Source: an optimization exercise on an open RTL-to-GDS flow (aim: small area and a short achievable clock period). Production flows keep margins and buffers that such runs may drop. Function was checked by simulation only, so behaviour that the tests miss may differ from the original. Not every run is shown, and edits may drop behaviour that the tests do not exercise. Power and IR drop assume default switching activity.

===== flow/run.sh =====
#!/bin/bash
# synth_recipe.tcl (not shown) runs the flow's synth.tcl, then flattens the netlist and writes it again
# the make line also repeats each setting of config.mk as NAME=value (left out here)
make -C /OpenROAD-flow-scripts/flow DESIGN_CONFIG=/design/flow/config.mk WORK_HOME=/design/flow/orfs CLKGATE_MAP_FILE= SYNTH_SCRIPT=/design/flow/synth_recipe.tcl finish

===== flow/config.mk =====
export PLATFORM = sky130hd
export DESIGN_NAME = top_module
export DESIGN_NICKNAME = top_module
export VERILOG_FILES = /design/flow/design.v
export SDC_FILE = /design/flow/constraint.sdc
export NUM_CORES = 4
export LEC_CHECK = 0
export CAP_MARGIN = 20
export CORE_MARGIN = 2
export CORE_UTILIZATION = 45
export PLACE_DENSITY = 0.6
export SETUP_SLACK_MARGIN = 0.5
export SLEW_MARGIN = 20

===== flow/constraint.sdc =====
create_clock -name core_clock -period 16.0 [get_ports {clk}]
set_input_delay 3.2000 -clock core_clock [delete_from_list [all_inputs] [get_ports {clk}]]
set_output_delay 3.2000 -clock core_clock [all_outputs]
set_load 0.01 [all_outputs]

===== flow/design.v =====
module ALU (
    input [31:0] SRCA,SCRB,
    input [2:0] ALUControl,
    output zero,
    output reg signed [31:0] ALUResult
);
always @(*) begin
          ALUResult=0; 
case (ALUControl)
    3'b000 : 
        ALUResult = SRCA & SCRB; 
    3'b001 : 
        ALUResult = SRCA | SCRB; 
    3'b010 : 
        ALUResult = SRCA + SCRB; 
    3'b110 : 
        ALUResult = SRCA - SCRB; 
    3'b111 : 
        ALUResult = (SRCA < SCRB) ? 1:0; 
    default:
        ALUResult=0; 
endcase
end
assign zero = (ALUResult==0) ? 1:0;
endmodule
module ALU_Decoder (
    input [5:0] Funct,
    input [1:0] ALUOp,
    output reg [2:0] ALUControl
);
always @(*) begin
    ALUControl=3'b000;
    casex (ALUOp)
       2'b00 : 
       ALUControl=3'b010;
       2'bx1:
       ALUControl=3'b110;
       2'b1x:
       begin
        case (Funct)
              6'b100000 :
              ALUControl=3'b010;
               6'b100010 :
              ALUControl=3'b110;
               6'b100100 :
              ALUControl=3'b000;
               6'b100101 :
              ALUControl=3'b001;
               6'b101010 :
              ALUControl=3'b111;
            default: 
              ALUControl=3'b000;
        endcase
       end
        default: 
         ALUControl=3'b000;
    endcase
end
endmodule
module main_decoder (
    input [5:0] Opcode,
    output reg MemtoReg,MemWrite,Branch,ALUSrc,RegDst,RegWrite,jump,
    output reg [1:0] ALUOp
);
always@(*)
begin
    RegWrite=0;
     RegDst=0;
     ALUSrc=0;
     Branch=0;
     MemWrite=0;
     MemtoReg=0;
     ALUOp=2'b00;
     jump=0;
case (Opcode)
   6'b0 :
   begin
     RegWrite=1;
     RegDst=1;
     ALUSrc=0;
     Branch=0;
     MemWrite=0;
     MemtoReg=0;
     ALUOp=2'b10;
   end 
   6'b100011 :
   begin
     RegWrite=1;
     RegDst=0;
     ALUSrc=1;
     Branch=0;
     MemWrite=0;
     MemtoReg=1;
     ALUOp=2'b00;
   end 
   6'b101011 :
   begin
     RegWrite=0;
     RegDst=0;
     ALUSrc=1;
     Branch=0;
     MemWrite=1;
     MemtoReg=0;
     ALUOp=2'b00;
   end 
   6'b000100:
   begin
     RegWrite=0;
     RegDst=0;
     ALUSrc=0;
     Branch=1;
     MemWrite=0;
     MemtoReg=0;
     ALUOp=2'b01;
   end 
   6'b001000 :
   begin
     RegWrite=1;
     RegDst=0;
     ALUSrc=1;
     Branch=0;
     MemWrite=0;
     MemtoReg=0;
     ALUOp=2'b00;
   end 
   6'b000010 :
   begin
     RegWrite=0;
     RegDst=0;
     ALUSrc=0;
     Branch=0;
     MemWrite=0;
     MemtoReg=0;
     ALUOp=2'b00;
     jump=1;
   end 
    default: 
     begin
     RegWrite=0;
     RegDst=0;
     ALUSrc=0;
     Branch=0;
     MemWrite=0;
     MemtoReg=0;
     ALUOp=2'b00;
     jump=0;
   end 
endcase
end
endmodule
module Contol_unit (
    input [5:0] Opcode,
    input [5:0] Funct,
    output  MemtoReg,MemWrite,Branch,ALUSrc,RegDst,RegWrite,jump,
    output  [2:0] ALUControl
);
wire [1:0] ALUOp;
main_decoder u1 (Opcode,MemtoReg,MemWrite,Branch,ALUSrc,RegDst,RegWrite,jump,ALUOp);
ALU_Decoder u2 (Funct,ALUOp,ALUControl);
endmodule
module mux2to1
#(parameter  N = 32 )(
    input [N-1 : 0] A,B,
    input sel,
    output reg [N-1 :0] OUT
);
always @(*) begin
    if(sel)
    OUT=B;
    else
    OUT=A;
end
endmodule
module sign_extend (
  input [15:0] in,
  output [31:0] out  
);
assign out = {{16{in[15]}},in};
endmodule
module Register_File(
input [4:0] A1,A2,A3,
input [31:0] WD3,
input WE3,clk,rst_n,
output reg [31:0] RD1,RD2
);
reg [31:0] Reg_MEM [1:31];
integer i;
always@(posedge clk , negedge rst_n)
begin
if(rst_n==0)
begin
 for(i=1;i<32;i=i+1)
begin
Reg_MEM[i]<=0;
end
end
else if (WE3 && A3!=0)
    Reg_MEM [A3]<= WD3;
end
always @(*) begin
    RD1=(A1==0) ? 32'd0 : Reg_MEM[A1];
    RD2=(A2==0) ? 32'd0 : Reg_MEM[A2];
end
endmodule
module Data_Memory (
input [31:0] A, WD,
input WE ,clk,rst_n,
output reg [31:0] RD
);
reg [31:0] DATA_MEM [0:31];
integer i;
always @(posedge clk , negedge rst_n) begin
 if(rst_n==0)
begin
 for(i=0;i<32;i=i+1)
begin
DATA_MEM[i]<=0;
end
end
else if (WE)
DATA_MEM[A[4:0]]<= WD;
end
always @(*) begin
    RD=DATA_MEM[A[4:0]];
end
endmodule
module PC_FF (
    input [31:0] PC_next,
    input rst_n,clk,
    output reg [31:0] PC
);
always @(posedge clk ,negedge rst_n) begin
    if(!rst_n)
    PC <= 0;
    else
    PC<=PC_next;
end
endmodule
module pcplus4 (
    input [31:0] pc,
    output reg [31:0] pc_plus4
);
always @(*) begin
    pc_plus4= pc +4;
end
endmodule
module pcbranch(
    input [31:0] A,B,
    output reg [31:0] S
);
reg [31:0] Ax4;
always @(*) begin
    Ax4 = A<<2;
    S= Ax4+B;
end
endmodule
module PCJump (
    input [3:0] up,
    input [25:0] down,
    output [31:0] out
);
    wire [27:0] down_mod;
    assign down_mod = down << 2;
    assign out = {up,down_mod};
endmodule
module top_module (
    input clk,rst_n,
    input [31:0] instr,
    output [31:0] pc,
    output signed [31:0] result
);
wire [31:0] PC,SRCA,SRCB,SRCB_reg,SignImm,ALUResult,ReadData,PC_next,PC_plus4,PC_Branch,PC_Jump,PC_notjump;
wire MemtoReg,MemWrite,Branch,ALUSrc,RegDst,RegWrite,zero,jump;
wire [2:0] ALUControl;
wire [4:0] WriteReg;
assign pc = PC;
Contol_unit u2 (instr [31:26], instr [5:0] , MemtoReg,MemWrite,Branch,ALUSrc,RegDst,RegWrite,jump,ALUControl);
mux2to1 #(.N(5)) u3 (instr[20:16],instr[15:11],RegDst,WriteReg);
Register_File u4 (instr[25:21],instr[20:16],WriteReg,result,RegWrite,clk,rst_n,SRCA,SRCB_reg);
sign_extend u5 (instr[15:0],SignImm);
mux2to1 u6 (SRCB_reg,SignImm,ALUSrc,SRCB);
ALU u7 (SRCA,SRCB,ALUControl,zero,ALUResult);
Data_Memory u8 (ALUResult,SRCB_reg,MemWrite,clk,rst_n,ReadData);
mux2to1 u9 (ALUResult,ReadData,MemtoReg,result);
PC_FF u10 (PC_next,rst_n,clk,PC);
pcplus4 u11 (PC,PC_plus4);
pcbranch u12 (SignImm,PC_plus4,PC_Branch);
mux2to1 u13 (PC_plus4,PC_Branch,(zero & Branch),PC_notjump);
mux2to1 u14 (PC_notjump,PC_Jump,jump,PC_next);
PCJump u15 (PC_plus4[31:28],instr[25:0],PC_Jump);
endmodule

==> run_1/metal_stack.png <==
Drawn at 1 px/micron.
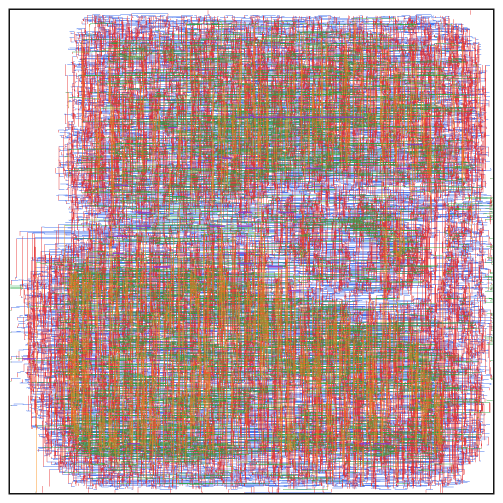
layer	colour	wire length
met4	orange	34.3 mm
met2	red	207 mm
met3	green	77.8 mm
met1	blue	207 mm
met5	purple	460 microns

==> run_1/drive_strength.png <==
Drawn at 1.5 px/micron.
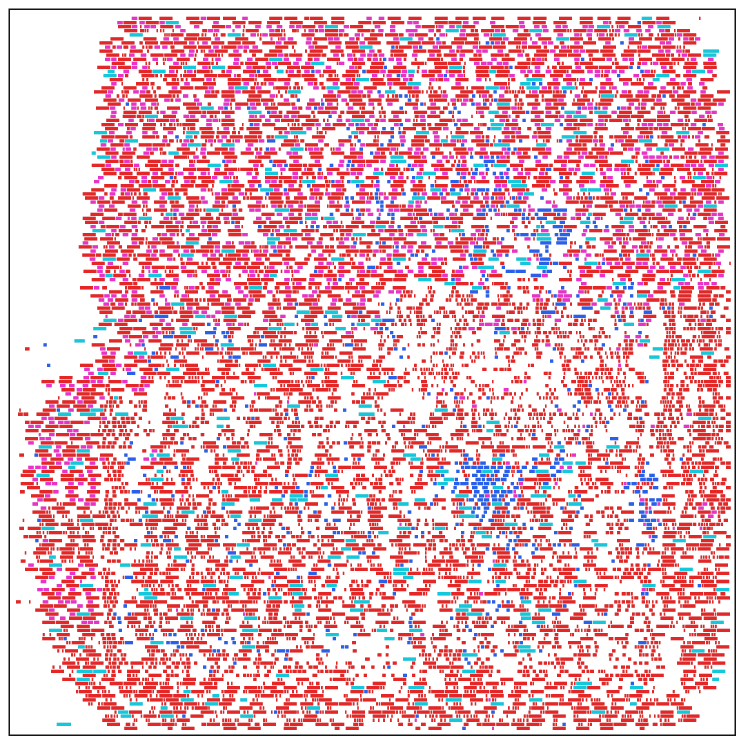
size	colour	cells	share
drive 1 or less	red	7,791	76%
drive 3 to 4	blue	756	7.4%
drive 6 and up	cyan	378	3.7%
drive 2	magenta	1,342	13%

==> flow_metrics.py, run 1 <==
metrics = {
    "run_status": {
        "status": "finished clean",
    },
    "placement": {
        "place_hpwl_microns": 336000,
        "dp_slack_ns": 0.475,
    },
    "layout": {
        "bufAreaShareNonClock": 0.0598,
        "nClkBuffers": 310,
        "design.seq.count": 2046,
        "diodes": 21,
        "drive_above_1_share": 0.241,
        "multi_input_area_sq_um": 49400,
    },
    "critical_path": {
        "crit_required_ns": 12.80,
        "r2r_end": "u10.PC[29]",
        "critPathKind": "in -> out",
        "critPathBufInv": 6,
        "max_stage_delay_ns": 0.96,
        "reg2reg_depth": 23,
        "crit_fanout": 15,
        "rr_startpoint": "u4.Reg_MEM[26][0]",
        "start_kind": "input pin",
    },
    "sta": {
        "setup_slack_ns": 0.321,
        "finalClockSkew_ns": 0.0383,
        "layout_min_cycle_time_ns": 15.68,
        "fin_setup_tns_ns": 0,
    },
    "clock_tree": {
        "postCtsSetupRepairBufs": 0,
        "postCtsHoldBufs": 0,
        "path_clk_slew_ns": 0.06,
    },
    "synthesis": {
        "yosys_warnings": 12,
        "postSynthAreaPerCell_sq_um": 10.3,
        "synth_most_common_cell": "dfrtp_1",
    },
    "drt": {
        "drt-pass1-iter-count": 14,
        "vias": 95931,
        "drt_wl_total_microns": 526000,
        "drc": 0,
        "ant_nets": 0,
    },
    "die": {
        "fp.dieH_microns": 483,
        "initial_core_util": 0.453,
        "core-area_sq_um": 228000,
    },
    "power": {
        "finalPower_uw": 11900,
    },
    "global_routing": {
        "grt.total_usage": 0.438,
        "grt_pass1_vias": 90722,
    },
    "hold_path": {
        "min_to": "u8.DATA_MEM[28][2]",
        "hp-start": "u8.DATA_MEM[28][2]",
    },
}
==> run_1/zoom.png <==
Region (222, 125) to (262, 165) microns. Cells in grey, sequential cells in the stronger grey; small squares are vias.
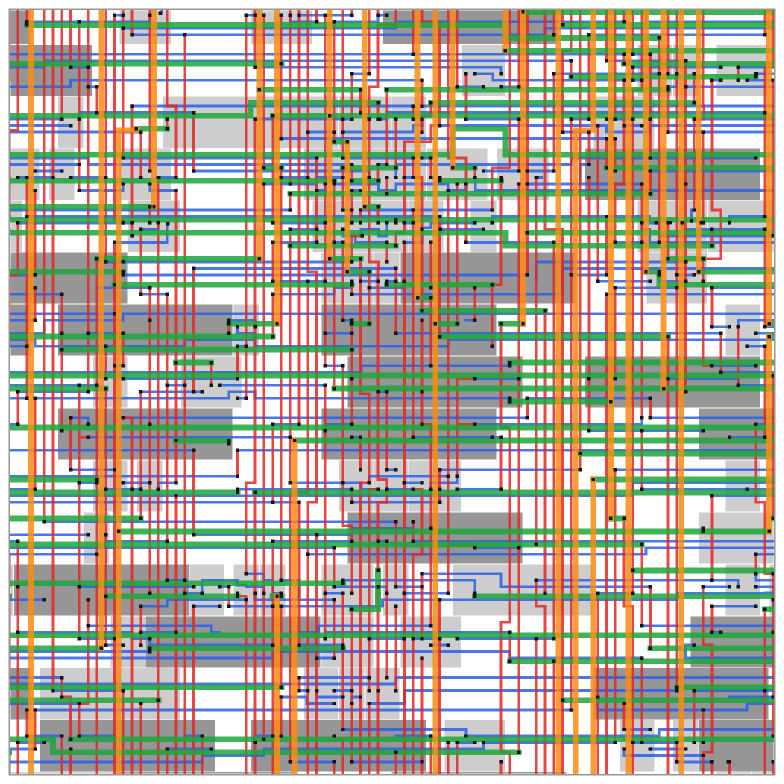
layer	colour
met2	red
met1	blue
met4	orange
met3	green
cells with their middle in the window	75
most frequent	nand2_1 (17), o21ai_0 (17), dfrtp_1 (16)
sequential cells in the window	16
netlist names of flops here include	u4.Reg_MEM (16)

-- run 1: where the power goes --
part           leakage, uW  internal [uW]  switching [uW]
combinational       0.0223            376             950
sequential          0.0285           5230            68.7
clock              0.00360           3030            2270
total               0.0544           8640            3290
-- run 1: cell families (layout without fill, tap and decap cells) --
kind of cell | Yosys count | in the layout | share of synthesized area
compound gates | 3040 | 3040 | 0.201
simple gates | 2422 | 2422 | 0.104
flops | 2046 | 2046 | 0.496
mux | 1258 | 1258 | 0.136
buf+inv | 1060 | 1306 | 0.0411
fa+ha+maj | 129 | 129 | 0.0158
xor+xnor | 64 | 64 | 0.00543
other cells | 1 | 23 | 0.0000363
-- run 1: per-layer routing --
metal,global-route usage,up-vias,share of wire
li1,-,37207,-
met1,0.601,48390,0.39
met2,0.590,8169,0.39
met3,0.173,2109,0.15
met4,0.228,56,0.065
met5,0.00388,-,0.00087
-- run 1: sequential cells by signal, indices dropped and copies added (netlist names) --
signal and cells:
u8.DATA_MEM 1024, u10.PC 30, u4.Reg_MEM 992
--- run 2 (changed files replaced; the others as in run 1) ---
==> flow/design.v <==
module ALU (
    input  [31:0] A,
    input  [31:0] B,
    input         sub,       
    input         op_and,
    input         op_or,
    input         op_add,    
    input         op_slt,
    output [31:0] Y,
    output        eq
);
    wire [32:0] s = {1'b0, A} + {1'b0, B ^ {32{sub}}} + {32'd0, sub};
    wire        lt = ~s[32];
    assign Y = ({32{op_and}} & (A & B))
             | ({32{op_or}}  & (A | B))
             | ({32{op_add}} & s[31:0])
             | {31'd0, op_slt & lt};
    assign eq = (A == B);
endmodule
module aoi222 (input a1, b1, a2, b2, a3, b3, output y);
    assign y = ~((a1 & b1) | (a2 & b2) | (a3 & b3));
endmodule
module aoi22 (input a1, b1, a2, b2, output y);
    assign y = ~((a1 & b1) | (a2 & b2));
endmodule
module onehot_mux32 (input [31:0] sel, input [31:0] d, output y);
    wire [10:0] n;
    genvar i;
    generate
        for (i = 0; i < 10; i = i + 1) begin : g
            aoi222 u (.a1(sel[3*i]), .b1(d[3*i]), .a2(sel[3*i+1]), .b2(d[3*i+1]),
                      .a3(sel[3*i+2]), .b3(d[3*i+2]), .y(n[i]));
        end
    endgenerate
    aoi22 u10 (.a1(sel[30]), .b1(d[30]), .a2(sel[31]), .b2(d[31]), .y(n[10]));
    assign y = ~&n[3:0] | ~&n[7:4] | ~&n[10:8];
endmodule
module top_module (
    input clk,rst_n,
    input [31:0] instr,
    output [31:0] pc,
    output signed [31:0] result
);
    wire [5:0] op    = instr[31:26];
    wire [4:0] rs    = instr[25:21];
    wire [4:0] rt    = instr[20:16];
    wire [4:0] rd    = instr[15:11];
    wire [5:0] funct = instr[5:0];
    wire [31:0] imm  = {{16{instr[15]}}, instr[15:0]};
    wire is_r    = (op == 6'b000000);
    wire is_lw   = (op == 6'b100011);
    wire is_sw   = (op == 6'b101011);
    wire is_beq  = (op == 6'b000100);
    wire is_addi = (op == 6'b001000);
    wire is_j    = (op == 6'b000010);
    wire f_add = (funct == 6'b100000);
    wire f_sub = (funct == 6'b100010);
    wire f_or  = (funct == 6'b100101);
    wire f_slt = (funct == 6'b101010);
    wire r_and = is_r & ~(f_add | f_sub | f_or | f_slt);
    wire r_or  = is_r & f_or;
    wire r_slt = is_r & f_slt;
    wire sub    = is_beq | (is_r & (f_sub | f_slt));
    wire op_add = ~is_r | f_add | f_sub;
    wire alusrc = is_lw | is_sw | is_addi;
    reg  [29:0] PC;            
    assign pc = {PC, 2'b00};
    wire [4:0]  wreg     = is_r ? rd : rt;
    wire        regwrite = is_r | is_lw | is_addi;
    wire [31:0] rwe      = (32'd1 << wreg) & {32{regwrite}} & 32'hFFFF_FFFE;
    reg  [31:0] rvalid;
    always @(posedge clk or negedge rst_n)
        if (!rst_n) rvalid <= 32'd0;
        else        rvalid <= rvalid | rwe;
    wire [31:0] sel1 = (32'd1 << rs) & rvalid & 32'hFFFF_FFFE;
    wire [31:0] sel2 = (32'd1 << rt) & rvalid & 32'hFFFF_FFFE;
    wire [31:0] rq [0:31];
    assign rq[0] = 32'd0;
    genvar i, b;
    generate
        for (i = 1; i < 32; i = i + 1) begin : r
            reg [31:0] d;
            always @(posedge clk)
                if (rwe[i]) d <= result;
            assign rq[i] = d;
        end
    endgenerate
    wire [31:0] RD1, RD2;
    wire [4:0]  maddr = RD1[4:0] + instr[4:0];
    wire [31:0] mdec  = 32'd1 << maddr;
    wire [31:0] mwe   = mdec & {32{is_sw}};
    reg  [31:0] mvalid;
    always @(posedge clk or negedge rst_n)
        if (!rst_n) mvalid <= 32'd0;
        else        mvalid <= mvalid | mwe;
    wire [31:0] msel = mdec & mvalid;
    wire [31:0] mq [0:31];
    generate
        for (i = 0; i < 32; i = i + 1) begin : m
            reg [31:0] d;
            always @(posedge clk)
                if (mwe[i]) d <= RD2;
            assign mq[i] = d;
        end
    endgenerate
    wire [31:0] mrd;
    generate
        for (b = 0; b < 32; b = b + 1) begin : rp
            wire [31:0] rcol, mcol;
            for (i = 0; i < 32; i = i + 1) begin : c
                assign rcol[i] = rq[i][b];
                assign mcol[i] = mq[i][b];
            end
            onehot_mux32 p1 (.sel(sel1), .d(rcol), .y(RD1[b]));
            onehot_mux32 p2 (.sel(sel2), .d(rcol), .y(RD2[b]));
            onehot_mux32 p3 (.sel(msel), .d(mcol), .y(mrd[b]));
        end
    endgenerate
    wire [31:0] srcb = alusrc ? imm : RD2;
    wire [31:0] alu_y;
    wire        eq;
    ALU alu (.A(RD1), .B(srcb), .sub(sub), .op_and(r_and), .op_or(r_or),
             .op_add(op_add), .op_slt(r_slt), .Y(alu_y), .eq(eq));
    assign result = is_lw ? mrd : alu_y;
    wire [29:0] pc4  = PC + 30'd1;
    wire [29:0] pcbr = PC + imm[29:0] + 30'd1;
    wire        take = is_beq & eq;
    wire [29:0] pcn  = is_j ? {pc4[29:26], instr[25:0]} : (take ? pcbr : pc4);
    always @(posedge clk or negedge rst_n)
        if (!rst_n) PC <= 30'd0;
        else        PC <= pcn;
endmodule
==> flow/config.mk <==
export PLATFORM = sky130hd
export DESIGN_NAME = top_module
export DESIGN_NICKNAME = top_module
export VERILOG_FILES = /design/flow/design.v
export SDC_FILE = /design/flow/constraint.sdc
export NUM_CORES = 4
export LEC_CHECK = 0
export CAP_MARGIN = 20
export CORE_MARGIN = 2
export CORE_UTILIZATION = 45
export PLACE_DENSITY = 0.6
export SETUP_SLACK_MARGIN = 0.5
export SLEW_MARGIN = 20
export SYNTH_HIERARCHICAL = 1
==> run 2 against run 1 <==
  * Still clean on timing, DRC and antenna
  * Maximum frequency up 4.4%
  * Worst hold slack worse by 0.033 ns
  * Critical path depth is 6 lower
  * Register-to-register slack better by 0.77 ns
  * Sequential share of layout area rose by 21 points
  * Sequential cell count grew 63
  * Utilization hardly changed
  * Critical path type unchanged
==> flow_metrics.py, run 2 <==
metrics = {
    "power": {
        "p_int_uw": 9610,
        "p_comb_uw": 1640,
        "p_seq_uw": 6520,
        "finalPower_uw": 13000,
        "power_leader": "sequential cells",
        "swShare": 0.259,
        "p_seq_frac": 0.503,
        "p_sw_uw": 3370,
        "comb_power_share": 0.126,
        "clkPwrFrac": 0.371,
    },
    "run_status": {
        "status": "finished clean",
    },
    "die": {
        "initial_core_util": 0.452,
        "core-area_sq_um": 188000,
    },
    "sta": {
        "layout_min_cycle_time_ns": 15.02,
        "finalClockSkew_ns": 0.0564,
        "setup_slack_ns": 0.984,
        "fin_setup_tns_ns": 0,
    },
    "layout": {
        "largest_register": "m.d",
        "largest_reg_flops": 1024,
        "drive_above_1_share": 0.152,
    },
    "critical_path": {
        "crit_required_ns": 12.80,
        "rr_startpoint": "rvalid[27]",
        "start_kind": "input pin",
        "r2r_end": "r[13].d[19]",
        "max_stage_delay_ns": 0.73,
    },
    "synthesis": {
        "synthSimpleGateAreaFrac": 0.0626,
        "synth_most_common_cell": "edfxtp_1",
        "synthMuxAreaShare": 0.00694,
        "synth_top_family_by_area": "compound AO/OA/AOI/OAI gates",
        "yosys_warnings": 7,
    },
    "global_routing": {
        "grt_pass1_vias": 55413,
        "met1_usage": 0.401,
        "grtUsageMet2": 0.483,
        "grt_use_met3": 0.0797,
        "grt_busiest_layer": "met2",
    },
    "drt": {
        "drc": 0,
        "wl_met3_microns": 39500,
        "drt-pass1-iter-count": 11,
        "vias": 58740,
        "wl_met2_microns": 139000,
        "ant_nets": 0,
    },
    "hold_path": {
        "min_to": "mvalid[14]",
    },
    "clock_tree": {
        "path_clk_slew_ns": 0.06,
        "postCtsHoldBufs": 0,
    },
    "placement": {
        "place_hpwl_microns": 196000,
        "dp_slack_ns": 1.37,
    },
}
## run 2: changes by cell type after synthesis, sizes merged, moves of 263 or more
| cell | before | now |
|---|---|---|
| a221oi | 267 | 4 |
| edfxtp | 0 | 2016 |
| dfrtp | 2046 | 93 |
| a22o | 268 | 0 |
| o21ai | 1011 | 55 |
| mux2 | 1174 | 46 |
| a222oi | 77 | 960 |
| a22oi | 577 | 96 |
| nand2 | 1314 | 130 |
| clkbuf | 712 | 44 |
## run 2: critical path, delay by kind of cell
kind            cells  cell delay (ns)
buf+inv             4             2.10
simple gates       10             4.01
compound gates      3             1.09
mux                 1             0.57
fa+ha+maj           1             0.42
xor+xnor            1             0.31
## run 2: area by class of cell
cell class / count / area, sq um
fillers: 15032 / 89200
flip-flops and latches: 2109 / 62900
multi-input cells: 2755 / 22400
clock buffers: 253 / 5290
well taps: 2495 / 3120
repair buffers: 358 / 2980
clock inverters: 121 / 1340
inverters: 87 / 327
diodes: 13 / 32.5
## run 2: logic make-up after synthesis
group	count (synthesis)
flops	2109
compound gates	1345
simple gates	974
fa+ha+maj	140
buf+inv	138
xor+xnor	113
mux	53
other cells	1
==> run_2/metal_stack.png <==
Drawn at 1 px/micron.
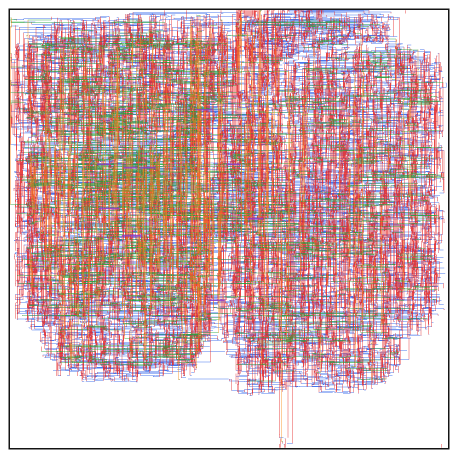
layer	colour	wire length
met4	orange	22.9 mm
met2	red	139 mm
met5	purple	130 microns
met3	green	39.5 mm
met1	blue	109 mm

==> run_2/gate_families.png <==
Drawn at 1.5 px/micron.
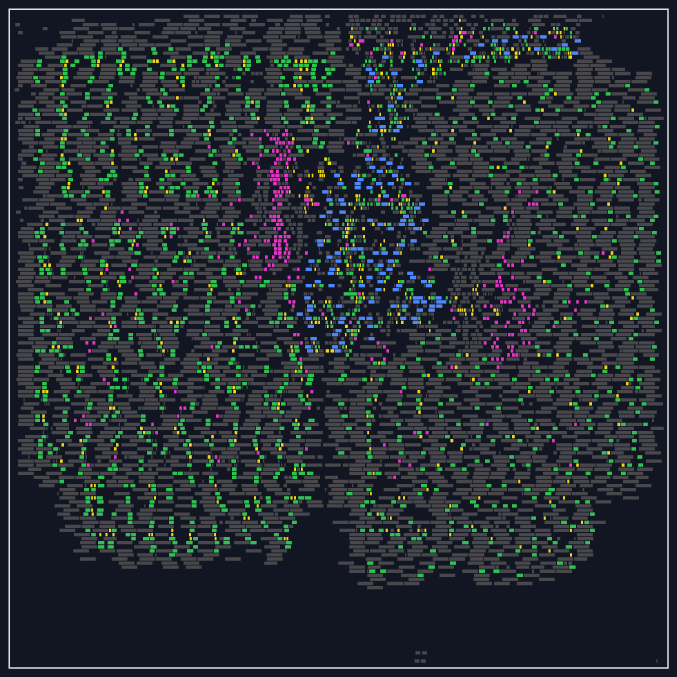
family	colour	cells	most used
NAND gates	yellow	487	nand4_1
AND and OR gates	magenta	289	or3_1
inverting AOI/OAI gates	green	1,281	a222oi_1
adder and majority cells	blue	140	ha_1

==> run_2/final_all.png <==
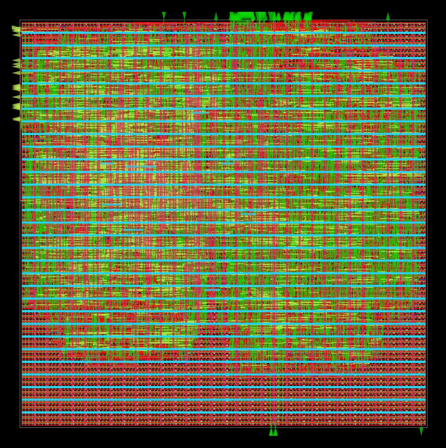
Die Width: 438 microns
Site Rows: 159
final wirelength: 310,000 microns
fin area: 98,400 sq um
fin cells: 8,191

==> run_2/drive_strength.png <==
Drawn at 1.5 px/micron.
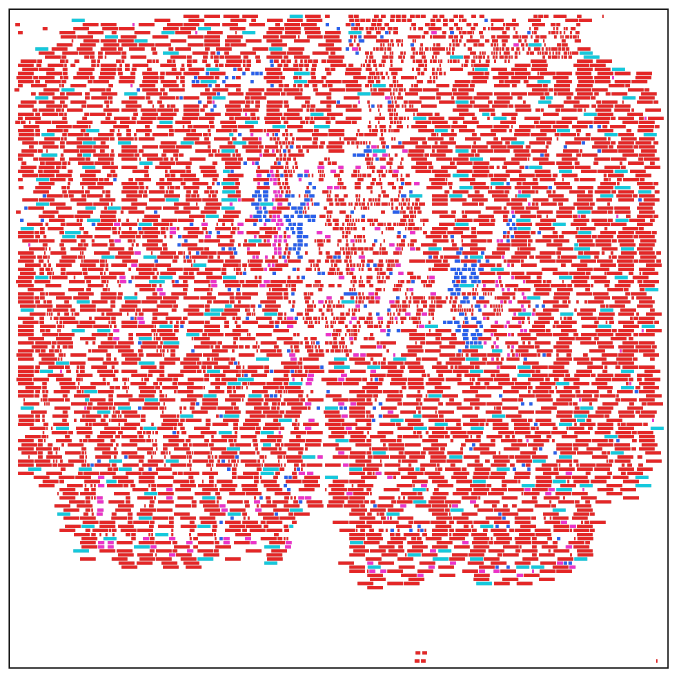

--- run 3: outline of the changes from run 2 ---
flow/design.v: 132 -> 1355 lines; modules unchanged: 2
  ALU: edited, 19 -> 1144 lines
  nand4g: new, 3 lines
  nand2g: new, 3 lines
  nor2g: new, 3 lines
  and3g: new, 3 lines
  nand3g: new, 3 lines
  invg: new, 3 lines
  and2g: new, 3 lines
  or2g: new, 3 lines
  xor2g: new, 3 lines
  xnor2g: new, 3 lines
  mux2g: new, 3 lines
  aoi21g: new, 3 lines
  oai21g: new, 3 lines
  aoi22g: new, 3 lines
  ohtail: new, 8 lines
  onehot_mux32: edited, 12 -> 13 lines
  onehot_mux31: new, 13 lines
  rsel: new, 3 lines
  maddr_dec: new, 29 lines
  top_module: edited, 95 -> 97 lines
==> module nand3g as of run 3 <==
module nand3g (input a, b, c, output y);
    assign y = ~(a & b & c);
endmodule
==> module invg as of run 3 <==
module invg (input a, output y);
    assign y = ~a;
endmodule
==> module and3g as of run 3 <==
module and3g (input a, b, c, output y);
    assign y = a & b & c;
endmodule
==> module rsel as of run 3 <==
module rsel (input [4:0] a, input [31:0] valid, output [31:0] sel);
    assign sel = (32'd1 << a) & valid & 32'hFFFF_FFFE;
endmodule
==> module xnor2g as of run 3 <==
module xnor2g (input a, b, output y);
    assign y = ~(a ^ b);
endmodule
==> module aoi22g as of run 3 <==
module aoi22g (input a1, b1, a2, b2, output y);
    assign y = ~((a1 & b1) | (a2 & b2));
endmodule
==> module ohtail as of run 3 <==
module ohtail (input [9:0] n, input nx, output y);
    wire h0, h1, t0, t1;
    nand4g u0 (.a(n[0]), .b(n[1]), .c(n[2]), .d(n[3]), .y(h0));
    nand4g u1 (.a(n[4]), .b(n[5]), .c(n[6]), .d(n[7]), .y(h1));
    nor2g  u2 (.a(h0), .b(h1), .y(t0));
    and3g  u3 (.a(n[8]), .b(n[9]), .c(nx), .y(t1));
    nand2g u4 (.a(t0), .b(t1), .y(y));
endmodule
==> module or2g as of run 3 <==
module or2g (input a, b, output y);
    assign y = a | b;
endmodule
==> module onehot_mux31 as of run 3 <==
module onehot_mux31 (input [31:1] sel, input [31:1] d, output y);
    wire [9:0] n;
    wire nx;
    genvar i;
    generate
        for (i = 0; i < 10; i = i + 1) begin : g
            aoi222 u (.a1(sel[3*i+1]), .b1(d[3*i+1]), .a2(sel[3*i+2]), .b2(d[3*i+2]),
                      .a3(sel[3*i+3]), .b3(d[3*i+3]), .y(n[i]));
        end
    endgenerate
    nand2g ux (.a(sel[31]), .b(d[31]), .y(nx));
    ohtail t (.n(n), .nx(nx), .y(y));
endmodule
==> module maddr_dec as of run 3 <==
module maddr_dec (input [4:0] a, input [4:0] b, output [31:0] dec);
    wire [3:0] oa_lo = 4'd1 << a[1:0];
    wire [3:0] ob_lo = 4'd1 << b[1:0];
    wire [7:0] oa_hi = 8'd1 << a[4:2];
    wire [7:0] ob_hi = 8'd1 << b[4:2];
    reg  [3:0] lo;
    reg  [7:0] hi0;
    integer j, k;
    always @(*) begin
        for (k = 0; k < 4; k = k + 1) begin
            lo[k] = 1'b0;
            for (j = 0; j < 4; j = j + 1)
                lo[k] = lo[k] | (oa_lo[j] & ob_lo[(k - j + 4) % 4]);
        end
        for (k = 0; k < 8; k = k + 1) begin
            hi0[k] = 1'b0;
            for (j = 0; j < 8; j = j + 1)
                hi0[k] = hi0[k] | (oa_hi[j] & ob_hi[(k - j + 8) % 8]);
        end
    end
    wire       c2 = (a[1] & b[1]) | ((a[1] | b[1]) & a[0] & b[0]);
    wire [7:0] hi = c2 ? {hi0[6:0], hi0[7]} : hi0;
    genvar i;
    generate
        for (i = 0; i < 32; i = i + 1) begin : d
            assign dec[i] = lo[i % 4] & hi[i / 4];
        end
    endgenerate
endmodule
==> module nand2g as of run 3 <==
module nand2g (input a, b, output y);
    assign y = ~(a & b);
endmodule
==> module nand4g as of run 3 <==
module nand4g (input a, b, c, d, output y);
    assign y = ~(a & b & c & d);
endmodule
==> module xor2g as of run 3 <==
module xor2g (input a, b, output y);
    assign y = a ^ b;
endmodule
==> module nor2g as of run 3 <==
module nor2g (input a, b, output y);
    assign y = ~(a | b);
endmodule
==> module top_module as of run 3 <==
module top_module (
    input clk,rst_n,
    input [31:0] instr,
    output [31:0] pc,
    output signed [31:0] result
);
    wire [5:0] op    = instr[31:26];
    wire [4:0] rs    = instr[25:21];
    wire [4:0] rt    = instr[20:16];
    wire [4:0] rd    = instr[15:11];
    wire [5:0] funct = instr[5:0];
    wire [31:0] imm  = {{16{instr[15]}}, instr[15:0]};
    wire is_r    = (op == 6'b000000);
    wire is_lw   = (op == 6'b100011);
    wire is_sw   = (op == 6'b101011);
    wire is_beq  = (op == 6'b000100);
    wire is_addi = (op == 6'b001000);
    wire is_j    = (op == 6'b000010);
    wire f_add = (funct == 6'b100000);
    wire f_sub = (funct == 6'b100010);
    wire f_or  = (funct == 6'b100101);
    wire f_slt = (funct == 6'b101010);
    wire r_and = is_r & ~(f_add | f_sub | f_or | f_slt);
    wire r_or  = is_r & f_or;
    wire r_slt = is_r & f_slt;
    wire sub    = is_beq | (is_r & (f_sub | f_slt));
    wire op_add = ~is_r | f_add | f_sub;
    wire alusrc = is_lw | is_sw | is_addi;
    reg  [29:0] PC;            
    assign pc = {PC, 2'b00};
    genvar i, b;
    wire [4:0]  wreg     = is_r ? rd : rt;
    wire        regwrite = is_r | is_lw | is_addi;
    wire [31:0] rwe      = (32'd1 << wreg) & {32{regwrite}} & 32'hFFFF_FFFE;
    reg  [31:0] rvalid;
    always @(posedge clk or negedge rst_n)
        if (!rst_n) rvalid <= 32'd0;
        else        rvalid <= rvalid | rwe;
    wire [31:0] sel1, sel1a, sel2;
    rsel dec1  (.a(rs), .valid(rvalid), .sel(sel1));
    rsel dec1a (.a(rs), .valid(rvalid), .sel(sel1a));
    rsel dec2  (.a(rt), .valid(rvalid), .sel(sel2));
    wire [31:0] rq [0:31];
    assign rq[0] = 32'd0;
    generate
        for (i = 1; i < 32; i = i + 1) begin : r
            reg  [31:0] d;
            always @(posedge clk)
                if (rwe[i]) d <= wdata;
            assign rq[i] = d;
        end
    endgenerate
    wire [31:0] RD1, RD2;
    wire [31:0] mdec;
    maddr_dec mad (.a(RD1[4:0]), .b(instr[4:0]), .dec(mdec));
    wire [31:0] mwe   = mdec & {32{is_sw}};
    reg  [31:0] mvalid;
    always @(posedge clk or negedge rst_n)
        if (!rst_n) mvalid <= 32'd0;
        else        mvalid <= mvalid | mwe;
    wire [31:0] msel = mdec & mvalid;
    wire [31:0] mq [0:31];
    generate
        for (i = 0; i < 32; i = i + 1) begin : m
            reg  [31:0] d;
            always @(posedge clk)
                if (mwe[i]) d <= RD2;
            assign mq[i] = d;
        end
    endgenerate
    wire [31:0] mrd;
    generate
        for (b = 0; b < 32; b = b + 1) begin : rp
            wire [31:1] rcol;
            wire [31:0] mcol;
            for (i = 0; i < 32; i = i + 1) begin : c
                if (i > 0) assign rcol[i] = rq[i][b];
                assign mcol[i] = mq[i][b];
            end
            onehot_mux31 p1 (.sel(b < 5 ? sel1a[31:1] : sel1[31:1]), .d(rcol), .y(RD1[b]));
            onehot_mux31 p2 (.sel(sel2[31:1]), .d(rcol), .y(RD2[b]));
            onehot_mux32 p3 (.sel(msel), .d(mcol), .y(mrd[b]));
        end
    endgenerate
    wire [31:0] wdata;
    wire        eq;
    ALU alu (.A(RD1), .RD2(RD2), .imm(imm), .mrd(mrd), .alusrc(alusrc), .sub(sub),
             .c_mem(is_lw), .c_add(~is_lw & op_add), .c_and(r_and), .c_or(r_or),
             .c_slt(r_slt), .result(result), .wdata(wdata), .eq(eq));
    wire [29:0] pc4  = PC + 30'd1;
    wire [29:0] pcbr = PC + imm[29:0] + 30'd1;
    wire        take = is_beq & eq;
    wire [29:0] pcn  = is_j ? {pc4[29:26], instr[25:0]} : (take ? pcbr : pc4);
    always @(posedge clk or negedge rst_n)
        if (!rst_n) PC <= 30'd0;
        else        PC <= pcn;
endmodule
==> module onehot_mux32 as of run 3 <==
module onehot_mux32 (input [31:0] sel, input [31:0] d, output y);
    wire [9:0] n;
    wire nx;
    genvar i;
    generate
        for (i = 0; i < 10; i = i + 1) begin : g
            aoi222 u (.a1(sel[3*i]), .b1(d[3*i]), .a2(sel[3*i+1]), .b2(d[3*i+1]),
                      .a3(sel[3*i+2]), .b3(d[3*i+2]), .y(n[i]));
        end
    endgenerate
    aoi22 ux (.a1(sel[30]), .b1(d[30]), .a2(sel[31]), .b2(d[31]), .y(nx));
    ohtail t (.n(n), .nx(nx), .y(y));
endmodule
==> module and2g as of run 3 <==
module and2g (input a, b, output y);
    assign y = a & b;
endmodule
==> module oai21g as of run 3 <==
module oai21g (input a1, a2, b1, output y);
    assign y = ~((a1 | a2) & b1);
endmodule
==> module mux2g as of run 3 <==
module mux2g (input a, b, s, output y);
    assign y = s ? b : a;
endmodule
==> module aoi21g as of run 3 <==
module aoi21g (input a1, a2, b1, output y);
    assign y = ~((a1 & a2) | b1);
endmodule
--- a/flow/config.mk
+++ b/flow/config.mk
@@ -8,7 +8,7 @@
 export CAP_MARGIN = 20
 export CORE_MARGIN = 2
-export CORE_UTILIZATION = 45
-export PLACE_DENSITY = 0.6
-export SETUP_SLACK_MARGIN = 0.5
+export CORE_UTILIZATION = 60
+export PLACE_DENSITY = 0.7
+export SETUP_SLACK_MARGIN = 5
 export SLEW_MARGIN = 20
 export SYNTH_HIERARCHICAL = 1
==> run_3/drive_strength.png <==
Drawn at 2 px/micron.
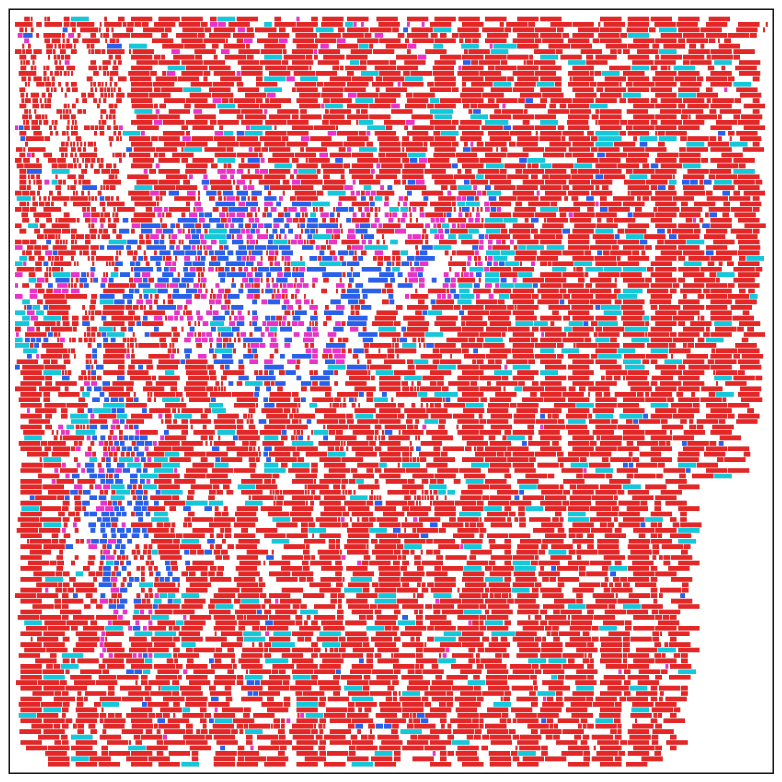
size	colour	cells	share
drive 2	magenta	475	8.0%
drive 1 or less	red	4,532	76%
drive 3 to 4	blue	576	9.6%
drive 6 and up	cyan	388	6.5%

==> run_3/gate_families.png <==
Drawn at 2 px/micron.
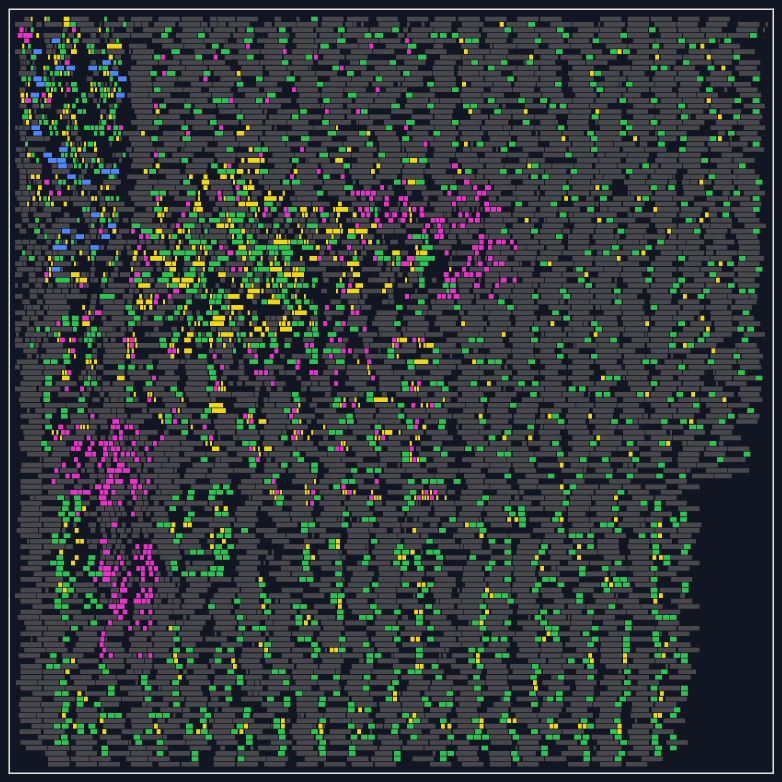
family	colour	cells	most used
NAND gates	yellow	662	nand2_1
inverting AOI/OAI gates	green	1,332	a222oi_1
adder and majority cells	blue	31	ha_1
AND and OR gates	magenta	423	and3_1

==> run_3/metal_stack.png <==
Drawn at 1 px/micron.
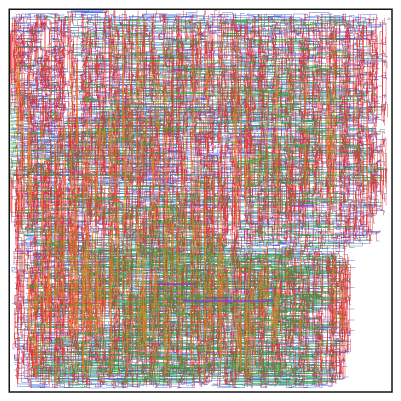
layer	colour	wire length
met3	green	56.3 mm
met5	purple	188 microns
met2	red	133 mm
met4	orange	20.5 mm
met1	blue	102 mm

==> run 3 against run 2 <==
  * Still clean on timing, DRC and antenna
  * Non-clock buffer count grew 124
  * Global-route usage up 9.6 points
  * Clock skew increased by 0.0015 ns
  * Total power is 7.6% lower
  * Highest routed layer unchanged
==> flow_metrics.py, run 3 <==
metrics = {
    "sta": {
        "layout_min_cycle_time_ns": 11.44,
        "fin_setup_tns_ns": 0,
        "setup_slack_ns": 4.56,
        "finalClockSkew_ns": 0.0579,
    },
    "die": {
        "die_w_microns": 381,
        "core-area_sq_um": 141000,
        "initial_core_util": 0.604,
        "row_count": 138,
    },
    "drt": {
        "wl_met3_microns": 56300,
        "drt_wl_total_microns": 312000,
        "vias": 62375,
        "ant_nets": 0,
        "drt-pass1-iter-count": 17,
        "wl_met2_microns": 133000,
    },
    "clock_tree": {
        "postCtsHoldBufs": 0,
    },
    "critical_path": {
        "cp.depth": 25,
        "cp_top_family": "simple AND/OR/NAND/NOR gates",
        "start_kind": "input pin",
        "crit_required_ns": 12.80,
        "rr_startpoint": "rvalid[3]",
        "r2r_end": "r[28].d[15]",
        "max_stage_delay_ns": 0.49,
        "critPathBufInv": 8,
    },
    "global_routing": {
        "grt_pass1_vias": 58206,
    },
    "layout": {
        "instances_no_fill": 7872,
        "largest_reg_flops": 1024,
        "final_cell_area_sq_um": 103000,
        "largest_register": "m.d",
        "drive_above_1_share": 0.241,
    },
    "placement": {
        "place_hpwl_microns": 173000,
        "dp_slack_ns": 2.15,
    },
    "run_status": {
        "status": "finished clean",
    },
    "power": {
        "finalPower_uw": 12000,
    },
}
==> run 3: area by class of cell <==
| cell class | instances | area (sq um) |
|---|---|---|
| antenna | 11 | 27.5 |
| clock buffer | 252 | 5270 |
| clock inverter | 122 | 1400 |
| fill | 8804 | 38900 |
| inverter | 34 | 128 |
| multi-input combinational | 2972 | 25200 |
| sequential | 2109 | 62900 |
| tap | 1890 | 2360 |
| timing repair buffer | 482 | 5330 |
==> run 3: worst min path at each step <==
stage | to | startpoint
after floorplan | mvalid[0] | mvalid[0]
after global placement | mvalid[1] | mvalid[1]
after detailed placement | mvalid[16] | mvalid[16]
after CTS | mvalid[26] | mvalid[26]
after global routing | mvalid[15] | mvalid[15]
final | mvalid[26] | mvalid[26]
==> run 3: power breakdown <==
group | internal [uW] | switching, uW | total [uW]
clock network | 2680 | 2110 | 4800
logic | 331 | 654 | 985
registers | 6140 | 59.1 | 6200
==> run 3: per-layer routing <==
metal,track usage,vias up
li1,-,24320
met1,0.544,30792
met2,0.580,6153
met3,0.162,1098
met4,0.231,12
met5,0,-
--- run 4 (diff from run 3) ---
==> flow/flow/run.sh (new file) <==
#!/bin/bash
# Layout: the standard ORFS flow (standard.sh, unchanged synthesis),
# with these changes to how the layout is built:
#  - timing repair aims for 6 ns of setup slack instead of 5;
#  - ports are buffered with buf_4 cells (resizable within the buf family)
#    instead of the delay cell buffer_ports picks by default;
#  - clock tree synthesis adds no dummy loads;
#  - the clock tree is built from clkbuf_8 cells.
# make's full output goes to flow_make.log here; ORFS keeps each step's log
# under orfs/logs/.
set -euo pipefail
bash standard.sh \
  "SETUP_SLACK_MARGIN=6" \
  "BUFFER_PORTS_ARGS=-buffer_cell sky130_fd_sc_hd__buf_4" \
  "CTS_ARGS=-sink_clustering_enable -repair_clock_nets -dont_use_dummy_load -buf_list sky130_fd_sc_hd__clkbuf_8" \
  finish > flow_make.log 2>&1
==> flow/standard.sh (new file) <==
#!/bin/bash
# synth_recipe.tcl (not shown) runs the flow's synth.tcl, then flattens the netlist and writes it again
# the make line also repeats each setting of config.mk as NAME=value (left out here)
make -C /OpenROAD-flow-scripts/flow DESIGN_CONFIG=/design/flow/config.mk WORK_HOME=/design/flow/orfs CLKGATE_MAP_FILE= SYNTH_SCRIPT=/design/flow/synth_recipe.tcl "${@:-finish}"
--- a/flow/config.mk
+++ b/flow/config.mk
@@ -7,8 +7,8 @@
 export LEC_CHECK = 0
 export CAP_MARGIN = 20
 export CORE_MARGIN = 2
-export CORE_UTILIZATION = 60
-export PLACE_DENSITY = 0.7
+export CORE_UTILIZATION = 50
+export PLACE_DENSITY = 0.62
 export SETUP_SLACK_MARGIN = 5
 export SLEW_MARGIN = 20
 export SYNTH_HIERARCHICAL = 1
removed: flow/run.sh
==> run 4 against run 3 <==
  * Wire length is 4.7% lower
  * Via count is 4.0% lower
  * Still clean
  * Clock power is about 20% lower
  * Global-route usage is 8.1 points lower
  * Synthesized cell count stayed put
  * Clock skew is 0.045 ns higher
  * Count of clock-buffer cells in the layout is 99 higher
  * Critical path type unchanged
  * Sequential power hardly changed
  * Largest power group unchanged
==> flow_metrics.py, run 4 <==
metrics = {
    "critical_path": {
        "max_stage_delay_ns": 0.49,
        "cp_slowest_cell": "a222oi_1",
        "crit_required_ns": 12.80,
        "start_kind": "input pin",
        "cp_top_family": "simple AND/OR/NAND/NOR gates",
        "critPathBufInv": 4,
    },
    "layout": {
        "reg_top3": "m.d: 1024 flops, r.d: 992 flops, mvalid: 32 flops",
        "final_cell_area_sq_um": 100000,
        "largest_reg_flops": 1024,
        "drive_above_1_share": 0.252,
        "instances_no_fill": 8111,
        "largest_register": "m.d",
    },
    "power": {
        "power_leader": "sequential cells",
        "comb_power_share": 0.082,
        "swShare": 0.233,
        "p_seq_uw": 6210,
        "p_seq_frac": 0.568,
        "p_comb_uw": 902,
        "p_sw_uw": 2550,
        "clk-power_uw": 3820,
        "clkPwrFrac": 0.350,
        "p_leak_uw": 0.0337,
        "p_int_uw": 8380,
        "finalPower_uw": 10900,
    },
    "clock_tree": {
        "postCtsHoldBufs": 0,
        "cts_tree": "built",
    },
    "global_routing": {
        "grt_overflow": 0,
        "grt_pass1_wl_microns": 411000,
        "grt_antenna_before_repair": 3,
        "grt_pass1_vias": 58135,
    },
    "die": {
        "initial_core_util": 0.504,
        "core-area_sq_um": 169000,
        "io_pins": 98,
    },
    "sta": {
        "layout_min_cycle_time_ns": 11.01,
        "setup_slack_ns": 4.99,
        "finalClockSkew_ns": 0.103,
        "fin_setup_tns_ns": 0,
        "drv_slew": 0,
    },
    "placement": {
        "place_area_sq_um": 90800,
        "dp_slack_ns": 3.64,
        "place_hpwl_microns": 166000,
    },
    "drt": {
        "ant_nets": 0,
        "vias": 59906,
        "drt-pass1-iter-count": 14,
        "drt_wl_total_microns": 297000,
    },
    "run_status": {
        "status": "finished clean",
    },
    "hold_path": {
        "hold_class": "reg -> reg",
    },
}
run 4: layout make-up:
class | instances | area [sq um]
fillers | 12718 | 69200
inverters | 34 | 130
flip-flops and latches | 2109 | 62900
well taps | 2218 | 2780
clock buffers | 351 | 4830
multi-input cells | 2980 | 25200
repair buffers | 413 | 4440
diodes | 6 | 15.0
run 4: worst paths after layout:
path / startpoint / to / slack (ns) / cells past startpoint
min in group asynchronous: rst_n / PC[10] / 2.15 / 1
max reg2reg: rvalid[10] / PC[15] / 10.29 / 20
min reg2reg: mvalid[22] / mvalid[22] / 0.46 / 1
max in group asynchronous: rst_n / rvalid[19] / 12.60 / 2
max: instr[23] / result[20] / 4.99 / 21
min: mvalid[22] / mvalid[22] / 0.46 / 1
run 4: timing repair:
action                                  4_1_cts  5_1_grt
endpoints found under the setup margin       32       32
buffers inserted                             83       22
gates cloned                                 31        9
pin swaps                                   252      148
resized for setup                           574       70
endpoints found under the hold margin         0        0
run 4: layer usage:
metal | global-route usage | share of wire | up-vias
met2 | 0.533 | 0.48 | 4469
li1 | - | - | 24277
met5 | 0 | 0 | -
met3 | 0.0702 | 0.11 | 885
met1 | 0.426 | 0.36 | 30275
met4 | 0.154 | 0.051 | 0
==> run_4/final_congestion.png <==
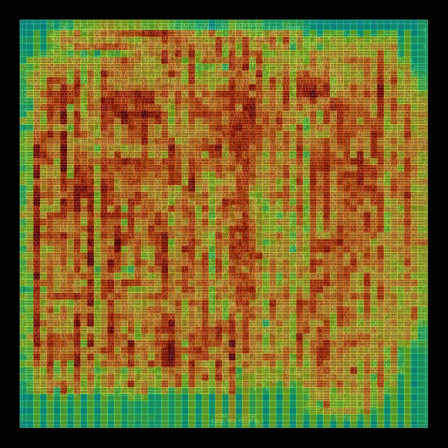
met3 global-route usage: 0.0702
Final Core Density: 0.592
grt met2 use: 0.533

==> run_4/final_all.png <==
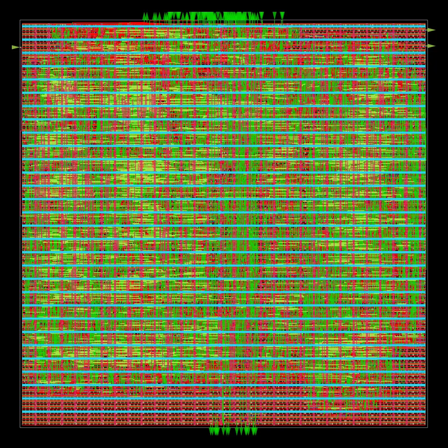
DIE HEIGHT: 417 microns
Site Rows: 151
Die Width: 417 microns

==> run_4/drive_strength.png <==
Drawn at 1.5 px/micron.
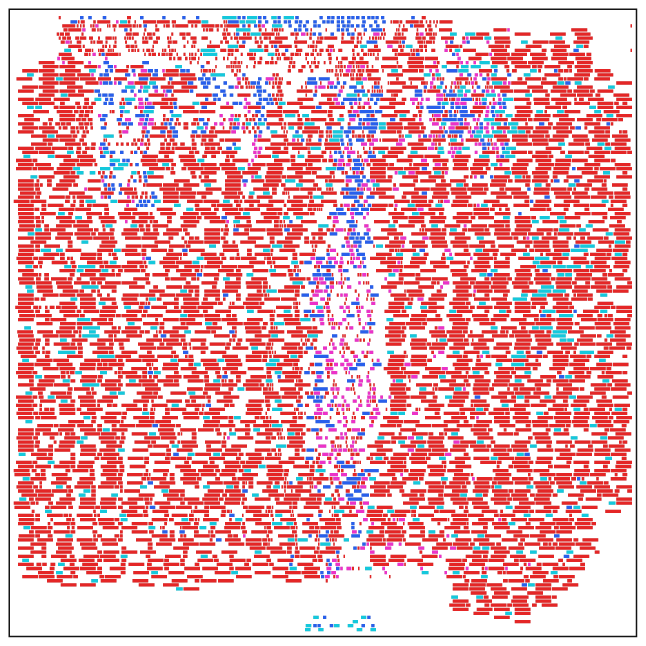
size	colour	cells	share
drive 2	magenta	452	7.7%
drive 1 or less	red	4,402	75%
drive 6 and up	cyan	492	8.4%
drive 3 to 4	blue	541	9.2%

## Run 5: large edit since run 4, in outline
flow/design.v: 1355 -> 1484 lines; modules unchanged: 21
  ALU: edited, 1144 -> 1273 lines
  top_module: edited, 97 -> 97 lines
==> module top_module as of run 5 <==
module top_module (
    input clk,rst_n,
    input [31:0] instr,
    output [31:0] pc,
    output signed [31:0] result
);
    wire [5:0] op    = instr[31:26];
    wire [4:0] rs    = instr[25:21];
    wire [4:0] rt    = instr[20:16];
    wire [4:0] rd    = instr[15:11];
    wire [5:0] funct = instr[5:0];
    wire [31:0] imm  = {{16{instr[15]}}, instr[15:0]};
    wire is_r    = (op == 6'b000000);
    wire is_lw   = (op == 6'b100011);
    wire is_sw   = (op == 6'b101011);
    wire is_beq  = (op == 6'b000100);
    wire is_addi = (op == 6'b001000);
    wire is_j    = (op == 6'b000010);
    wire f_add = (funct == 6'b100000);
    wire f_sub = (funct == 6'b100010);
    wire f_or  = (funct == 6'b100101);
    wire f_slt = (funct == 6'b101010);
    wire r_and = is_r & ~(f_add | f_sub | f_or | f_slt);
    wire r_or  = is_r & f_or;
    wire r_slt = is_r & f_slt;
    wire sub    = is_beq | (is_r & (f_sub | f_slt));
    wire op_add = ~is_r | f_add | f_sub;
    wire alusrc = is_lw | is_sw | is_addi;
    reg  [29:0] PC;            
    assign pc = {PC, 2'b00};
    genvar i, b;
    wire [4:0]  wreg     = is_r ? rd : rt;
    wire        regwrite = is_r | is_lw | is_addi;
    wire [31:0] rwe      = (32'd1 << wreg) & {32{regwrite}} & 32'hFFFF_FFFE;
    reg  [31:0] rvalid;
    always @(posedge clk or negedge rst_n)
        if (!rst_n) rvalid <= 32'd0;
        else        rvalid <= rvalid | rwe;
    wire [31:0] sel1, sel1a, sel2;
    rsel dec1  (.a(rs), .valid(rvalid), .sel(sel1));
    rsel dec1a (.a(rs), .valid(rvalid), .sel(sel1a));
    rsel dec2  (.a(rt), .valid(rvalid), .sel(sel2));
    wire [31:0] rq [0:31];
    assign rq[0] = 32'd0;
    generate
        for (i = 1; i < 32; i = i + 1) begin : r
            reg  [31:0] d;
            always @(posedge clk)
                if (rwe[i]) d <= wdata;
            assign rq[i] = d;
        end
    endgenerate
    wire [31:0] RD1, RD2;
    wire [31:0] mdec;
    maddr_dec mad (.a(RD1[4:0]), .b(instr[4:0]), .dec(mdec));
    wire [31:0] mwe   = mdec & {32{is_sw}};
    reg  [31:0] mvalid;
    always @(posedge clk or negedge rst_n)
        if (!rst_n) mvalid <= 32'd0;
        else        mvalid <= mvalid | mwe;
    wire [31:0] msel = mdec & mvalid;
    wire [31:0] mq [0:31];
    generate
        for (i = 0; i < 32; i = i + 1) begin : m
            reg  [31:0] d;
            always @(posedge clk)
                if (mwe[i]) d <= RD2;
            assign mq[i] = d;
        end
    endgenerate
    wire [31:0] mrd;
    generate
        for (b = 0; b < 32; b = b + 1) begin : rp
            wire [31:1] rcol;
            wire [31:0] mcol;
            for (i = 0; i < 32; i = i + 1) begin : c
                if (i > 0) assign rcol[i] = rq[i][b];
                assign mcol[i] = mq[i][b];
            end
            onehot_mux31 p1 (.sel(b < 5 ? sel1a[31:1] : sel1[31:1]), .d(rcol), .y(RD1[b]));
            onehot_mux31 p2 (.sel(sel2[31:1]), .d(rcol), .y(RD2[b]));
            onehot_mux32 p3 (.sel(msel), .d(mcol), .y(mrd[b]));
        end
    endgenerate
    wire [31:0] wdata;
    wire        eq;
    ALU alu (.A(RD1), .RD2(RD2), .imm(imm), .mrd(mrd), .alusrc(alusrc), .nalusrc(~alusrc), .sub(sub),
             .c_mem(is_lw), .c_add(~is_lw & op_add), .c_and(r_and), .c_or(r_or),
             .c_slt(r_slt), .result(result), .wdata(wdata), .eq(eq));
    wire [29:0] pc4  = PC + 30'd1;
    wire [29:0] pcbr = PC + imm[29:0] + 30'd1;
    wire        take = is_beq & eq;
    wire [29:0] pcn  = is_j ? {pc4[29:26], instr[25:0]} : (take ? pcbr : pc4);
    always @(posedge clk or negedge rst_n)
        if (!rst_n) PC <= 30'd0;
        else        PC <= pcn;
endmodule
==> flow/flow/run.sh (replaced) <==
#!/bin/bash
# Layout: the standard ORFS flow (standard.sh, unchanged synthesis),
# with these changes to how the layout is built:
#  - timing repair aims for 6 ns of setup slack instead of 5;
#  - ports are buffered with buf_4 cells (resizable within the buf family)
#    instead of the delay cell buffer_ports picks by default;
#  - clock tree synthesis adds no dummy loads and clusters up to 20 flops
#    per clkbuf_16 leaf buffer.
# make's full output goes to flow_make.log here; ORFS keeps each step's log
# under orfs/logs/.
set -euo pipefail
bash standard.sh \
  "SETUP_SLACK_MARGIN=6" \
  "BUFFER_PORTS_ARGS=-buffer_cell sky130_fd_sc_hd__buf_4" \
  "CTS_ARGS=-sink_clustering_enable -repair_clock_nets -dont_use_dummy_load -buf_list sky130_fd_sc_hd__clkbuf_16 -sink_clustering_size 20 -sink_clustering_max_diameter 100" \
  finish > flow_make.log 2>&1
--- a/flow/config.mk
+++ b/flow/config.mk
@@ -7,7 +7,8 @@
 export LEC_CHECK = 0
 export CAP_MARGIN = 20
+export CELL_PAD_IN_SITES_DETAIL_PLACEMENT = 1
 export CORE_MARGIN = 2
-export CORE_UTILIZATION = 50
-export PLACE_DENSITY = 0.62
+export CORE_UTILIZATION = 45
+export PLACE_DENSITY = 0.6
 export SETUP_SLACK_MARGIN = 5
 export SLEW_MARGIN = 20
==> run_5/gate_families.png <==
Drawn at 1.5 px/micron.
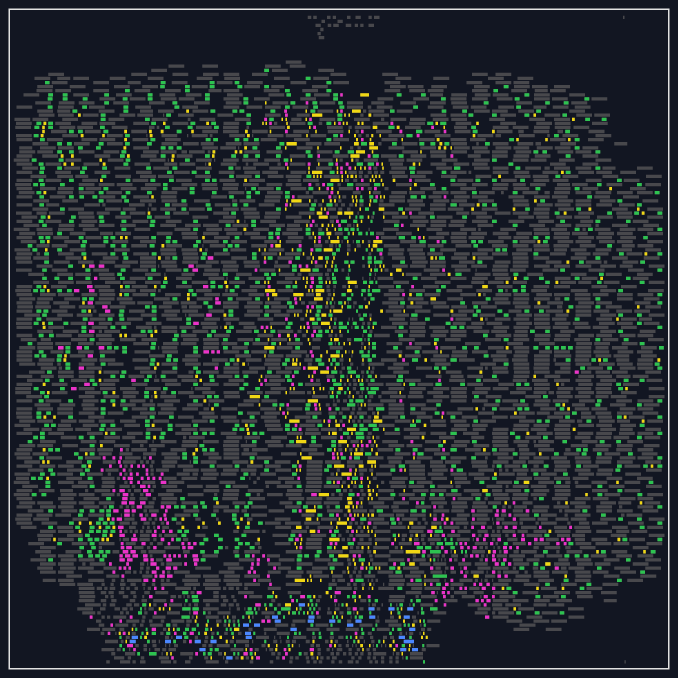
family	colour	cells	most used
adder and majority cells	blue	31	ha_1
NAND gates	yellow	742	nand2_1
AND and OR gates	magenta	469	and3_1
inverting AOI/OAI gates	green	1,313	a222oi_1

==> run_5/final_all.png <==
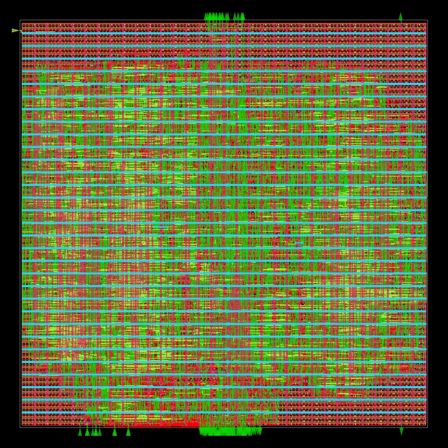
Die Width: 439 microns
boundary pin count: 98
die area: 192,000 sq um

==> run 5 against run 4 <==
  * Global-route usage increased by 0.62 points
  * Register-to-register slack lost 0.33 ns
  * Non-clock buffer count increased by 18
  * Synthesized cell count about the same
  * Critical path depth increased by 3
  * Largest power group unchanged
  * Maximum frequency shrank 1.6%
  * Total power fell by 7.7%
==> flow_metrics.py, run 5 <==
metrics = {
    "critical_path": {
        "start_kind": "input pin",
        "r2r_end": "r[3].d[17]",
        "critPathLaunch": "instr[21]",
        "crit_required_ns": 12.80,
        "reg2reg_depth": 21,
        "cp_slowest_cell": "a222oi_1",
        "cp.depth": 24,
        "critPathBufInv": 7,
        "cp_top_family": "simple AND/OR/NAND/NOR gates",
    },
    "clock_tree": {
        "cts_tree": "built",
        "postCtsHoldBufs": 0,
    },
    "layout": {
        "largest_reg_flops": 1024,
        "drive_above_1_share": 0.226,
        "final_cell_area_sq_um": 98700,
        "area.sequential_sq_um": 62900,
        "fillers": 17464,
        "largest_register": "m.d",
    },
    "hold_path": {
        "hold_class": "reg -> reg",
    },
    "die": {
        "row_count": 159,
        "core-area_sq_um": 188000,
    },
    "placement": {
        "place_area_sq_um": 90400,
        "place_hpwl_microns": 180000,
    },
    "sta": {
        "drv_slew": 0,
        "setup_slack_ns": 4.80,
    },
    "drt": {
        "vias": 61494,
        "drt-pass1-iter-count": 13,
        "drt_wl_total_microns": 333000,
    },
    "global_routing": {
        "grt_pass1_vias": 61054,
        "grt_overflow": 0,
    },
    "run_status": {
        "status": "finished clean",
    },
    "power": {
        "p_leak_uw": 0.0325,
    },
}
==> run_5/final_congestion.png <==
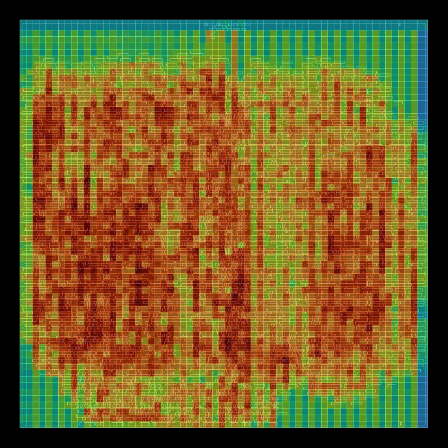
met3 global-route usage: 0.0529
met1 Use GR: 0.421
Final Core Density: 0.525
WL per Instance: 40.6 microns
Overall Global Routing Usage: 0.335

## run 5: area by class of cell
cell class	count	share of cell area
inverter	21	0.000837
sequential	2109	0.637
clock buffer	116	0.0294
timing repair buffer	431	0.0448
tap	2495	0.0316
antenna	6	0.000152
timing repair inverter	1	0.0000761
multi-input combinational	3038	0.256
## run 5: power breakdown
group | internal, uW | leakage (uW) | switching [uW] | total (uW)
logic | 297 | 0.0113 | 590 | 887
clock network | 1280 | 0.00143 | 1730 | 3010
registers | 6130 | 0.0198 | 66.8 | 6200
## run 5: how the worst min path moves through the flow
stage | from | end | cells past startpoint
floorplan | mvalid[30] | mvalid[30] | 1
global placement | mvalid[17] | mvalid[17] | 1
finish | mvalid[10] | mvalid[10] | 1
CTS | mvalid[9] | mvalid[9] | 1
global route | mvalid[9] | mvalid[9] | 1
detailed placement | mvalid[9] | mvalid[9] | 1
## run 5: layer usage
metal / vias up / track usage / share of wire
li1: 23978 / - / -
met1: 31789 / 0.421 / 0.35
met2: 4674 / 0.548 / 0.47
met3: 1049 / 0.0529 / 0.11
met4: 4 / 0.203 / 0.072
met5: - / 0 / 0.000063
--- run 6 (diff from run 5) ---
--- a/flow/design.v
+++ b/flow/design.v
@@ -1356,7 +1356,7 @@
 module rsel (input [4:0] a, input [31:0] valid, output [31:0] sel);
     assign sel = (32'd1 << a) & valid & 32'hFFFF_FFFE;
 endmodule
-module maddr_dec (input [4:0] a, input [4:0] b, output [31:0] dec);
+module maddr_dec (input [4:0] a, input [4:0] b, input [31:0] valid, output [31:0] dec);
     wire [3:0] oa_lo = 4'd1 << a[1:0];
     wire [3:0] ob_lo = 4'd1 << b[1:0];
     wire [7:0] oa_hi = 8'd1 << a[4:2];
@@ -1381,7 +1381,7 @@
     genvar i;
     generate
         for (i = 0; i < 32; i = i + 1) begin : d
-            assign dec[i] = lo[i % 4] & hi[i / 4];
+            assign dec[i] = lo[i % 4] & hi[i / 4] & valid[i];
         end
     endgenerate
 endmodule
@@ -1438,14 +1438,15 @@
         end
     endgenerate
     wire [31:0] RD1, RD2;
-    wire [31:0] mdec;
-    maddr_dec mad (.a(RD1[4:0]), .b(instr[4:0]), .dec(mdec));
-    wire [31:0] mwe   = mdec & {32{is_sw}};
+    wire [31:0] mdec, msel;
     reg  [31:0] mvalid;
+    maddr_dec mad (.a(RD1[4:0]), .b(instr[4:0]), .valid(mvalid), .dec(msel));
+    wire [4:0]  waddr = RD1[4:0] + instr[4:0];
+    assign mdec = 32'd1 << waddr;
+    wire [31:0] mwe   = mdec & {32{is_sw}};
     always @(posedge clk or negedge rst_n)
         if (!rst_n) mvalid <= 32'd0;
         else        mvalid <= mvalid | mwe;
-    wire [31:0] msel = mdec & mvalid;
     wire [31:0] mq [0:31];
     generate
         for (i = 0; i < 32; i = i + 1) begin : m
==> run_6/drive_strength.png <==
Drawn at 1.5 px/micron.
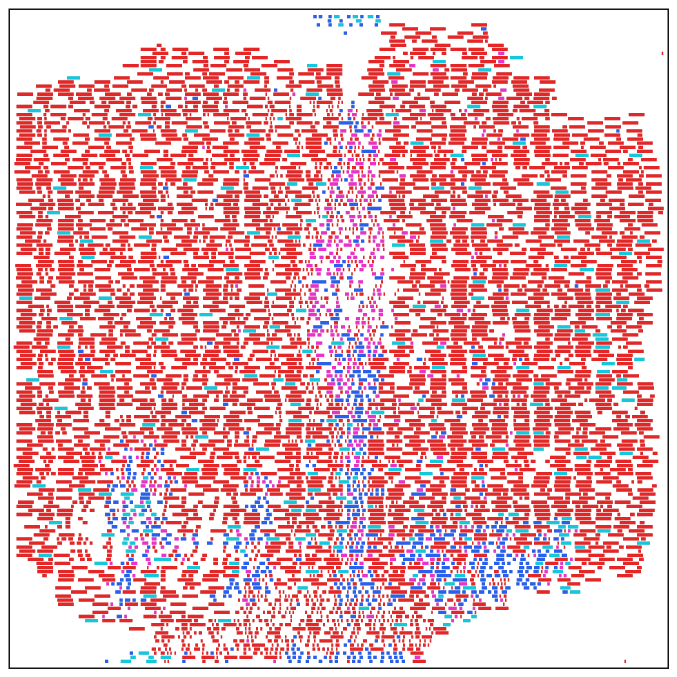
size	colour	cells	share
drive 6 and up	cyan	243	4.2%
drive 3 to 4	blue	623	11%
drive 1 or less	red	4,422	77%
drive 2	magenta	434	7.6%

==> run_6/gate_families.png <==
Drawn at 1.5 px/micron.
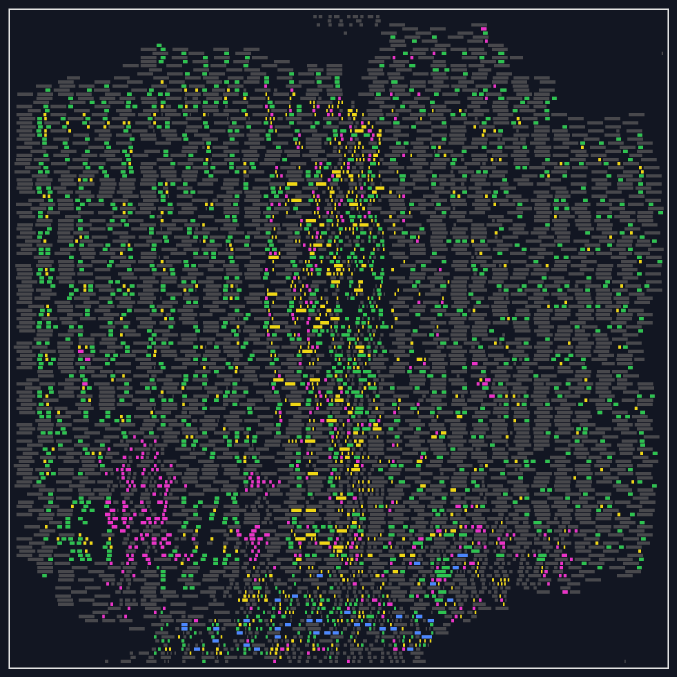
family	colour	cells	most used
NAND gates	yellow	764	nand2_1
inverting AOI/OAI gates	green	1,300	a222oi_1
AND and OR gates	magenta	382	and3_1
adder and majority cells	blue	36	ha_1

==> run 6 against run 5 <==
  * Still clean
  * Combinational power grew 2%
  * Global-route usage shrank 2.6 points
  * Non-clock buffer count is 24 higher
  * First-iteration DRC count is 9.3% lower
  * Register-to-register slack got worse by 2.9 ns
  * Via count decreased by 3.0%
  * Final cell count is essentially flat
  * Largest cell class unchanged
  * Highest routed layer unchanged
==> flow_metrics.py, run 6 <==
metrics = {
    "run_status": {
        "status": "finished clean",
    },
    "drt": {
        "wl_met2_microns": 150000,
        "drt-met1-wl_microns": 111000,
        "routed.top_layer": "met5",
    },
    "die": {
        "die_w_microns": 438,
        "die_area_sq_um": 192000,
        "core-area_sq_um": 188000,
    },
    "power": {
        "p_leak_uw": 0.0329,
    },
    "critical_path": {
        "r2r_end": "r[8].d[3]",
        "start_kind": "input pin",
        "reg2reg_depth": 49,
        "cp_top_family": "simple AND/OR/NAND/NOR gates",
        "critPathBufInv": 5,
        "crit_required_ns": 12.80,
    },
    "layout": {
        "largest_reg_flops": 1024,
        "fin_util": 0.526,
        "largest_register": "m.d",
        "fillers": 17246,
        "area.sequential_sq_um": 62900,
    },
    "global_routing": {
        "grt.total_usage": 0.310,
        "grtUsageMet2": 0.521,
        "grt_overflow": 0,
    },
    "hold_path": {
        "hold_depth": 1,
        "min_to": "mvalid[4]",
        "hold_class": "reg -> reg",
    },
    "sta": {
        "setup_slack_ns": 4.88,
    },
}
==> run_6/final_congestion.png <==
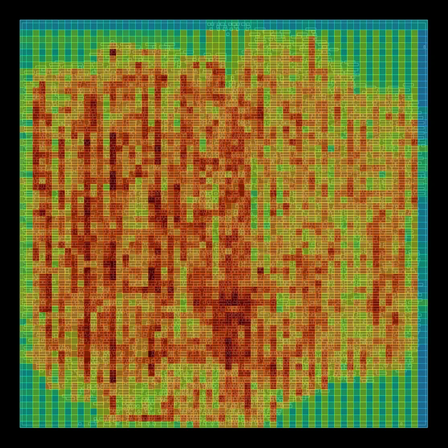
met1 Use GR: 0.395
met3 global-route usage: 0.0465

[run 6: cell count changes in the layout (fill, tap and decap cells not counted), moves of 10 or more]
cell	before	now
and2_4	22	6
nand2_1	362	385
a21oi_4	14	24
nand3_2	21	32
nor2_4	76	107
buf_4	332	356
nand3_1	49	37
nor2_1	111	94
buf_6	27	38
nor2_2	51	61
and2_2	47	7
o21ai_1	42	31
and3_4	61	44
[run 6: final cells by class]
type                            instances  area share
Antenna cell                            5    0.000127
Clock buffer                          118      0.0299
Inverter                               27     0.00103
Multi-Input combinational cell       3013       0.256
Sequential cell                      2109       0.637
Tap cell                             2495      0.0316
Timing Repair Buffer                  455      0.0442
[run 6: report_power, final]
part	leakage [uW]	internal [uW]	switching (uW)
Clock	0.00145	1300	1710
Combinational	0.0111	308	594
Sequential	0.0204	6130	59.3
Total	0.0329	7740	2360
[run 6: through the flow]
step,instance area [sq um],total power [uW]
after detailed placement,90600,7080
after global routing,98700,10400
after CTS,97600,10100
after floorplan,85100,6740
final,98700,10100
after global placement,90600,7060
--- run 7 (diff from run 6) ---
--- a/flow/config.mk
+++ b/flow/config.mk
@@ -6,10 +6,9 @@
 export NUM_CORES = 4
 export LEC_CHECK = 0
 export CAP_MARGIN = 20
-export CELL_PAD_IN_SITES_DETAIL_PLACEMENT = 1
 export CORE_MARGIN = 2
-export CORE_UTILIZATION = 45
-export PLACE_DENSITY = 0.6
+export CORE_UTILIZATION = 50
+export PLACE_DENSITY = 0.62
 export SETUP_SLACK_MARGIN = 5
 export SLEW_MARGIN = 20
 export SYNTH_HIERARCHICAL = 1
==> run 7 against run 6 <==
  * Sequential power about the same
  * Non-clock buffer count increased by 6
  * Critical path depth increased by 1
  * Largest cell class unchanged
  * Highest routed layer unchanged
  * Register-to-register slack improved by 0.40 ns
  * Worst hold slack got worse by 0.0016 ns
  * Combinational power decreased by 5.1%
  * Clock skew increased by 0.018 ns
  * Cell area about the same
  * Synthesized cell count unchanged
==> flow_metrics.py, run 7 <==
metrics = {
    "run_status": {
        "status": "finished clean",
    },
    "clock_tree": {
        "cts_tree": "built",
        "postCtsSetupRepairBufs": 151,
    },
    "critical_path": {
        "critPathBufInv": 5,
        "critPathKind": "in -> out",
        "crit_chain": "buf_12, nor3b_2, and3_1, a222oi_1, nand4_1, nor2_4, nand2_8, o211ai_1, buf_4, a22oi_2, o2bb2ai_4, and3_4, buf_12, buf_16, a222oi_1, nand4_1, nor2_2, nand2_1, nand2_2, nand3_4, buf_6",
        "cp_top_family": "simple AND/OR/NAND/NOR gates",
        "crit_required_ns": 12.80,
        "reg2reg_depth": 47,
        "start_kind": "input pin",
        "r2r_end": "r[9].d[3]",
        "cp_slowest_cell": "a222oi_1",
    },
    "sta": {
        "setup_slack_ns": 5.17,
        "drv_slew": 0,
        "final-hold-violation-count": 0,
    },
    "die": {
        "io_pins": 98,
        "core-area_sq_um": 169000,
    },
    "placement": {
        "place_hpwl_microns": 161000,
        "gp_congestion": 0.984,
        "place_area_sq_um": 90300,
        "portBuffers": 95,
    },
    "layout": {
        "fin_util": 0.583,
        "fillers": 12664,
        "final_cell_area_sq_um": 98700,
        "largest_reg_flops": 1024,
        "largest_register": "m.d",
        "final_common_cell": "edfxtp_1",
        "drive_above_1_share": 0.230,
    },
    "power": {
        "clkPwrFrac": 0.295,
        "p_leak_uw": 0.0330,
        "p_seq_frac": 0.619,
        "finalPower_uw": 10000,
        "comb_power_share": 0.086,
        "p_comb_uw": 856,
        "p_sw_uw": 2290,
        "p_int_uw": 7710,
        "swShare": 0.229,
        "power_leader": "sequential cells",
        "clk-power_uw": 2950,
        "p_seq_uw": 6190,
    },
    "hold_path": {
        "hold_depth": 1,
        "min_to": "mvalid[26]",
        "hold_class": "reg -> reg",
    },
    "drt": {
        "drt_wl_total_microns": 295000,
        "drt-pass1-iter-count": 14,
        "wl_per_cell_microns": 37.1,
    },
    "global_routing": {
        "grt_max_degree": 62,
        "grt.total_usage": 0.324,
        "grt_overflow": 0,
    },
    "synthesis": {
        "syn-cell-area_sq_um": 84900,
    },
}
-- run 7: cell types whose count changed in the layout (fill, tap and decap cells not counted), sizes merged --
cell	delta
buf	-4
diode	-1
nand3	+2
and3	-7
clkbuf	+9
bufbuf	-1
nand2	+1
-- run 7: worst max path at each step --
stage | from | slack (ns) | to
floorplan | instr[24] | 6.01 | result[0]
global placement | instr[19] | 3.85 | result[31]
detailed placement | instr[19] | 3.78 | result[15]
CTS | instr[21] | 5.37 | result[17]
global route | instr[18] | 5.10 | result[19]
finish | instr[21] | 5.17 | result[15]
-- run 7: per-layer routing --
layer,track usage,part of all wire,vias up
met5,0,0.000044,-
met4,0.145,0.054,2
met3,0.0580,0.11,835
met2,0.537,0.48,4245
met1,0.420,0.35,29992
li1,-,-,23908
-- run 7: final cells by class --
| cell class | instances | area, sq um | area share |
|---|---|---|---|
| clock buffer | 116 | 2900 | 0.0294 |
| antenna | 4 | 10.0 | 0.000101 |
| tap | 2218 | 2780 | 0.0281 |
| multi-input combinational | 3009 | 25400 | 0.258 |
| timing repair buffer | 461 | 4600 | 0.0466 |
| inverter | 27 | 101 | 0.00103 |
| sequential | 2109 | 62900 | 0.637 |
==> run_7/final_all.png <==
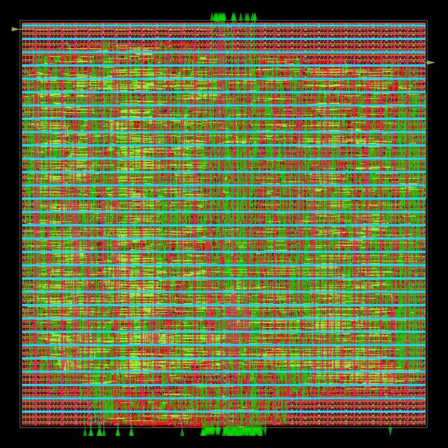
fin cells: 7,944
Die Width: 416 microns
die area: 173,000 sq um

==> run_7/drive_strength.png <==
Drawn at 1.5 px/micron.
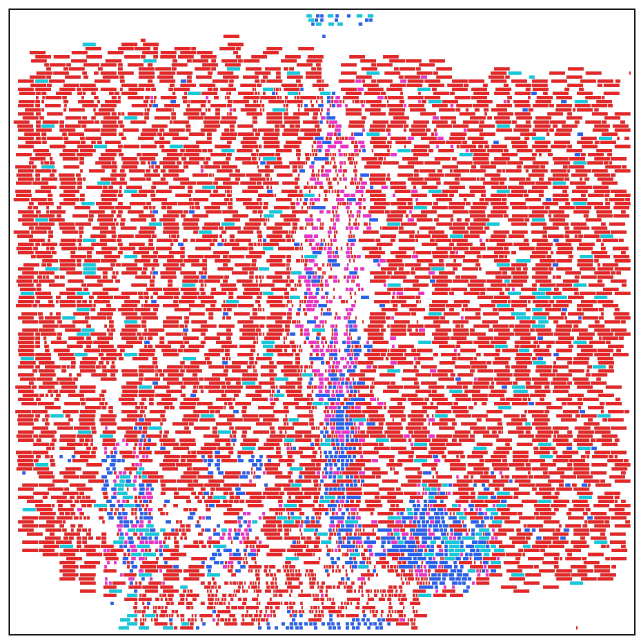
size	colour	cells	share
drive 1 or less	red	4,405	77%
drive 2	magenta	434	7.6%
drive 6 and up	cyan	254	4.4%
drive 3 to 4	blue	629	11%

==> run_7/metal_stack.png <==
Drawn at 1 px/micron.
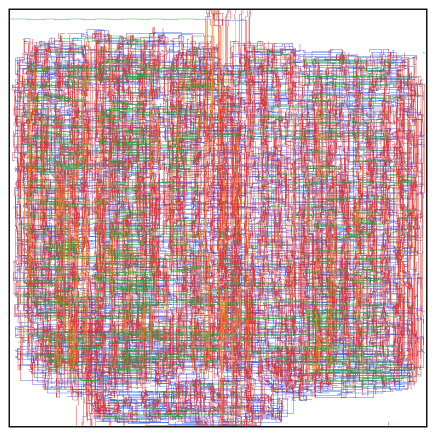
layer	colour	wire length
met3	green	33.7 mm
met2	red	141 mm
met4	orange	16,000 microns
met1	blue	104 mm
met5	purple	13.8 microns

--- run 8 (diff from run 7) ---
--- a/flow/config.mk
+++ b/flow/config.mk
@@ -7,8 +7,8 @@
 export LEC_CHECK = 0
 export CAP_MARGIN = 20
 export CORE_MARGIN = 2
-export CORE_UTILIZATION = 50
-export PLACE_DENSITY = 0.62
+export CORE_UTILIZATION = 55
+export PLACE_DENSITY = 0.66
 export SETUP_SLACK_MARGIN = 5
 export SLEW_MARGIN = 20
 export SYNTH_HIERARCHICAL = 1
==> run 8 against run 7 <==
  * Setup slack got worse by 0.27 ns
  * Worst hold slack got worse by 0.0083 ns
  * Cell area decreased by 1.2%
  * Sequential share of layout area increased by 0.77 points
  * Sequential cell count unchanged
  * Clock skew decreased by 0.017 ns
  * Critical path depth decreased by 1
  * Via count increased by 0.71%
  * Utilization increased by 5.1 points
  * Maximum frequency decreased by 2.4%
==> flow_metrics.py, run 8 <==
metrics = {
    "power": {
        "p_int_uw": 7700,
        "p_seq_uw": 6200,
        "clkPwrFrac": 0.293,
        "finalPower_uw": 9990,
        "power_leader": "sequential cells",
        "p_leak_uw": 0.0325,
        "comb_power_share": 0.087,
        "p_comb_uw": 866,
        "clk-power_uw": 2930,
    },
    "clock_tree": {
        "postCtsSetupRepairBufs": 73,
        "cts-resized-gates": 508,
        "cts_tree": "built",
    },
    "sta": {
        "setup_slack_ns": 4.90,
        "drv_slew": 0,
        "final-hold-violation-count": 0,
    },
    "die": {
        "io_pins": 98,
        "core-area_sq_um": 154000,
    },
    "drt": {
        "routed.top_layer": "met5",
        "drt-pass1-iter-count": 11,
        "wl_per_cell_microns": 38.4,
        "drt_wl_total_microns": 296000,
        "wl_met3_microns": 36400,
        "wl_met2_microns": 140000,
        "drt-met1-wl_microns": 101000,
    },
    "critical_path": {
        "critPathLaunch": "instr[21]",
        "crit_required_ns": 12.80,
        "critPathKind": "in -> out",
        "start_kind": "input pin",
    },
    "global_routing": {
        "grtUsageMet2": 0.587,
        "grt_pass1_vias": 56483,
        "grt_max_degree": 60,
        "grt_overflow": 0,
    },
    "layout": {
        "final_common_cell": "edfxtp_1",
        "largest_register": "m.d",
        "drive_above_1_share": 0.216,
    },
    "placement": {
        "gp_congestion": 0.951,
        "portBuffers": 95,
    },
    "synthesis": {
        "syn-cell-area_sq_um": 84900,
    },
    "run_status": {
        "status": "finished clean",
    },
}
-- run 8: path summary, 6_finish.rpt --
path                       slack [ns]         to  depth (start not counted)
min in group asynchronous        2.41  rvalid[1]                          1
max reg2reg                      9.88     PC[20]                         20
max in group asynchronous       12.30      PC[0]                          2
max                              4.90  result[0]                         20
min                              0.46  mvalid[5]                          1
min reg2reg                      0.46  mvalid[5]                          1
-- run 8: critical path: stages --
cell      delay [ns]
buf_12          0.12
and3b_2         0.25
and3_4          0.21
a222oi_1        0.37
nand4_1         0.41
nor2_4          0.33
nand2_4         0.15
and2_4          0.18
buf_6           0.11
a211oi_4        0.27
o21a_4          0.26
nor3_4          0.06
buf_8           0.21
a222oi_1        0.44
nand4_1         0.20
nor2_4          0.22
nand2_2         0.12
nand2_2         0.08
nand4_1         0.37
buf_4           0.29
-- run 8: area by class of cell --
cell class | instances | area [sq um]
Timing Repair Buffer | 372 | 3600
Multi-Input combinational cell | 3028 | 25500
Tap cell | 2044 | 2560
Sequential cell | 2109 | 62900
Antenna cell | 3 | 7.51
Inverter | 27 | 101
Fill cell | 10950 | 56200
Clock buffer | 115 | 2880
==> run_8/gate_families.png <==
Drawn at 1.5 px/micron.
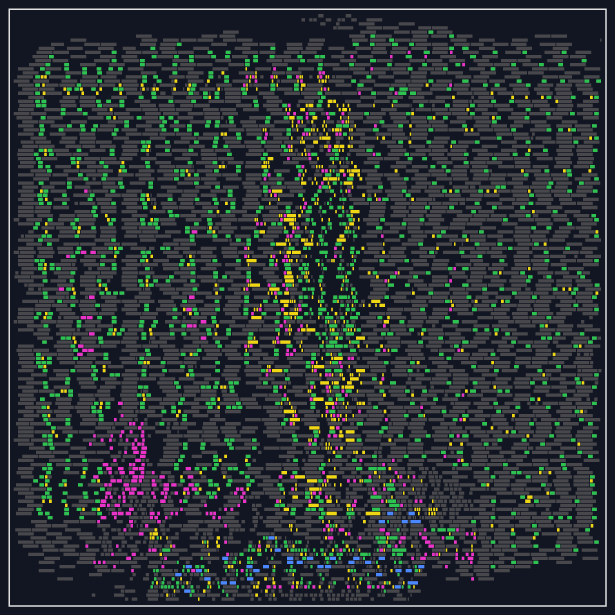
family	colour	cells	most used
NAND gates	yellow	758	nand2_1
adder and majority cells	blue	36	ha_1
inverting AOI/OAI gates	green	1,302	a222oi_1
AND and OR gates	magenta	400	and3_1

==> run_8/drive_strength.png <==
Drawn at 1.5 px/micron.
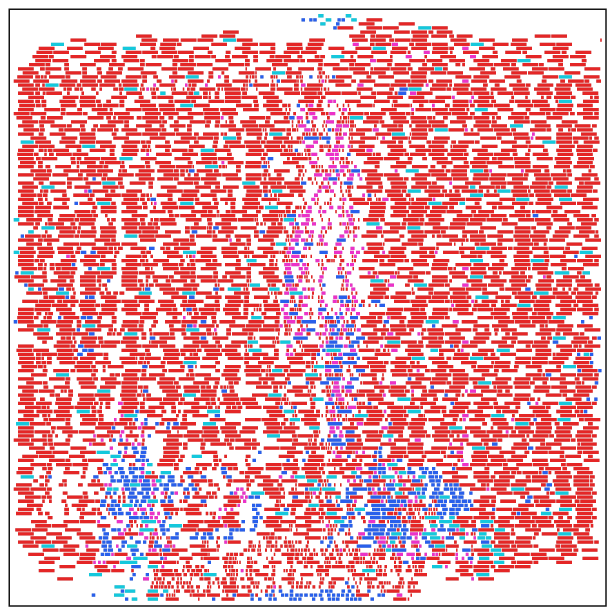
size	colour	cells	share
drive 3 to 4	blue	580	10%
drive 6 and up	cyan	220	3.9%
drive 2	magenta	420	7.4%
drive 1 or less	red	4,431	78%

==> run_8/final_congestion.png <==
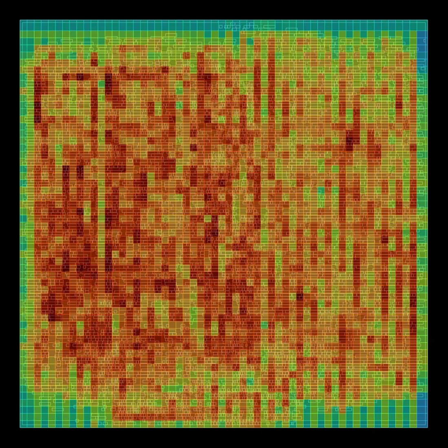
Final Core Density: 0.634
met3 global-route usage: 0.0736
GRT busiest layer: met2
met1 Use GR: 0.466

--- run 9 (diff from run 8) ---
--- a/flow/design.v
+++ b/flow/design.v
@@ -1353,6 +1353,34 @@
     nand2g ux (.a(sel[31]), .b(d[31]), .y(nx));
     ohtail t (.n(n), .nx(nx), .y(y));
 endmodule
+module or8 (input [7:0] s, input [7:0] d, output y);
+    assign y = |(s & d);
+endmodule
+module or7 (input [6:0] s, input [6:0] d, output y);
+    assign y = |(s & d);
+endmodule
+module onehot_mux32f (input [31:0] sel, input [31:0] d, output y);
+    wire [3:0] h;
+    wire [1:0] t;
+    or8    g0 (.s(sel[7:0]),   .d(d[7:0]),   .y(h[0]));
+    or8    g1 (.s(sel[15:8]),  .d(d[15:8]),  .y(h[1]));
+    or8    g2 (.s(sel[23:16]), .d(d[23:16]), .y(h[2]));
+    or8    g3 (.s(sel[31:24]), .d(d[31:24]), .y(h[3]));
+    nor2g  u0 (.a(h[0]), .b(h[1]), .y(t[0]));
+    nor2g  u1 (.a(h[2]), .b(h[3]), .y(t[1]));
+    nand2g u2 (.a(t[0]), .b(t[1]), .y(y));
+endmodule
+module onehot_mux31f (input [31:1] sel, input [31:1] d, output y);
+    wire [3:0] h;
+    wire [1:0] t;
+    or8    g0 (.s(sel[8:1]),   .d(d[8:1]),   .y(h[0]));
+    or8    g1 (.s(sel[16:9]),  .d(d[16:9]),  .y(h[1]));
+    or8    g2 (.s(sel[24:17]), .d(d[24:17]), .y(h[2]));
+    or7    g3 (.s(sel[31:25]), .d(d[31:25]), .y(h[3]));
+    nor2g  u0 (.a(h[0]), .b(h[1]), .y(t[0]));
+    nor2g  u1 (.a(h[2]), .b(h[3]), .y(t[1]));
+    nand2g u2 (.a(t[0]), .b(t[1]), .y(y));
+endmodule
 module rsel (input [4:0] a, input [31:0] valid, output [31:0] sel);
     assign sel = (32'd1 << a) & valid & 32'hFFFF_FFFE;
 endmodule
@@ -1465,9 +1493,9 @@
                 if (i > 0) assign rcol[i] = rq[i][b];
                 assign mcol[i] = mq[i][b];
             end
-            onehot_mux31 p1 (.sel(b < 5 ? sel1a[31:1] : sel1[31:1]), .d(rcol), .y(RD1[b]));
+            onehot_mux31f p1 (.sel(b < 5 ? sel1a[31:1] : sel1[31:1]), .d(rcol), .y(RD1[b]));
             onehot_mux31 p2 (.sel(sel2[31:1]), .d(rcol), .y(RD2[b]));
-            onehot_mux32 p3 (.sel(msel), .d(mcol), .y(mrd[b]));
+            onehot_mux32f p3 (.sel(msel), .d(mcol), .y(mrd[b]));
         end
     endgenerate
     wire [31:0] wdata;
==> flow/flow/run.sh (replaced) <==
#!/bin/bash
# Layout: the standard ORFS flow (standard.sh, unchanged synthesis),
# with these changes to how the layout is built:
#  - timing repair aims for 6 ns of setup slack instead of 5;
#  - ports are buffered with buf_4 cells (resizable within the buf family)
#    instead of the delay cell buffer_ports picks by default;
#  - clock tree synthesis adds no dummy loads;
#  - the clock tree is built from clkbuf_8 cells.
# make's full output goes to flow_make.log here; ORFS keeps each step's log
# under orfs/logs/.
set -euo pipefail
bash standard.sh \
  "SETUP_SLACK_MARGIN=6" \
  "BUFFER_PORTS_ARGS=-buffer_cell sky130_fd_sc_hd__buf_4" \
  "CTS_ARGS=-sink_clustering_enable -repair_clock_nets -dont_use_dummy_load -buf_list sky130_fd_sc_hd__clkbuf_8" \
  finish > flow_make.log 2>&1
--- a/flow/config.mk
+++ b/flow/config.mk
@@ -7,8 +7,8 @@
 export LEC_CHECK = 0
 export CAP_MARGIN = 20
 export CORE_MARGIN = 2
-export CORE_UTILIZATION = 55
-export PLACE_DENSITY = 0.66
+export CORE_UTILIZATION = 50
+export PLACE_DENSITY = 0.62
 export SETUP_SLACK_MARGIN = 5
 export SLEW_MARGIN = 20
 export SYNTH_HIERARCHICAL = 1
==> run_9/final_congestion.png <==
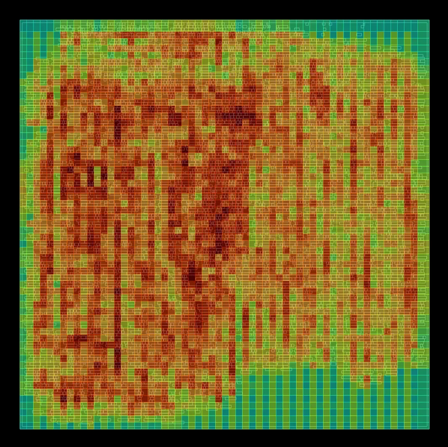
WL per Instance: 35.8 microns
Overall Global Routing Usage: 0.345
grt met2 use: 0.543
Final Core Density: 0.603
met1 Use GR: 0.447

==> run_9/metal_stack.png <==
Drawn at 1 px/micron.
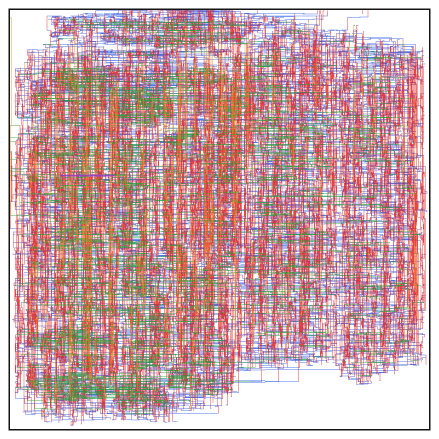
layer	colour	wire length
met1	blue	113 mm
met5	purple	52.4 microns
met4	orange	18,200 microns
met3	green	38.2 mm
met2	red	145 mm

==> run 9 against run 8 <==
  * Worst hold slack worse by 0.0068 ns
  * Critical endpoint is now result[27]
  * Highest routed layer unchanged
  * Sequential share of layout area down 3.7 points
  * Register-to-register slack worse by 2.0 ns
  * Still clean on timing, DRC and antenna
  * Non-clock buffer count grew 160
==> flow_metrics.py, run 9 <==
metrics = {
    "drt": {
        "wl_met3_microns": 38200,
        "drt-pass1-iter-count": 14,
        "drt_wl_total_microns": 314000,
        "wl_met2_microns": 145000,
        "drt-met1-wl_microns": 113000,
    },
    "clock_tree": {
        "cts_tree": "built",
        "cts-resized-gates": 759,
        "postCtsSetupRepairBufs": 167,
    },
    "placement": {
        "gp_congestion": 1.00,
    },
    "sta": {
        "setup_slack_ns": 4.99,
        "final-hold-violation-count": 0,
    },
    "critical_path": {
        "max_stage_delay_ns": 0.93,
        "critPathBufInv": 6,
        "critPathKind": "in -> out",
        "start_kind": "input pin",
        "cp_slowest_cell": "a222oi_1",
        "crit_required_ns": 12.80,
        "cp_top_family": "compound AO/OA/AOI/OAI gates",
        "crit_chain": "buf_12, and3b_2, and3_4, buf_12, a222oi_1, nand4_1, nor2_2, nand2_2, buf_12, xor2_1, nand2_1, nand2_4, xor2_4, buf_12, a21oi_4, o21ai_4, a21oi_2, buf_4, o21ai_4, a21oi_2, xnor2_1, nand2_1, nand3_4, buf_6",
    },
    "run_status": {
        "status": "finished clean",
    },
    "global_routing": {
        "grt_max_degree": 58,
        "grt_busiest_layer": "met2",
        "grt_use_met3": 0.0858,
        "grt_pass1_vias": 60247,
        "grt_overflow": 0,
    },
    "power": {
        "p_leak_uw": 0.0353,
        "finalPower_uw": 11100,
    },
    "die": {
        "core-area_sq_um": 171000,
    },
    "synthesis": {
        "syn-cell-area_sq_um": 86100,
    },
    "layout": {
        "drive_above_1_share": 0.257,
        "fillers": 12804,
        "final_common_cell": "edfxtp_1",
    },
}
==> run_9/final_all.png <==
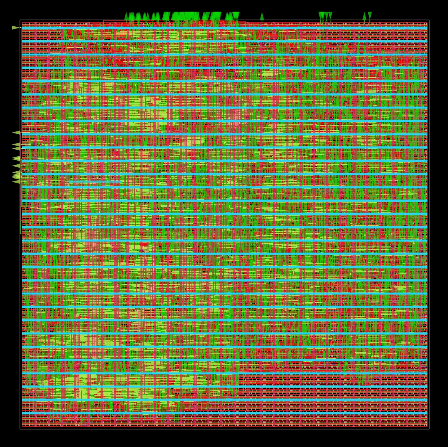
Site Rows: 152
Die Width: 419 microns
DIE HEIGHT: 419 microns
die area: 176,000 sq um

==> run 9: cell count changes in the layout (fill, tap and decap cells not counted), sizes merged, moves of 31 or more <==
cell and change:
nand2 -31, nand3 +34, nand4 +96, a22oi +928, nor2 +65, clkbuf +241, buf +150, a222oi -608
and3 -88
==> run 9: area by class of cell <==
type	instances	area [sq um]	area share
antenna	9	22.5	0.000218
clock buffer	354	4870	0.0471
inverter	27	101	0.000980
multi-input combinational	3421	27000	0.261
sequential	2109	62900	0.608
tap	2310	2890	0.0280
timing repair buffer	532	5680	0.0549
==> run 9: path summary, 6_finish.rpt <==
check | startpoint | to | slack (ns) | depth (start not counted)
worst max-delay path | instr[19] | result[27] | 4.99 | 24
min in group asynchronous | rst_n | PC[2] | 2.13 | 1
max in group asynchronous | rst_n | rvalid[23] | 12.60 | 2
worst min-delay path | mvalid[4] | mvalid[4] | 0.46 | 1
worst min register to register | mvalid[4] | mvalid[4] | 0.46 | 1
worst max register to register | rvalid[13] | r[5].d[3] | 7.90 | 53
==> run 9: report_power, final <==
part	switching, uW	internal (uW)	total [uW]
Combinational	621	354	975
Sequential	52.4	6150	6200
Clock	1930	1950	3880

==> gallery <==
Routing congestion map.
(a)
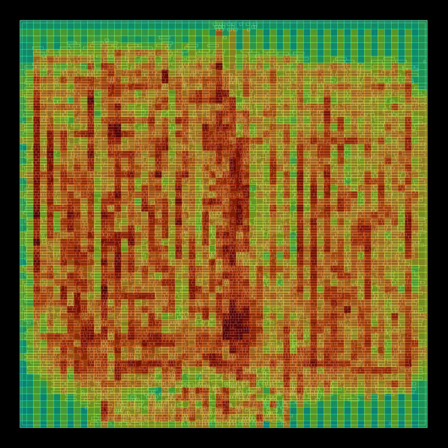
(b)
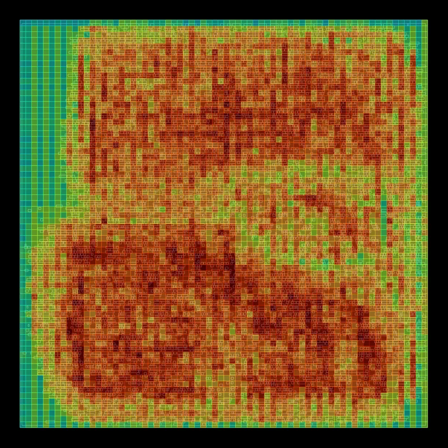
(c)
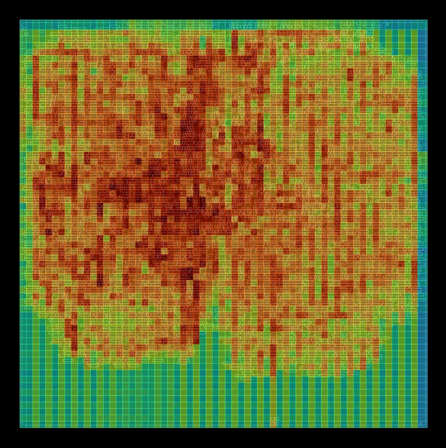
(d)
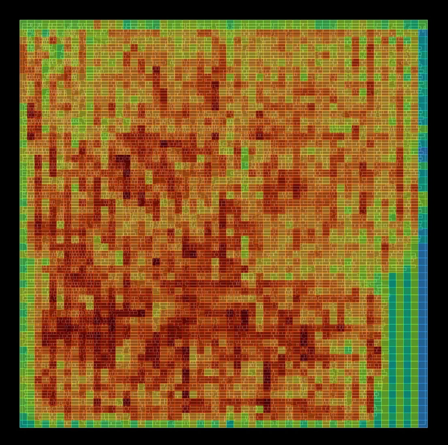
Run 2 is (c).
Run 1 is (b).
Run 7 is (a).
Run 3 is (d).
The one with the highest utilization is (d).


## Gallery

Wiring by layer.
Drawn at 1 px/micron.
panel A
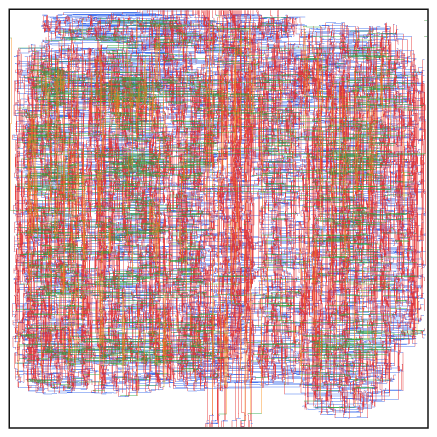
panel B
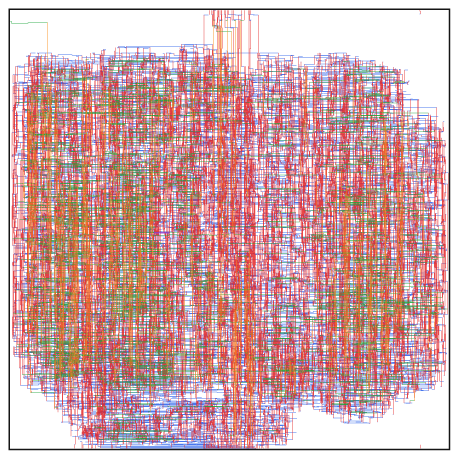
panel C
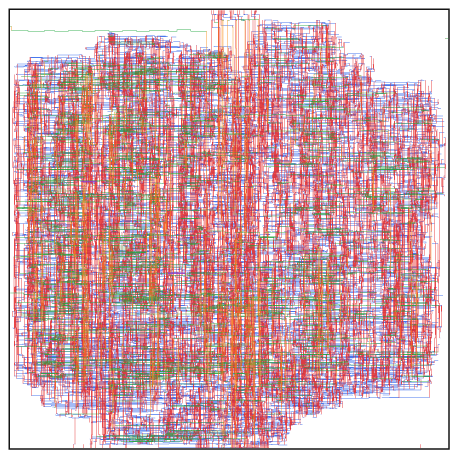
panel D
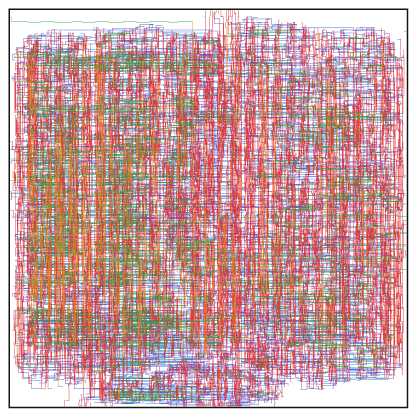
- run 6 = panel C
- run 8 = panel D
- run 5 = panel B
- run 4 = panel A

Key to panel A:
layer	colour	wire length
met3	green	33.8 mm
met1	blue	107 mm
met2	red	142 mm
met4	orange	15,200 microns

[port drivers added, routing unchanged]
The results above use ideal ports. As a check the final layouts listed here were re-extracted and re-timed, cells and wires unchanged.
Step 1 (the two cells are an assumption about what drives the block):
set clk [get_ports {clk}]
set_driving_cell -lib_cell sky130_fd_sc_hd__clkbuf_16 $clk
set_driving_cell -lib_cell sky130_fd_sc_hd__buf_2 [delete_from_list [all_inputs] $clk]
Step 2, shift: input delay + t, output delay - t, t = (earliest + latest rising clock arrival at the registers) / 2. This alone moves slack from input paths to output paths.
a / b / c = ideal / step 1 / step 2; a / b = the first two.
| run | t, ns | setup slack, ns | clock arrival spread, ns | cell pins on the clock port's net |
|---|---|---|---|---|
| run 1 | 1.012 | 0.321 / 0.287 / 0.287 | 0.038 / 0.039 | 1 |
| run 2 | 0.953 | 0.984 / 0.959 / 0.959 | 0.057 / 0.058 | 1 |
| run 3 | 0.930 | 4.562 / 4.432 / 4.432 | 0.059 / 0.059 | 1 |
| run 4 | 1.094 | 4.987 / 4.903 / 4.903 | 0.104 / 0.104 | 1 |
| run 5 | 0.861 | 4.803 / 4.679 / 4.679 | 0.086 / 0.086 | 1 |
| run 6 | 0.891 | 4.877 / 4.828 / 4.031 | 0.057 / 0.057 | 1 |
| run 7 | 0.851 | 5.171 / 5.046 / 4.279 | 0.075 / 0.075 | 1 |
| run 8 | 0.849 | 4.904 / 4.768 / 4.768 | 0.067 / 0.067 | 1 |
| run 9 | 1.123 | 4.993 / 4.928 / 4.729 | 0.114 / 0.114 | 1 |
After both steps every run listed still meets setup and hold. For run 7, which loses most, drivers alone change the setup slack by -0.125 ns; drivers and shift together by -0.892 ns.
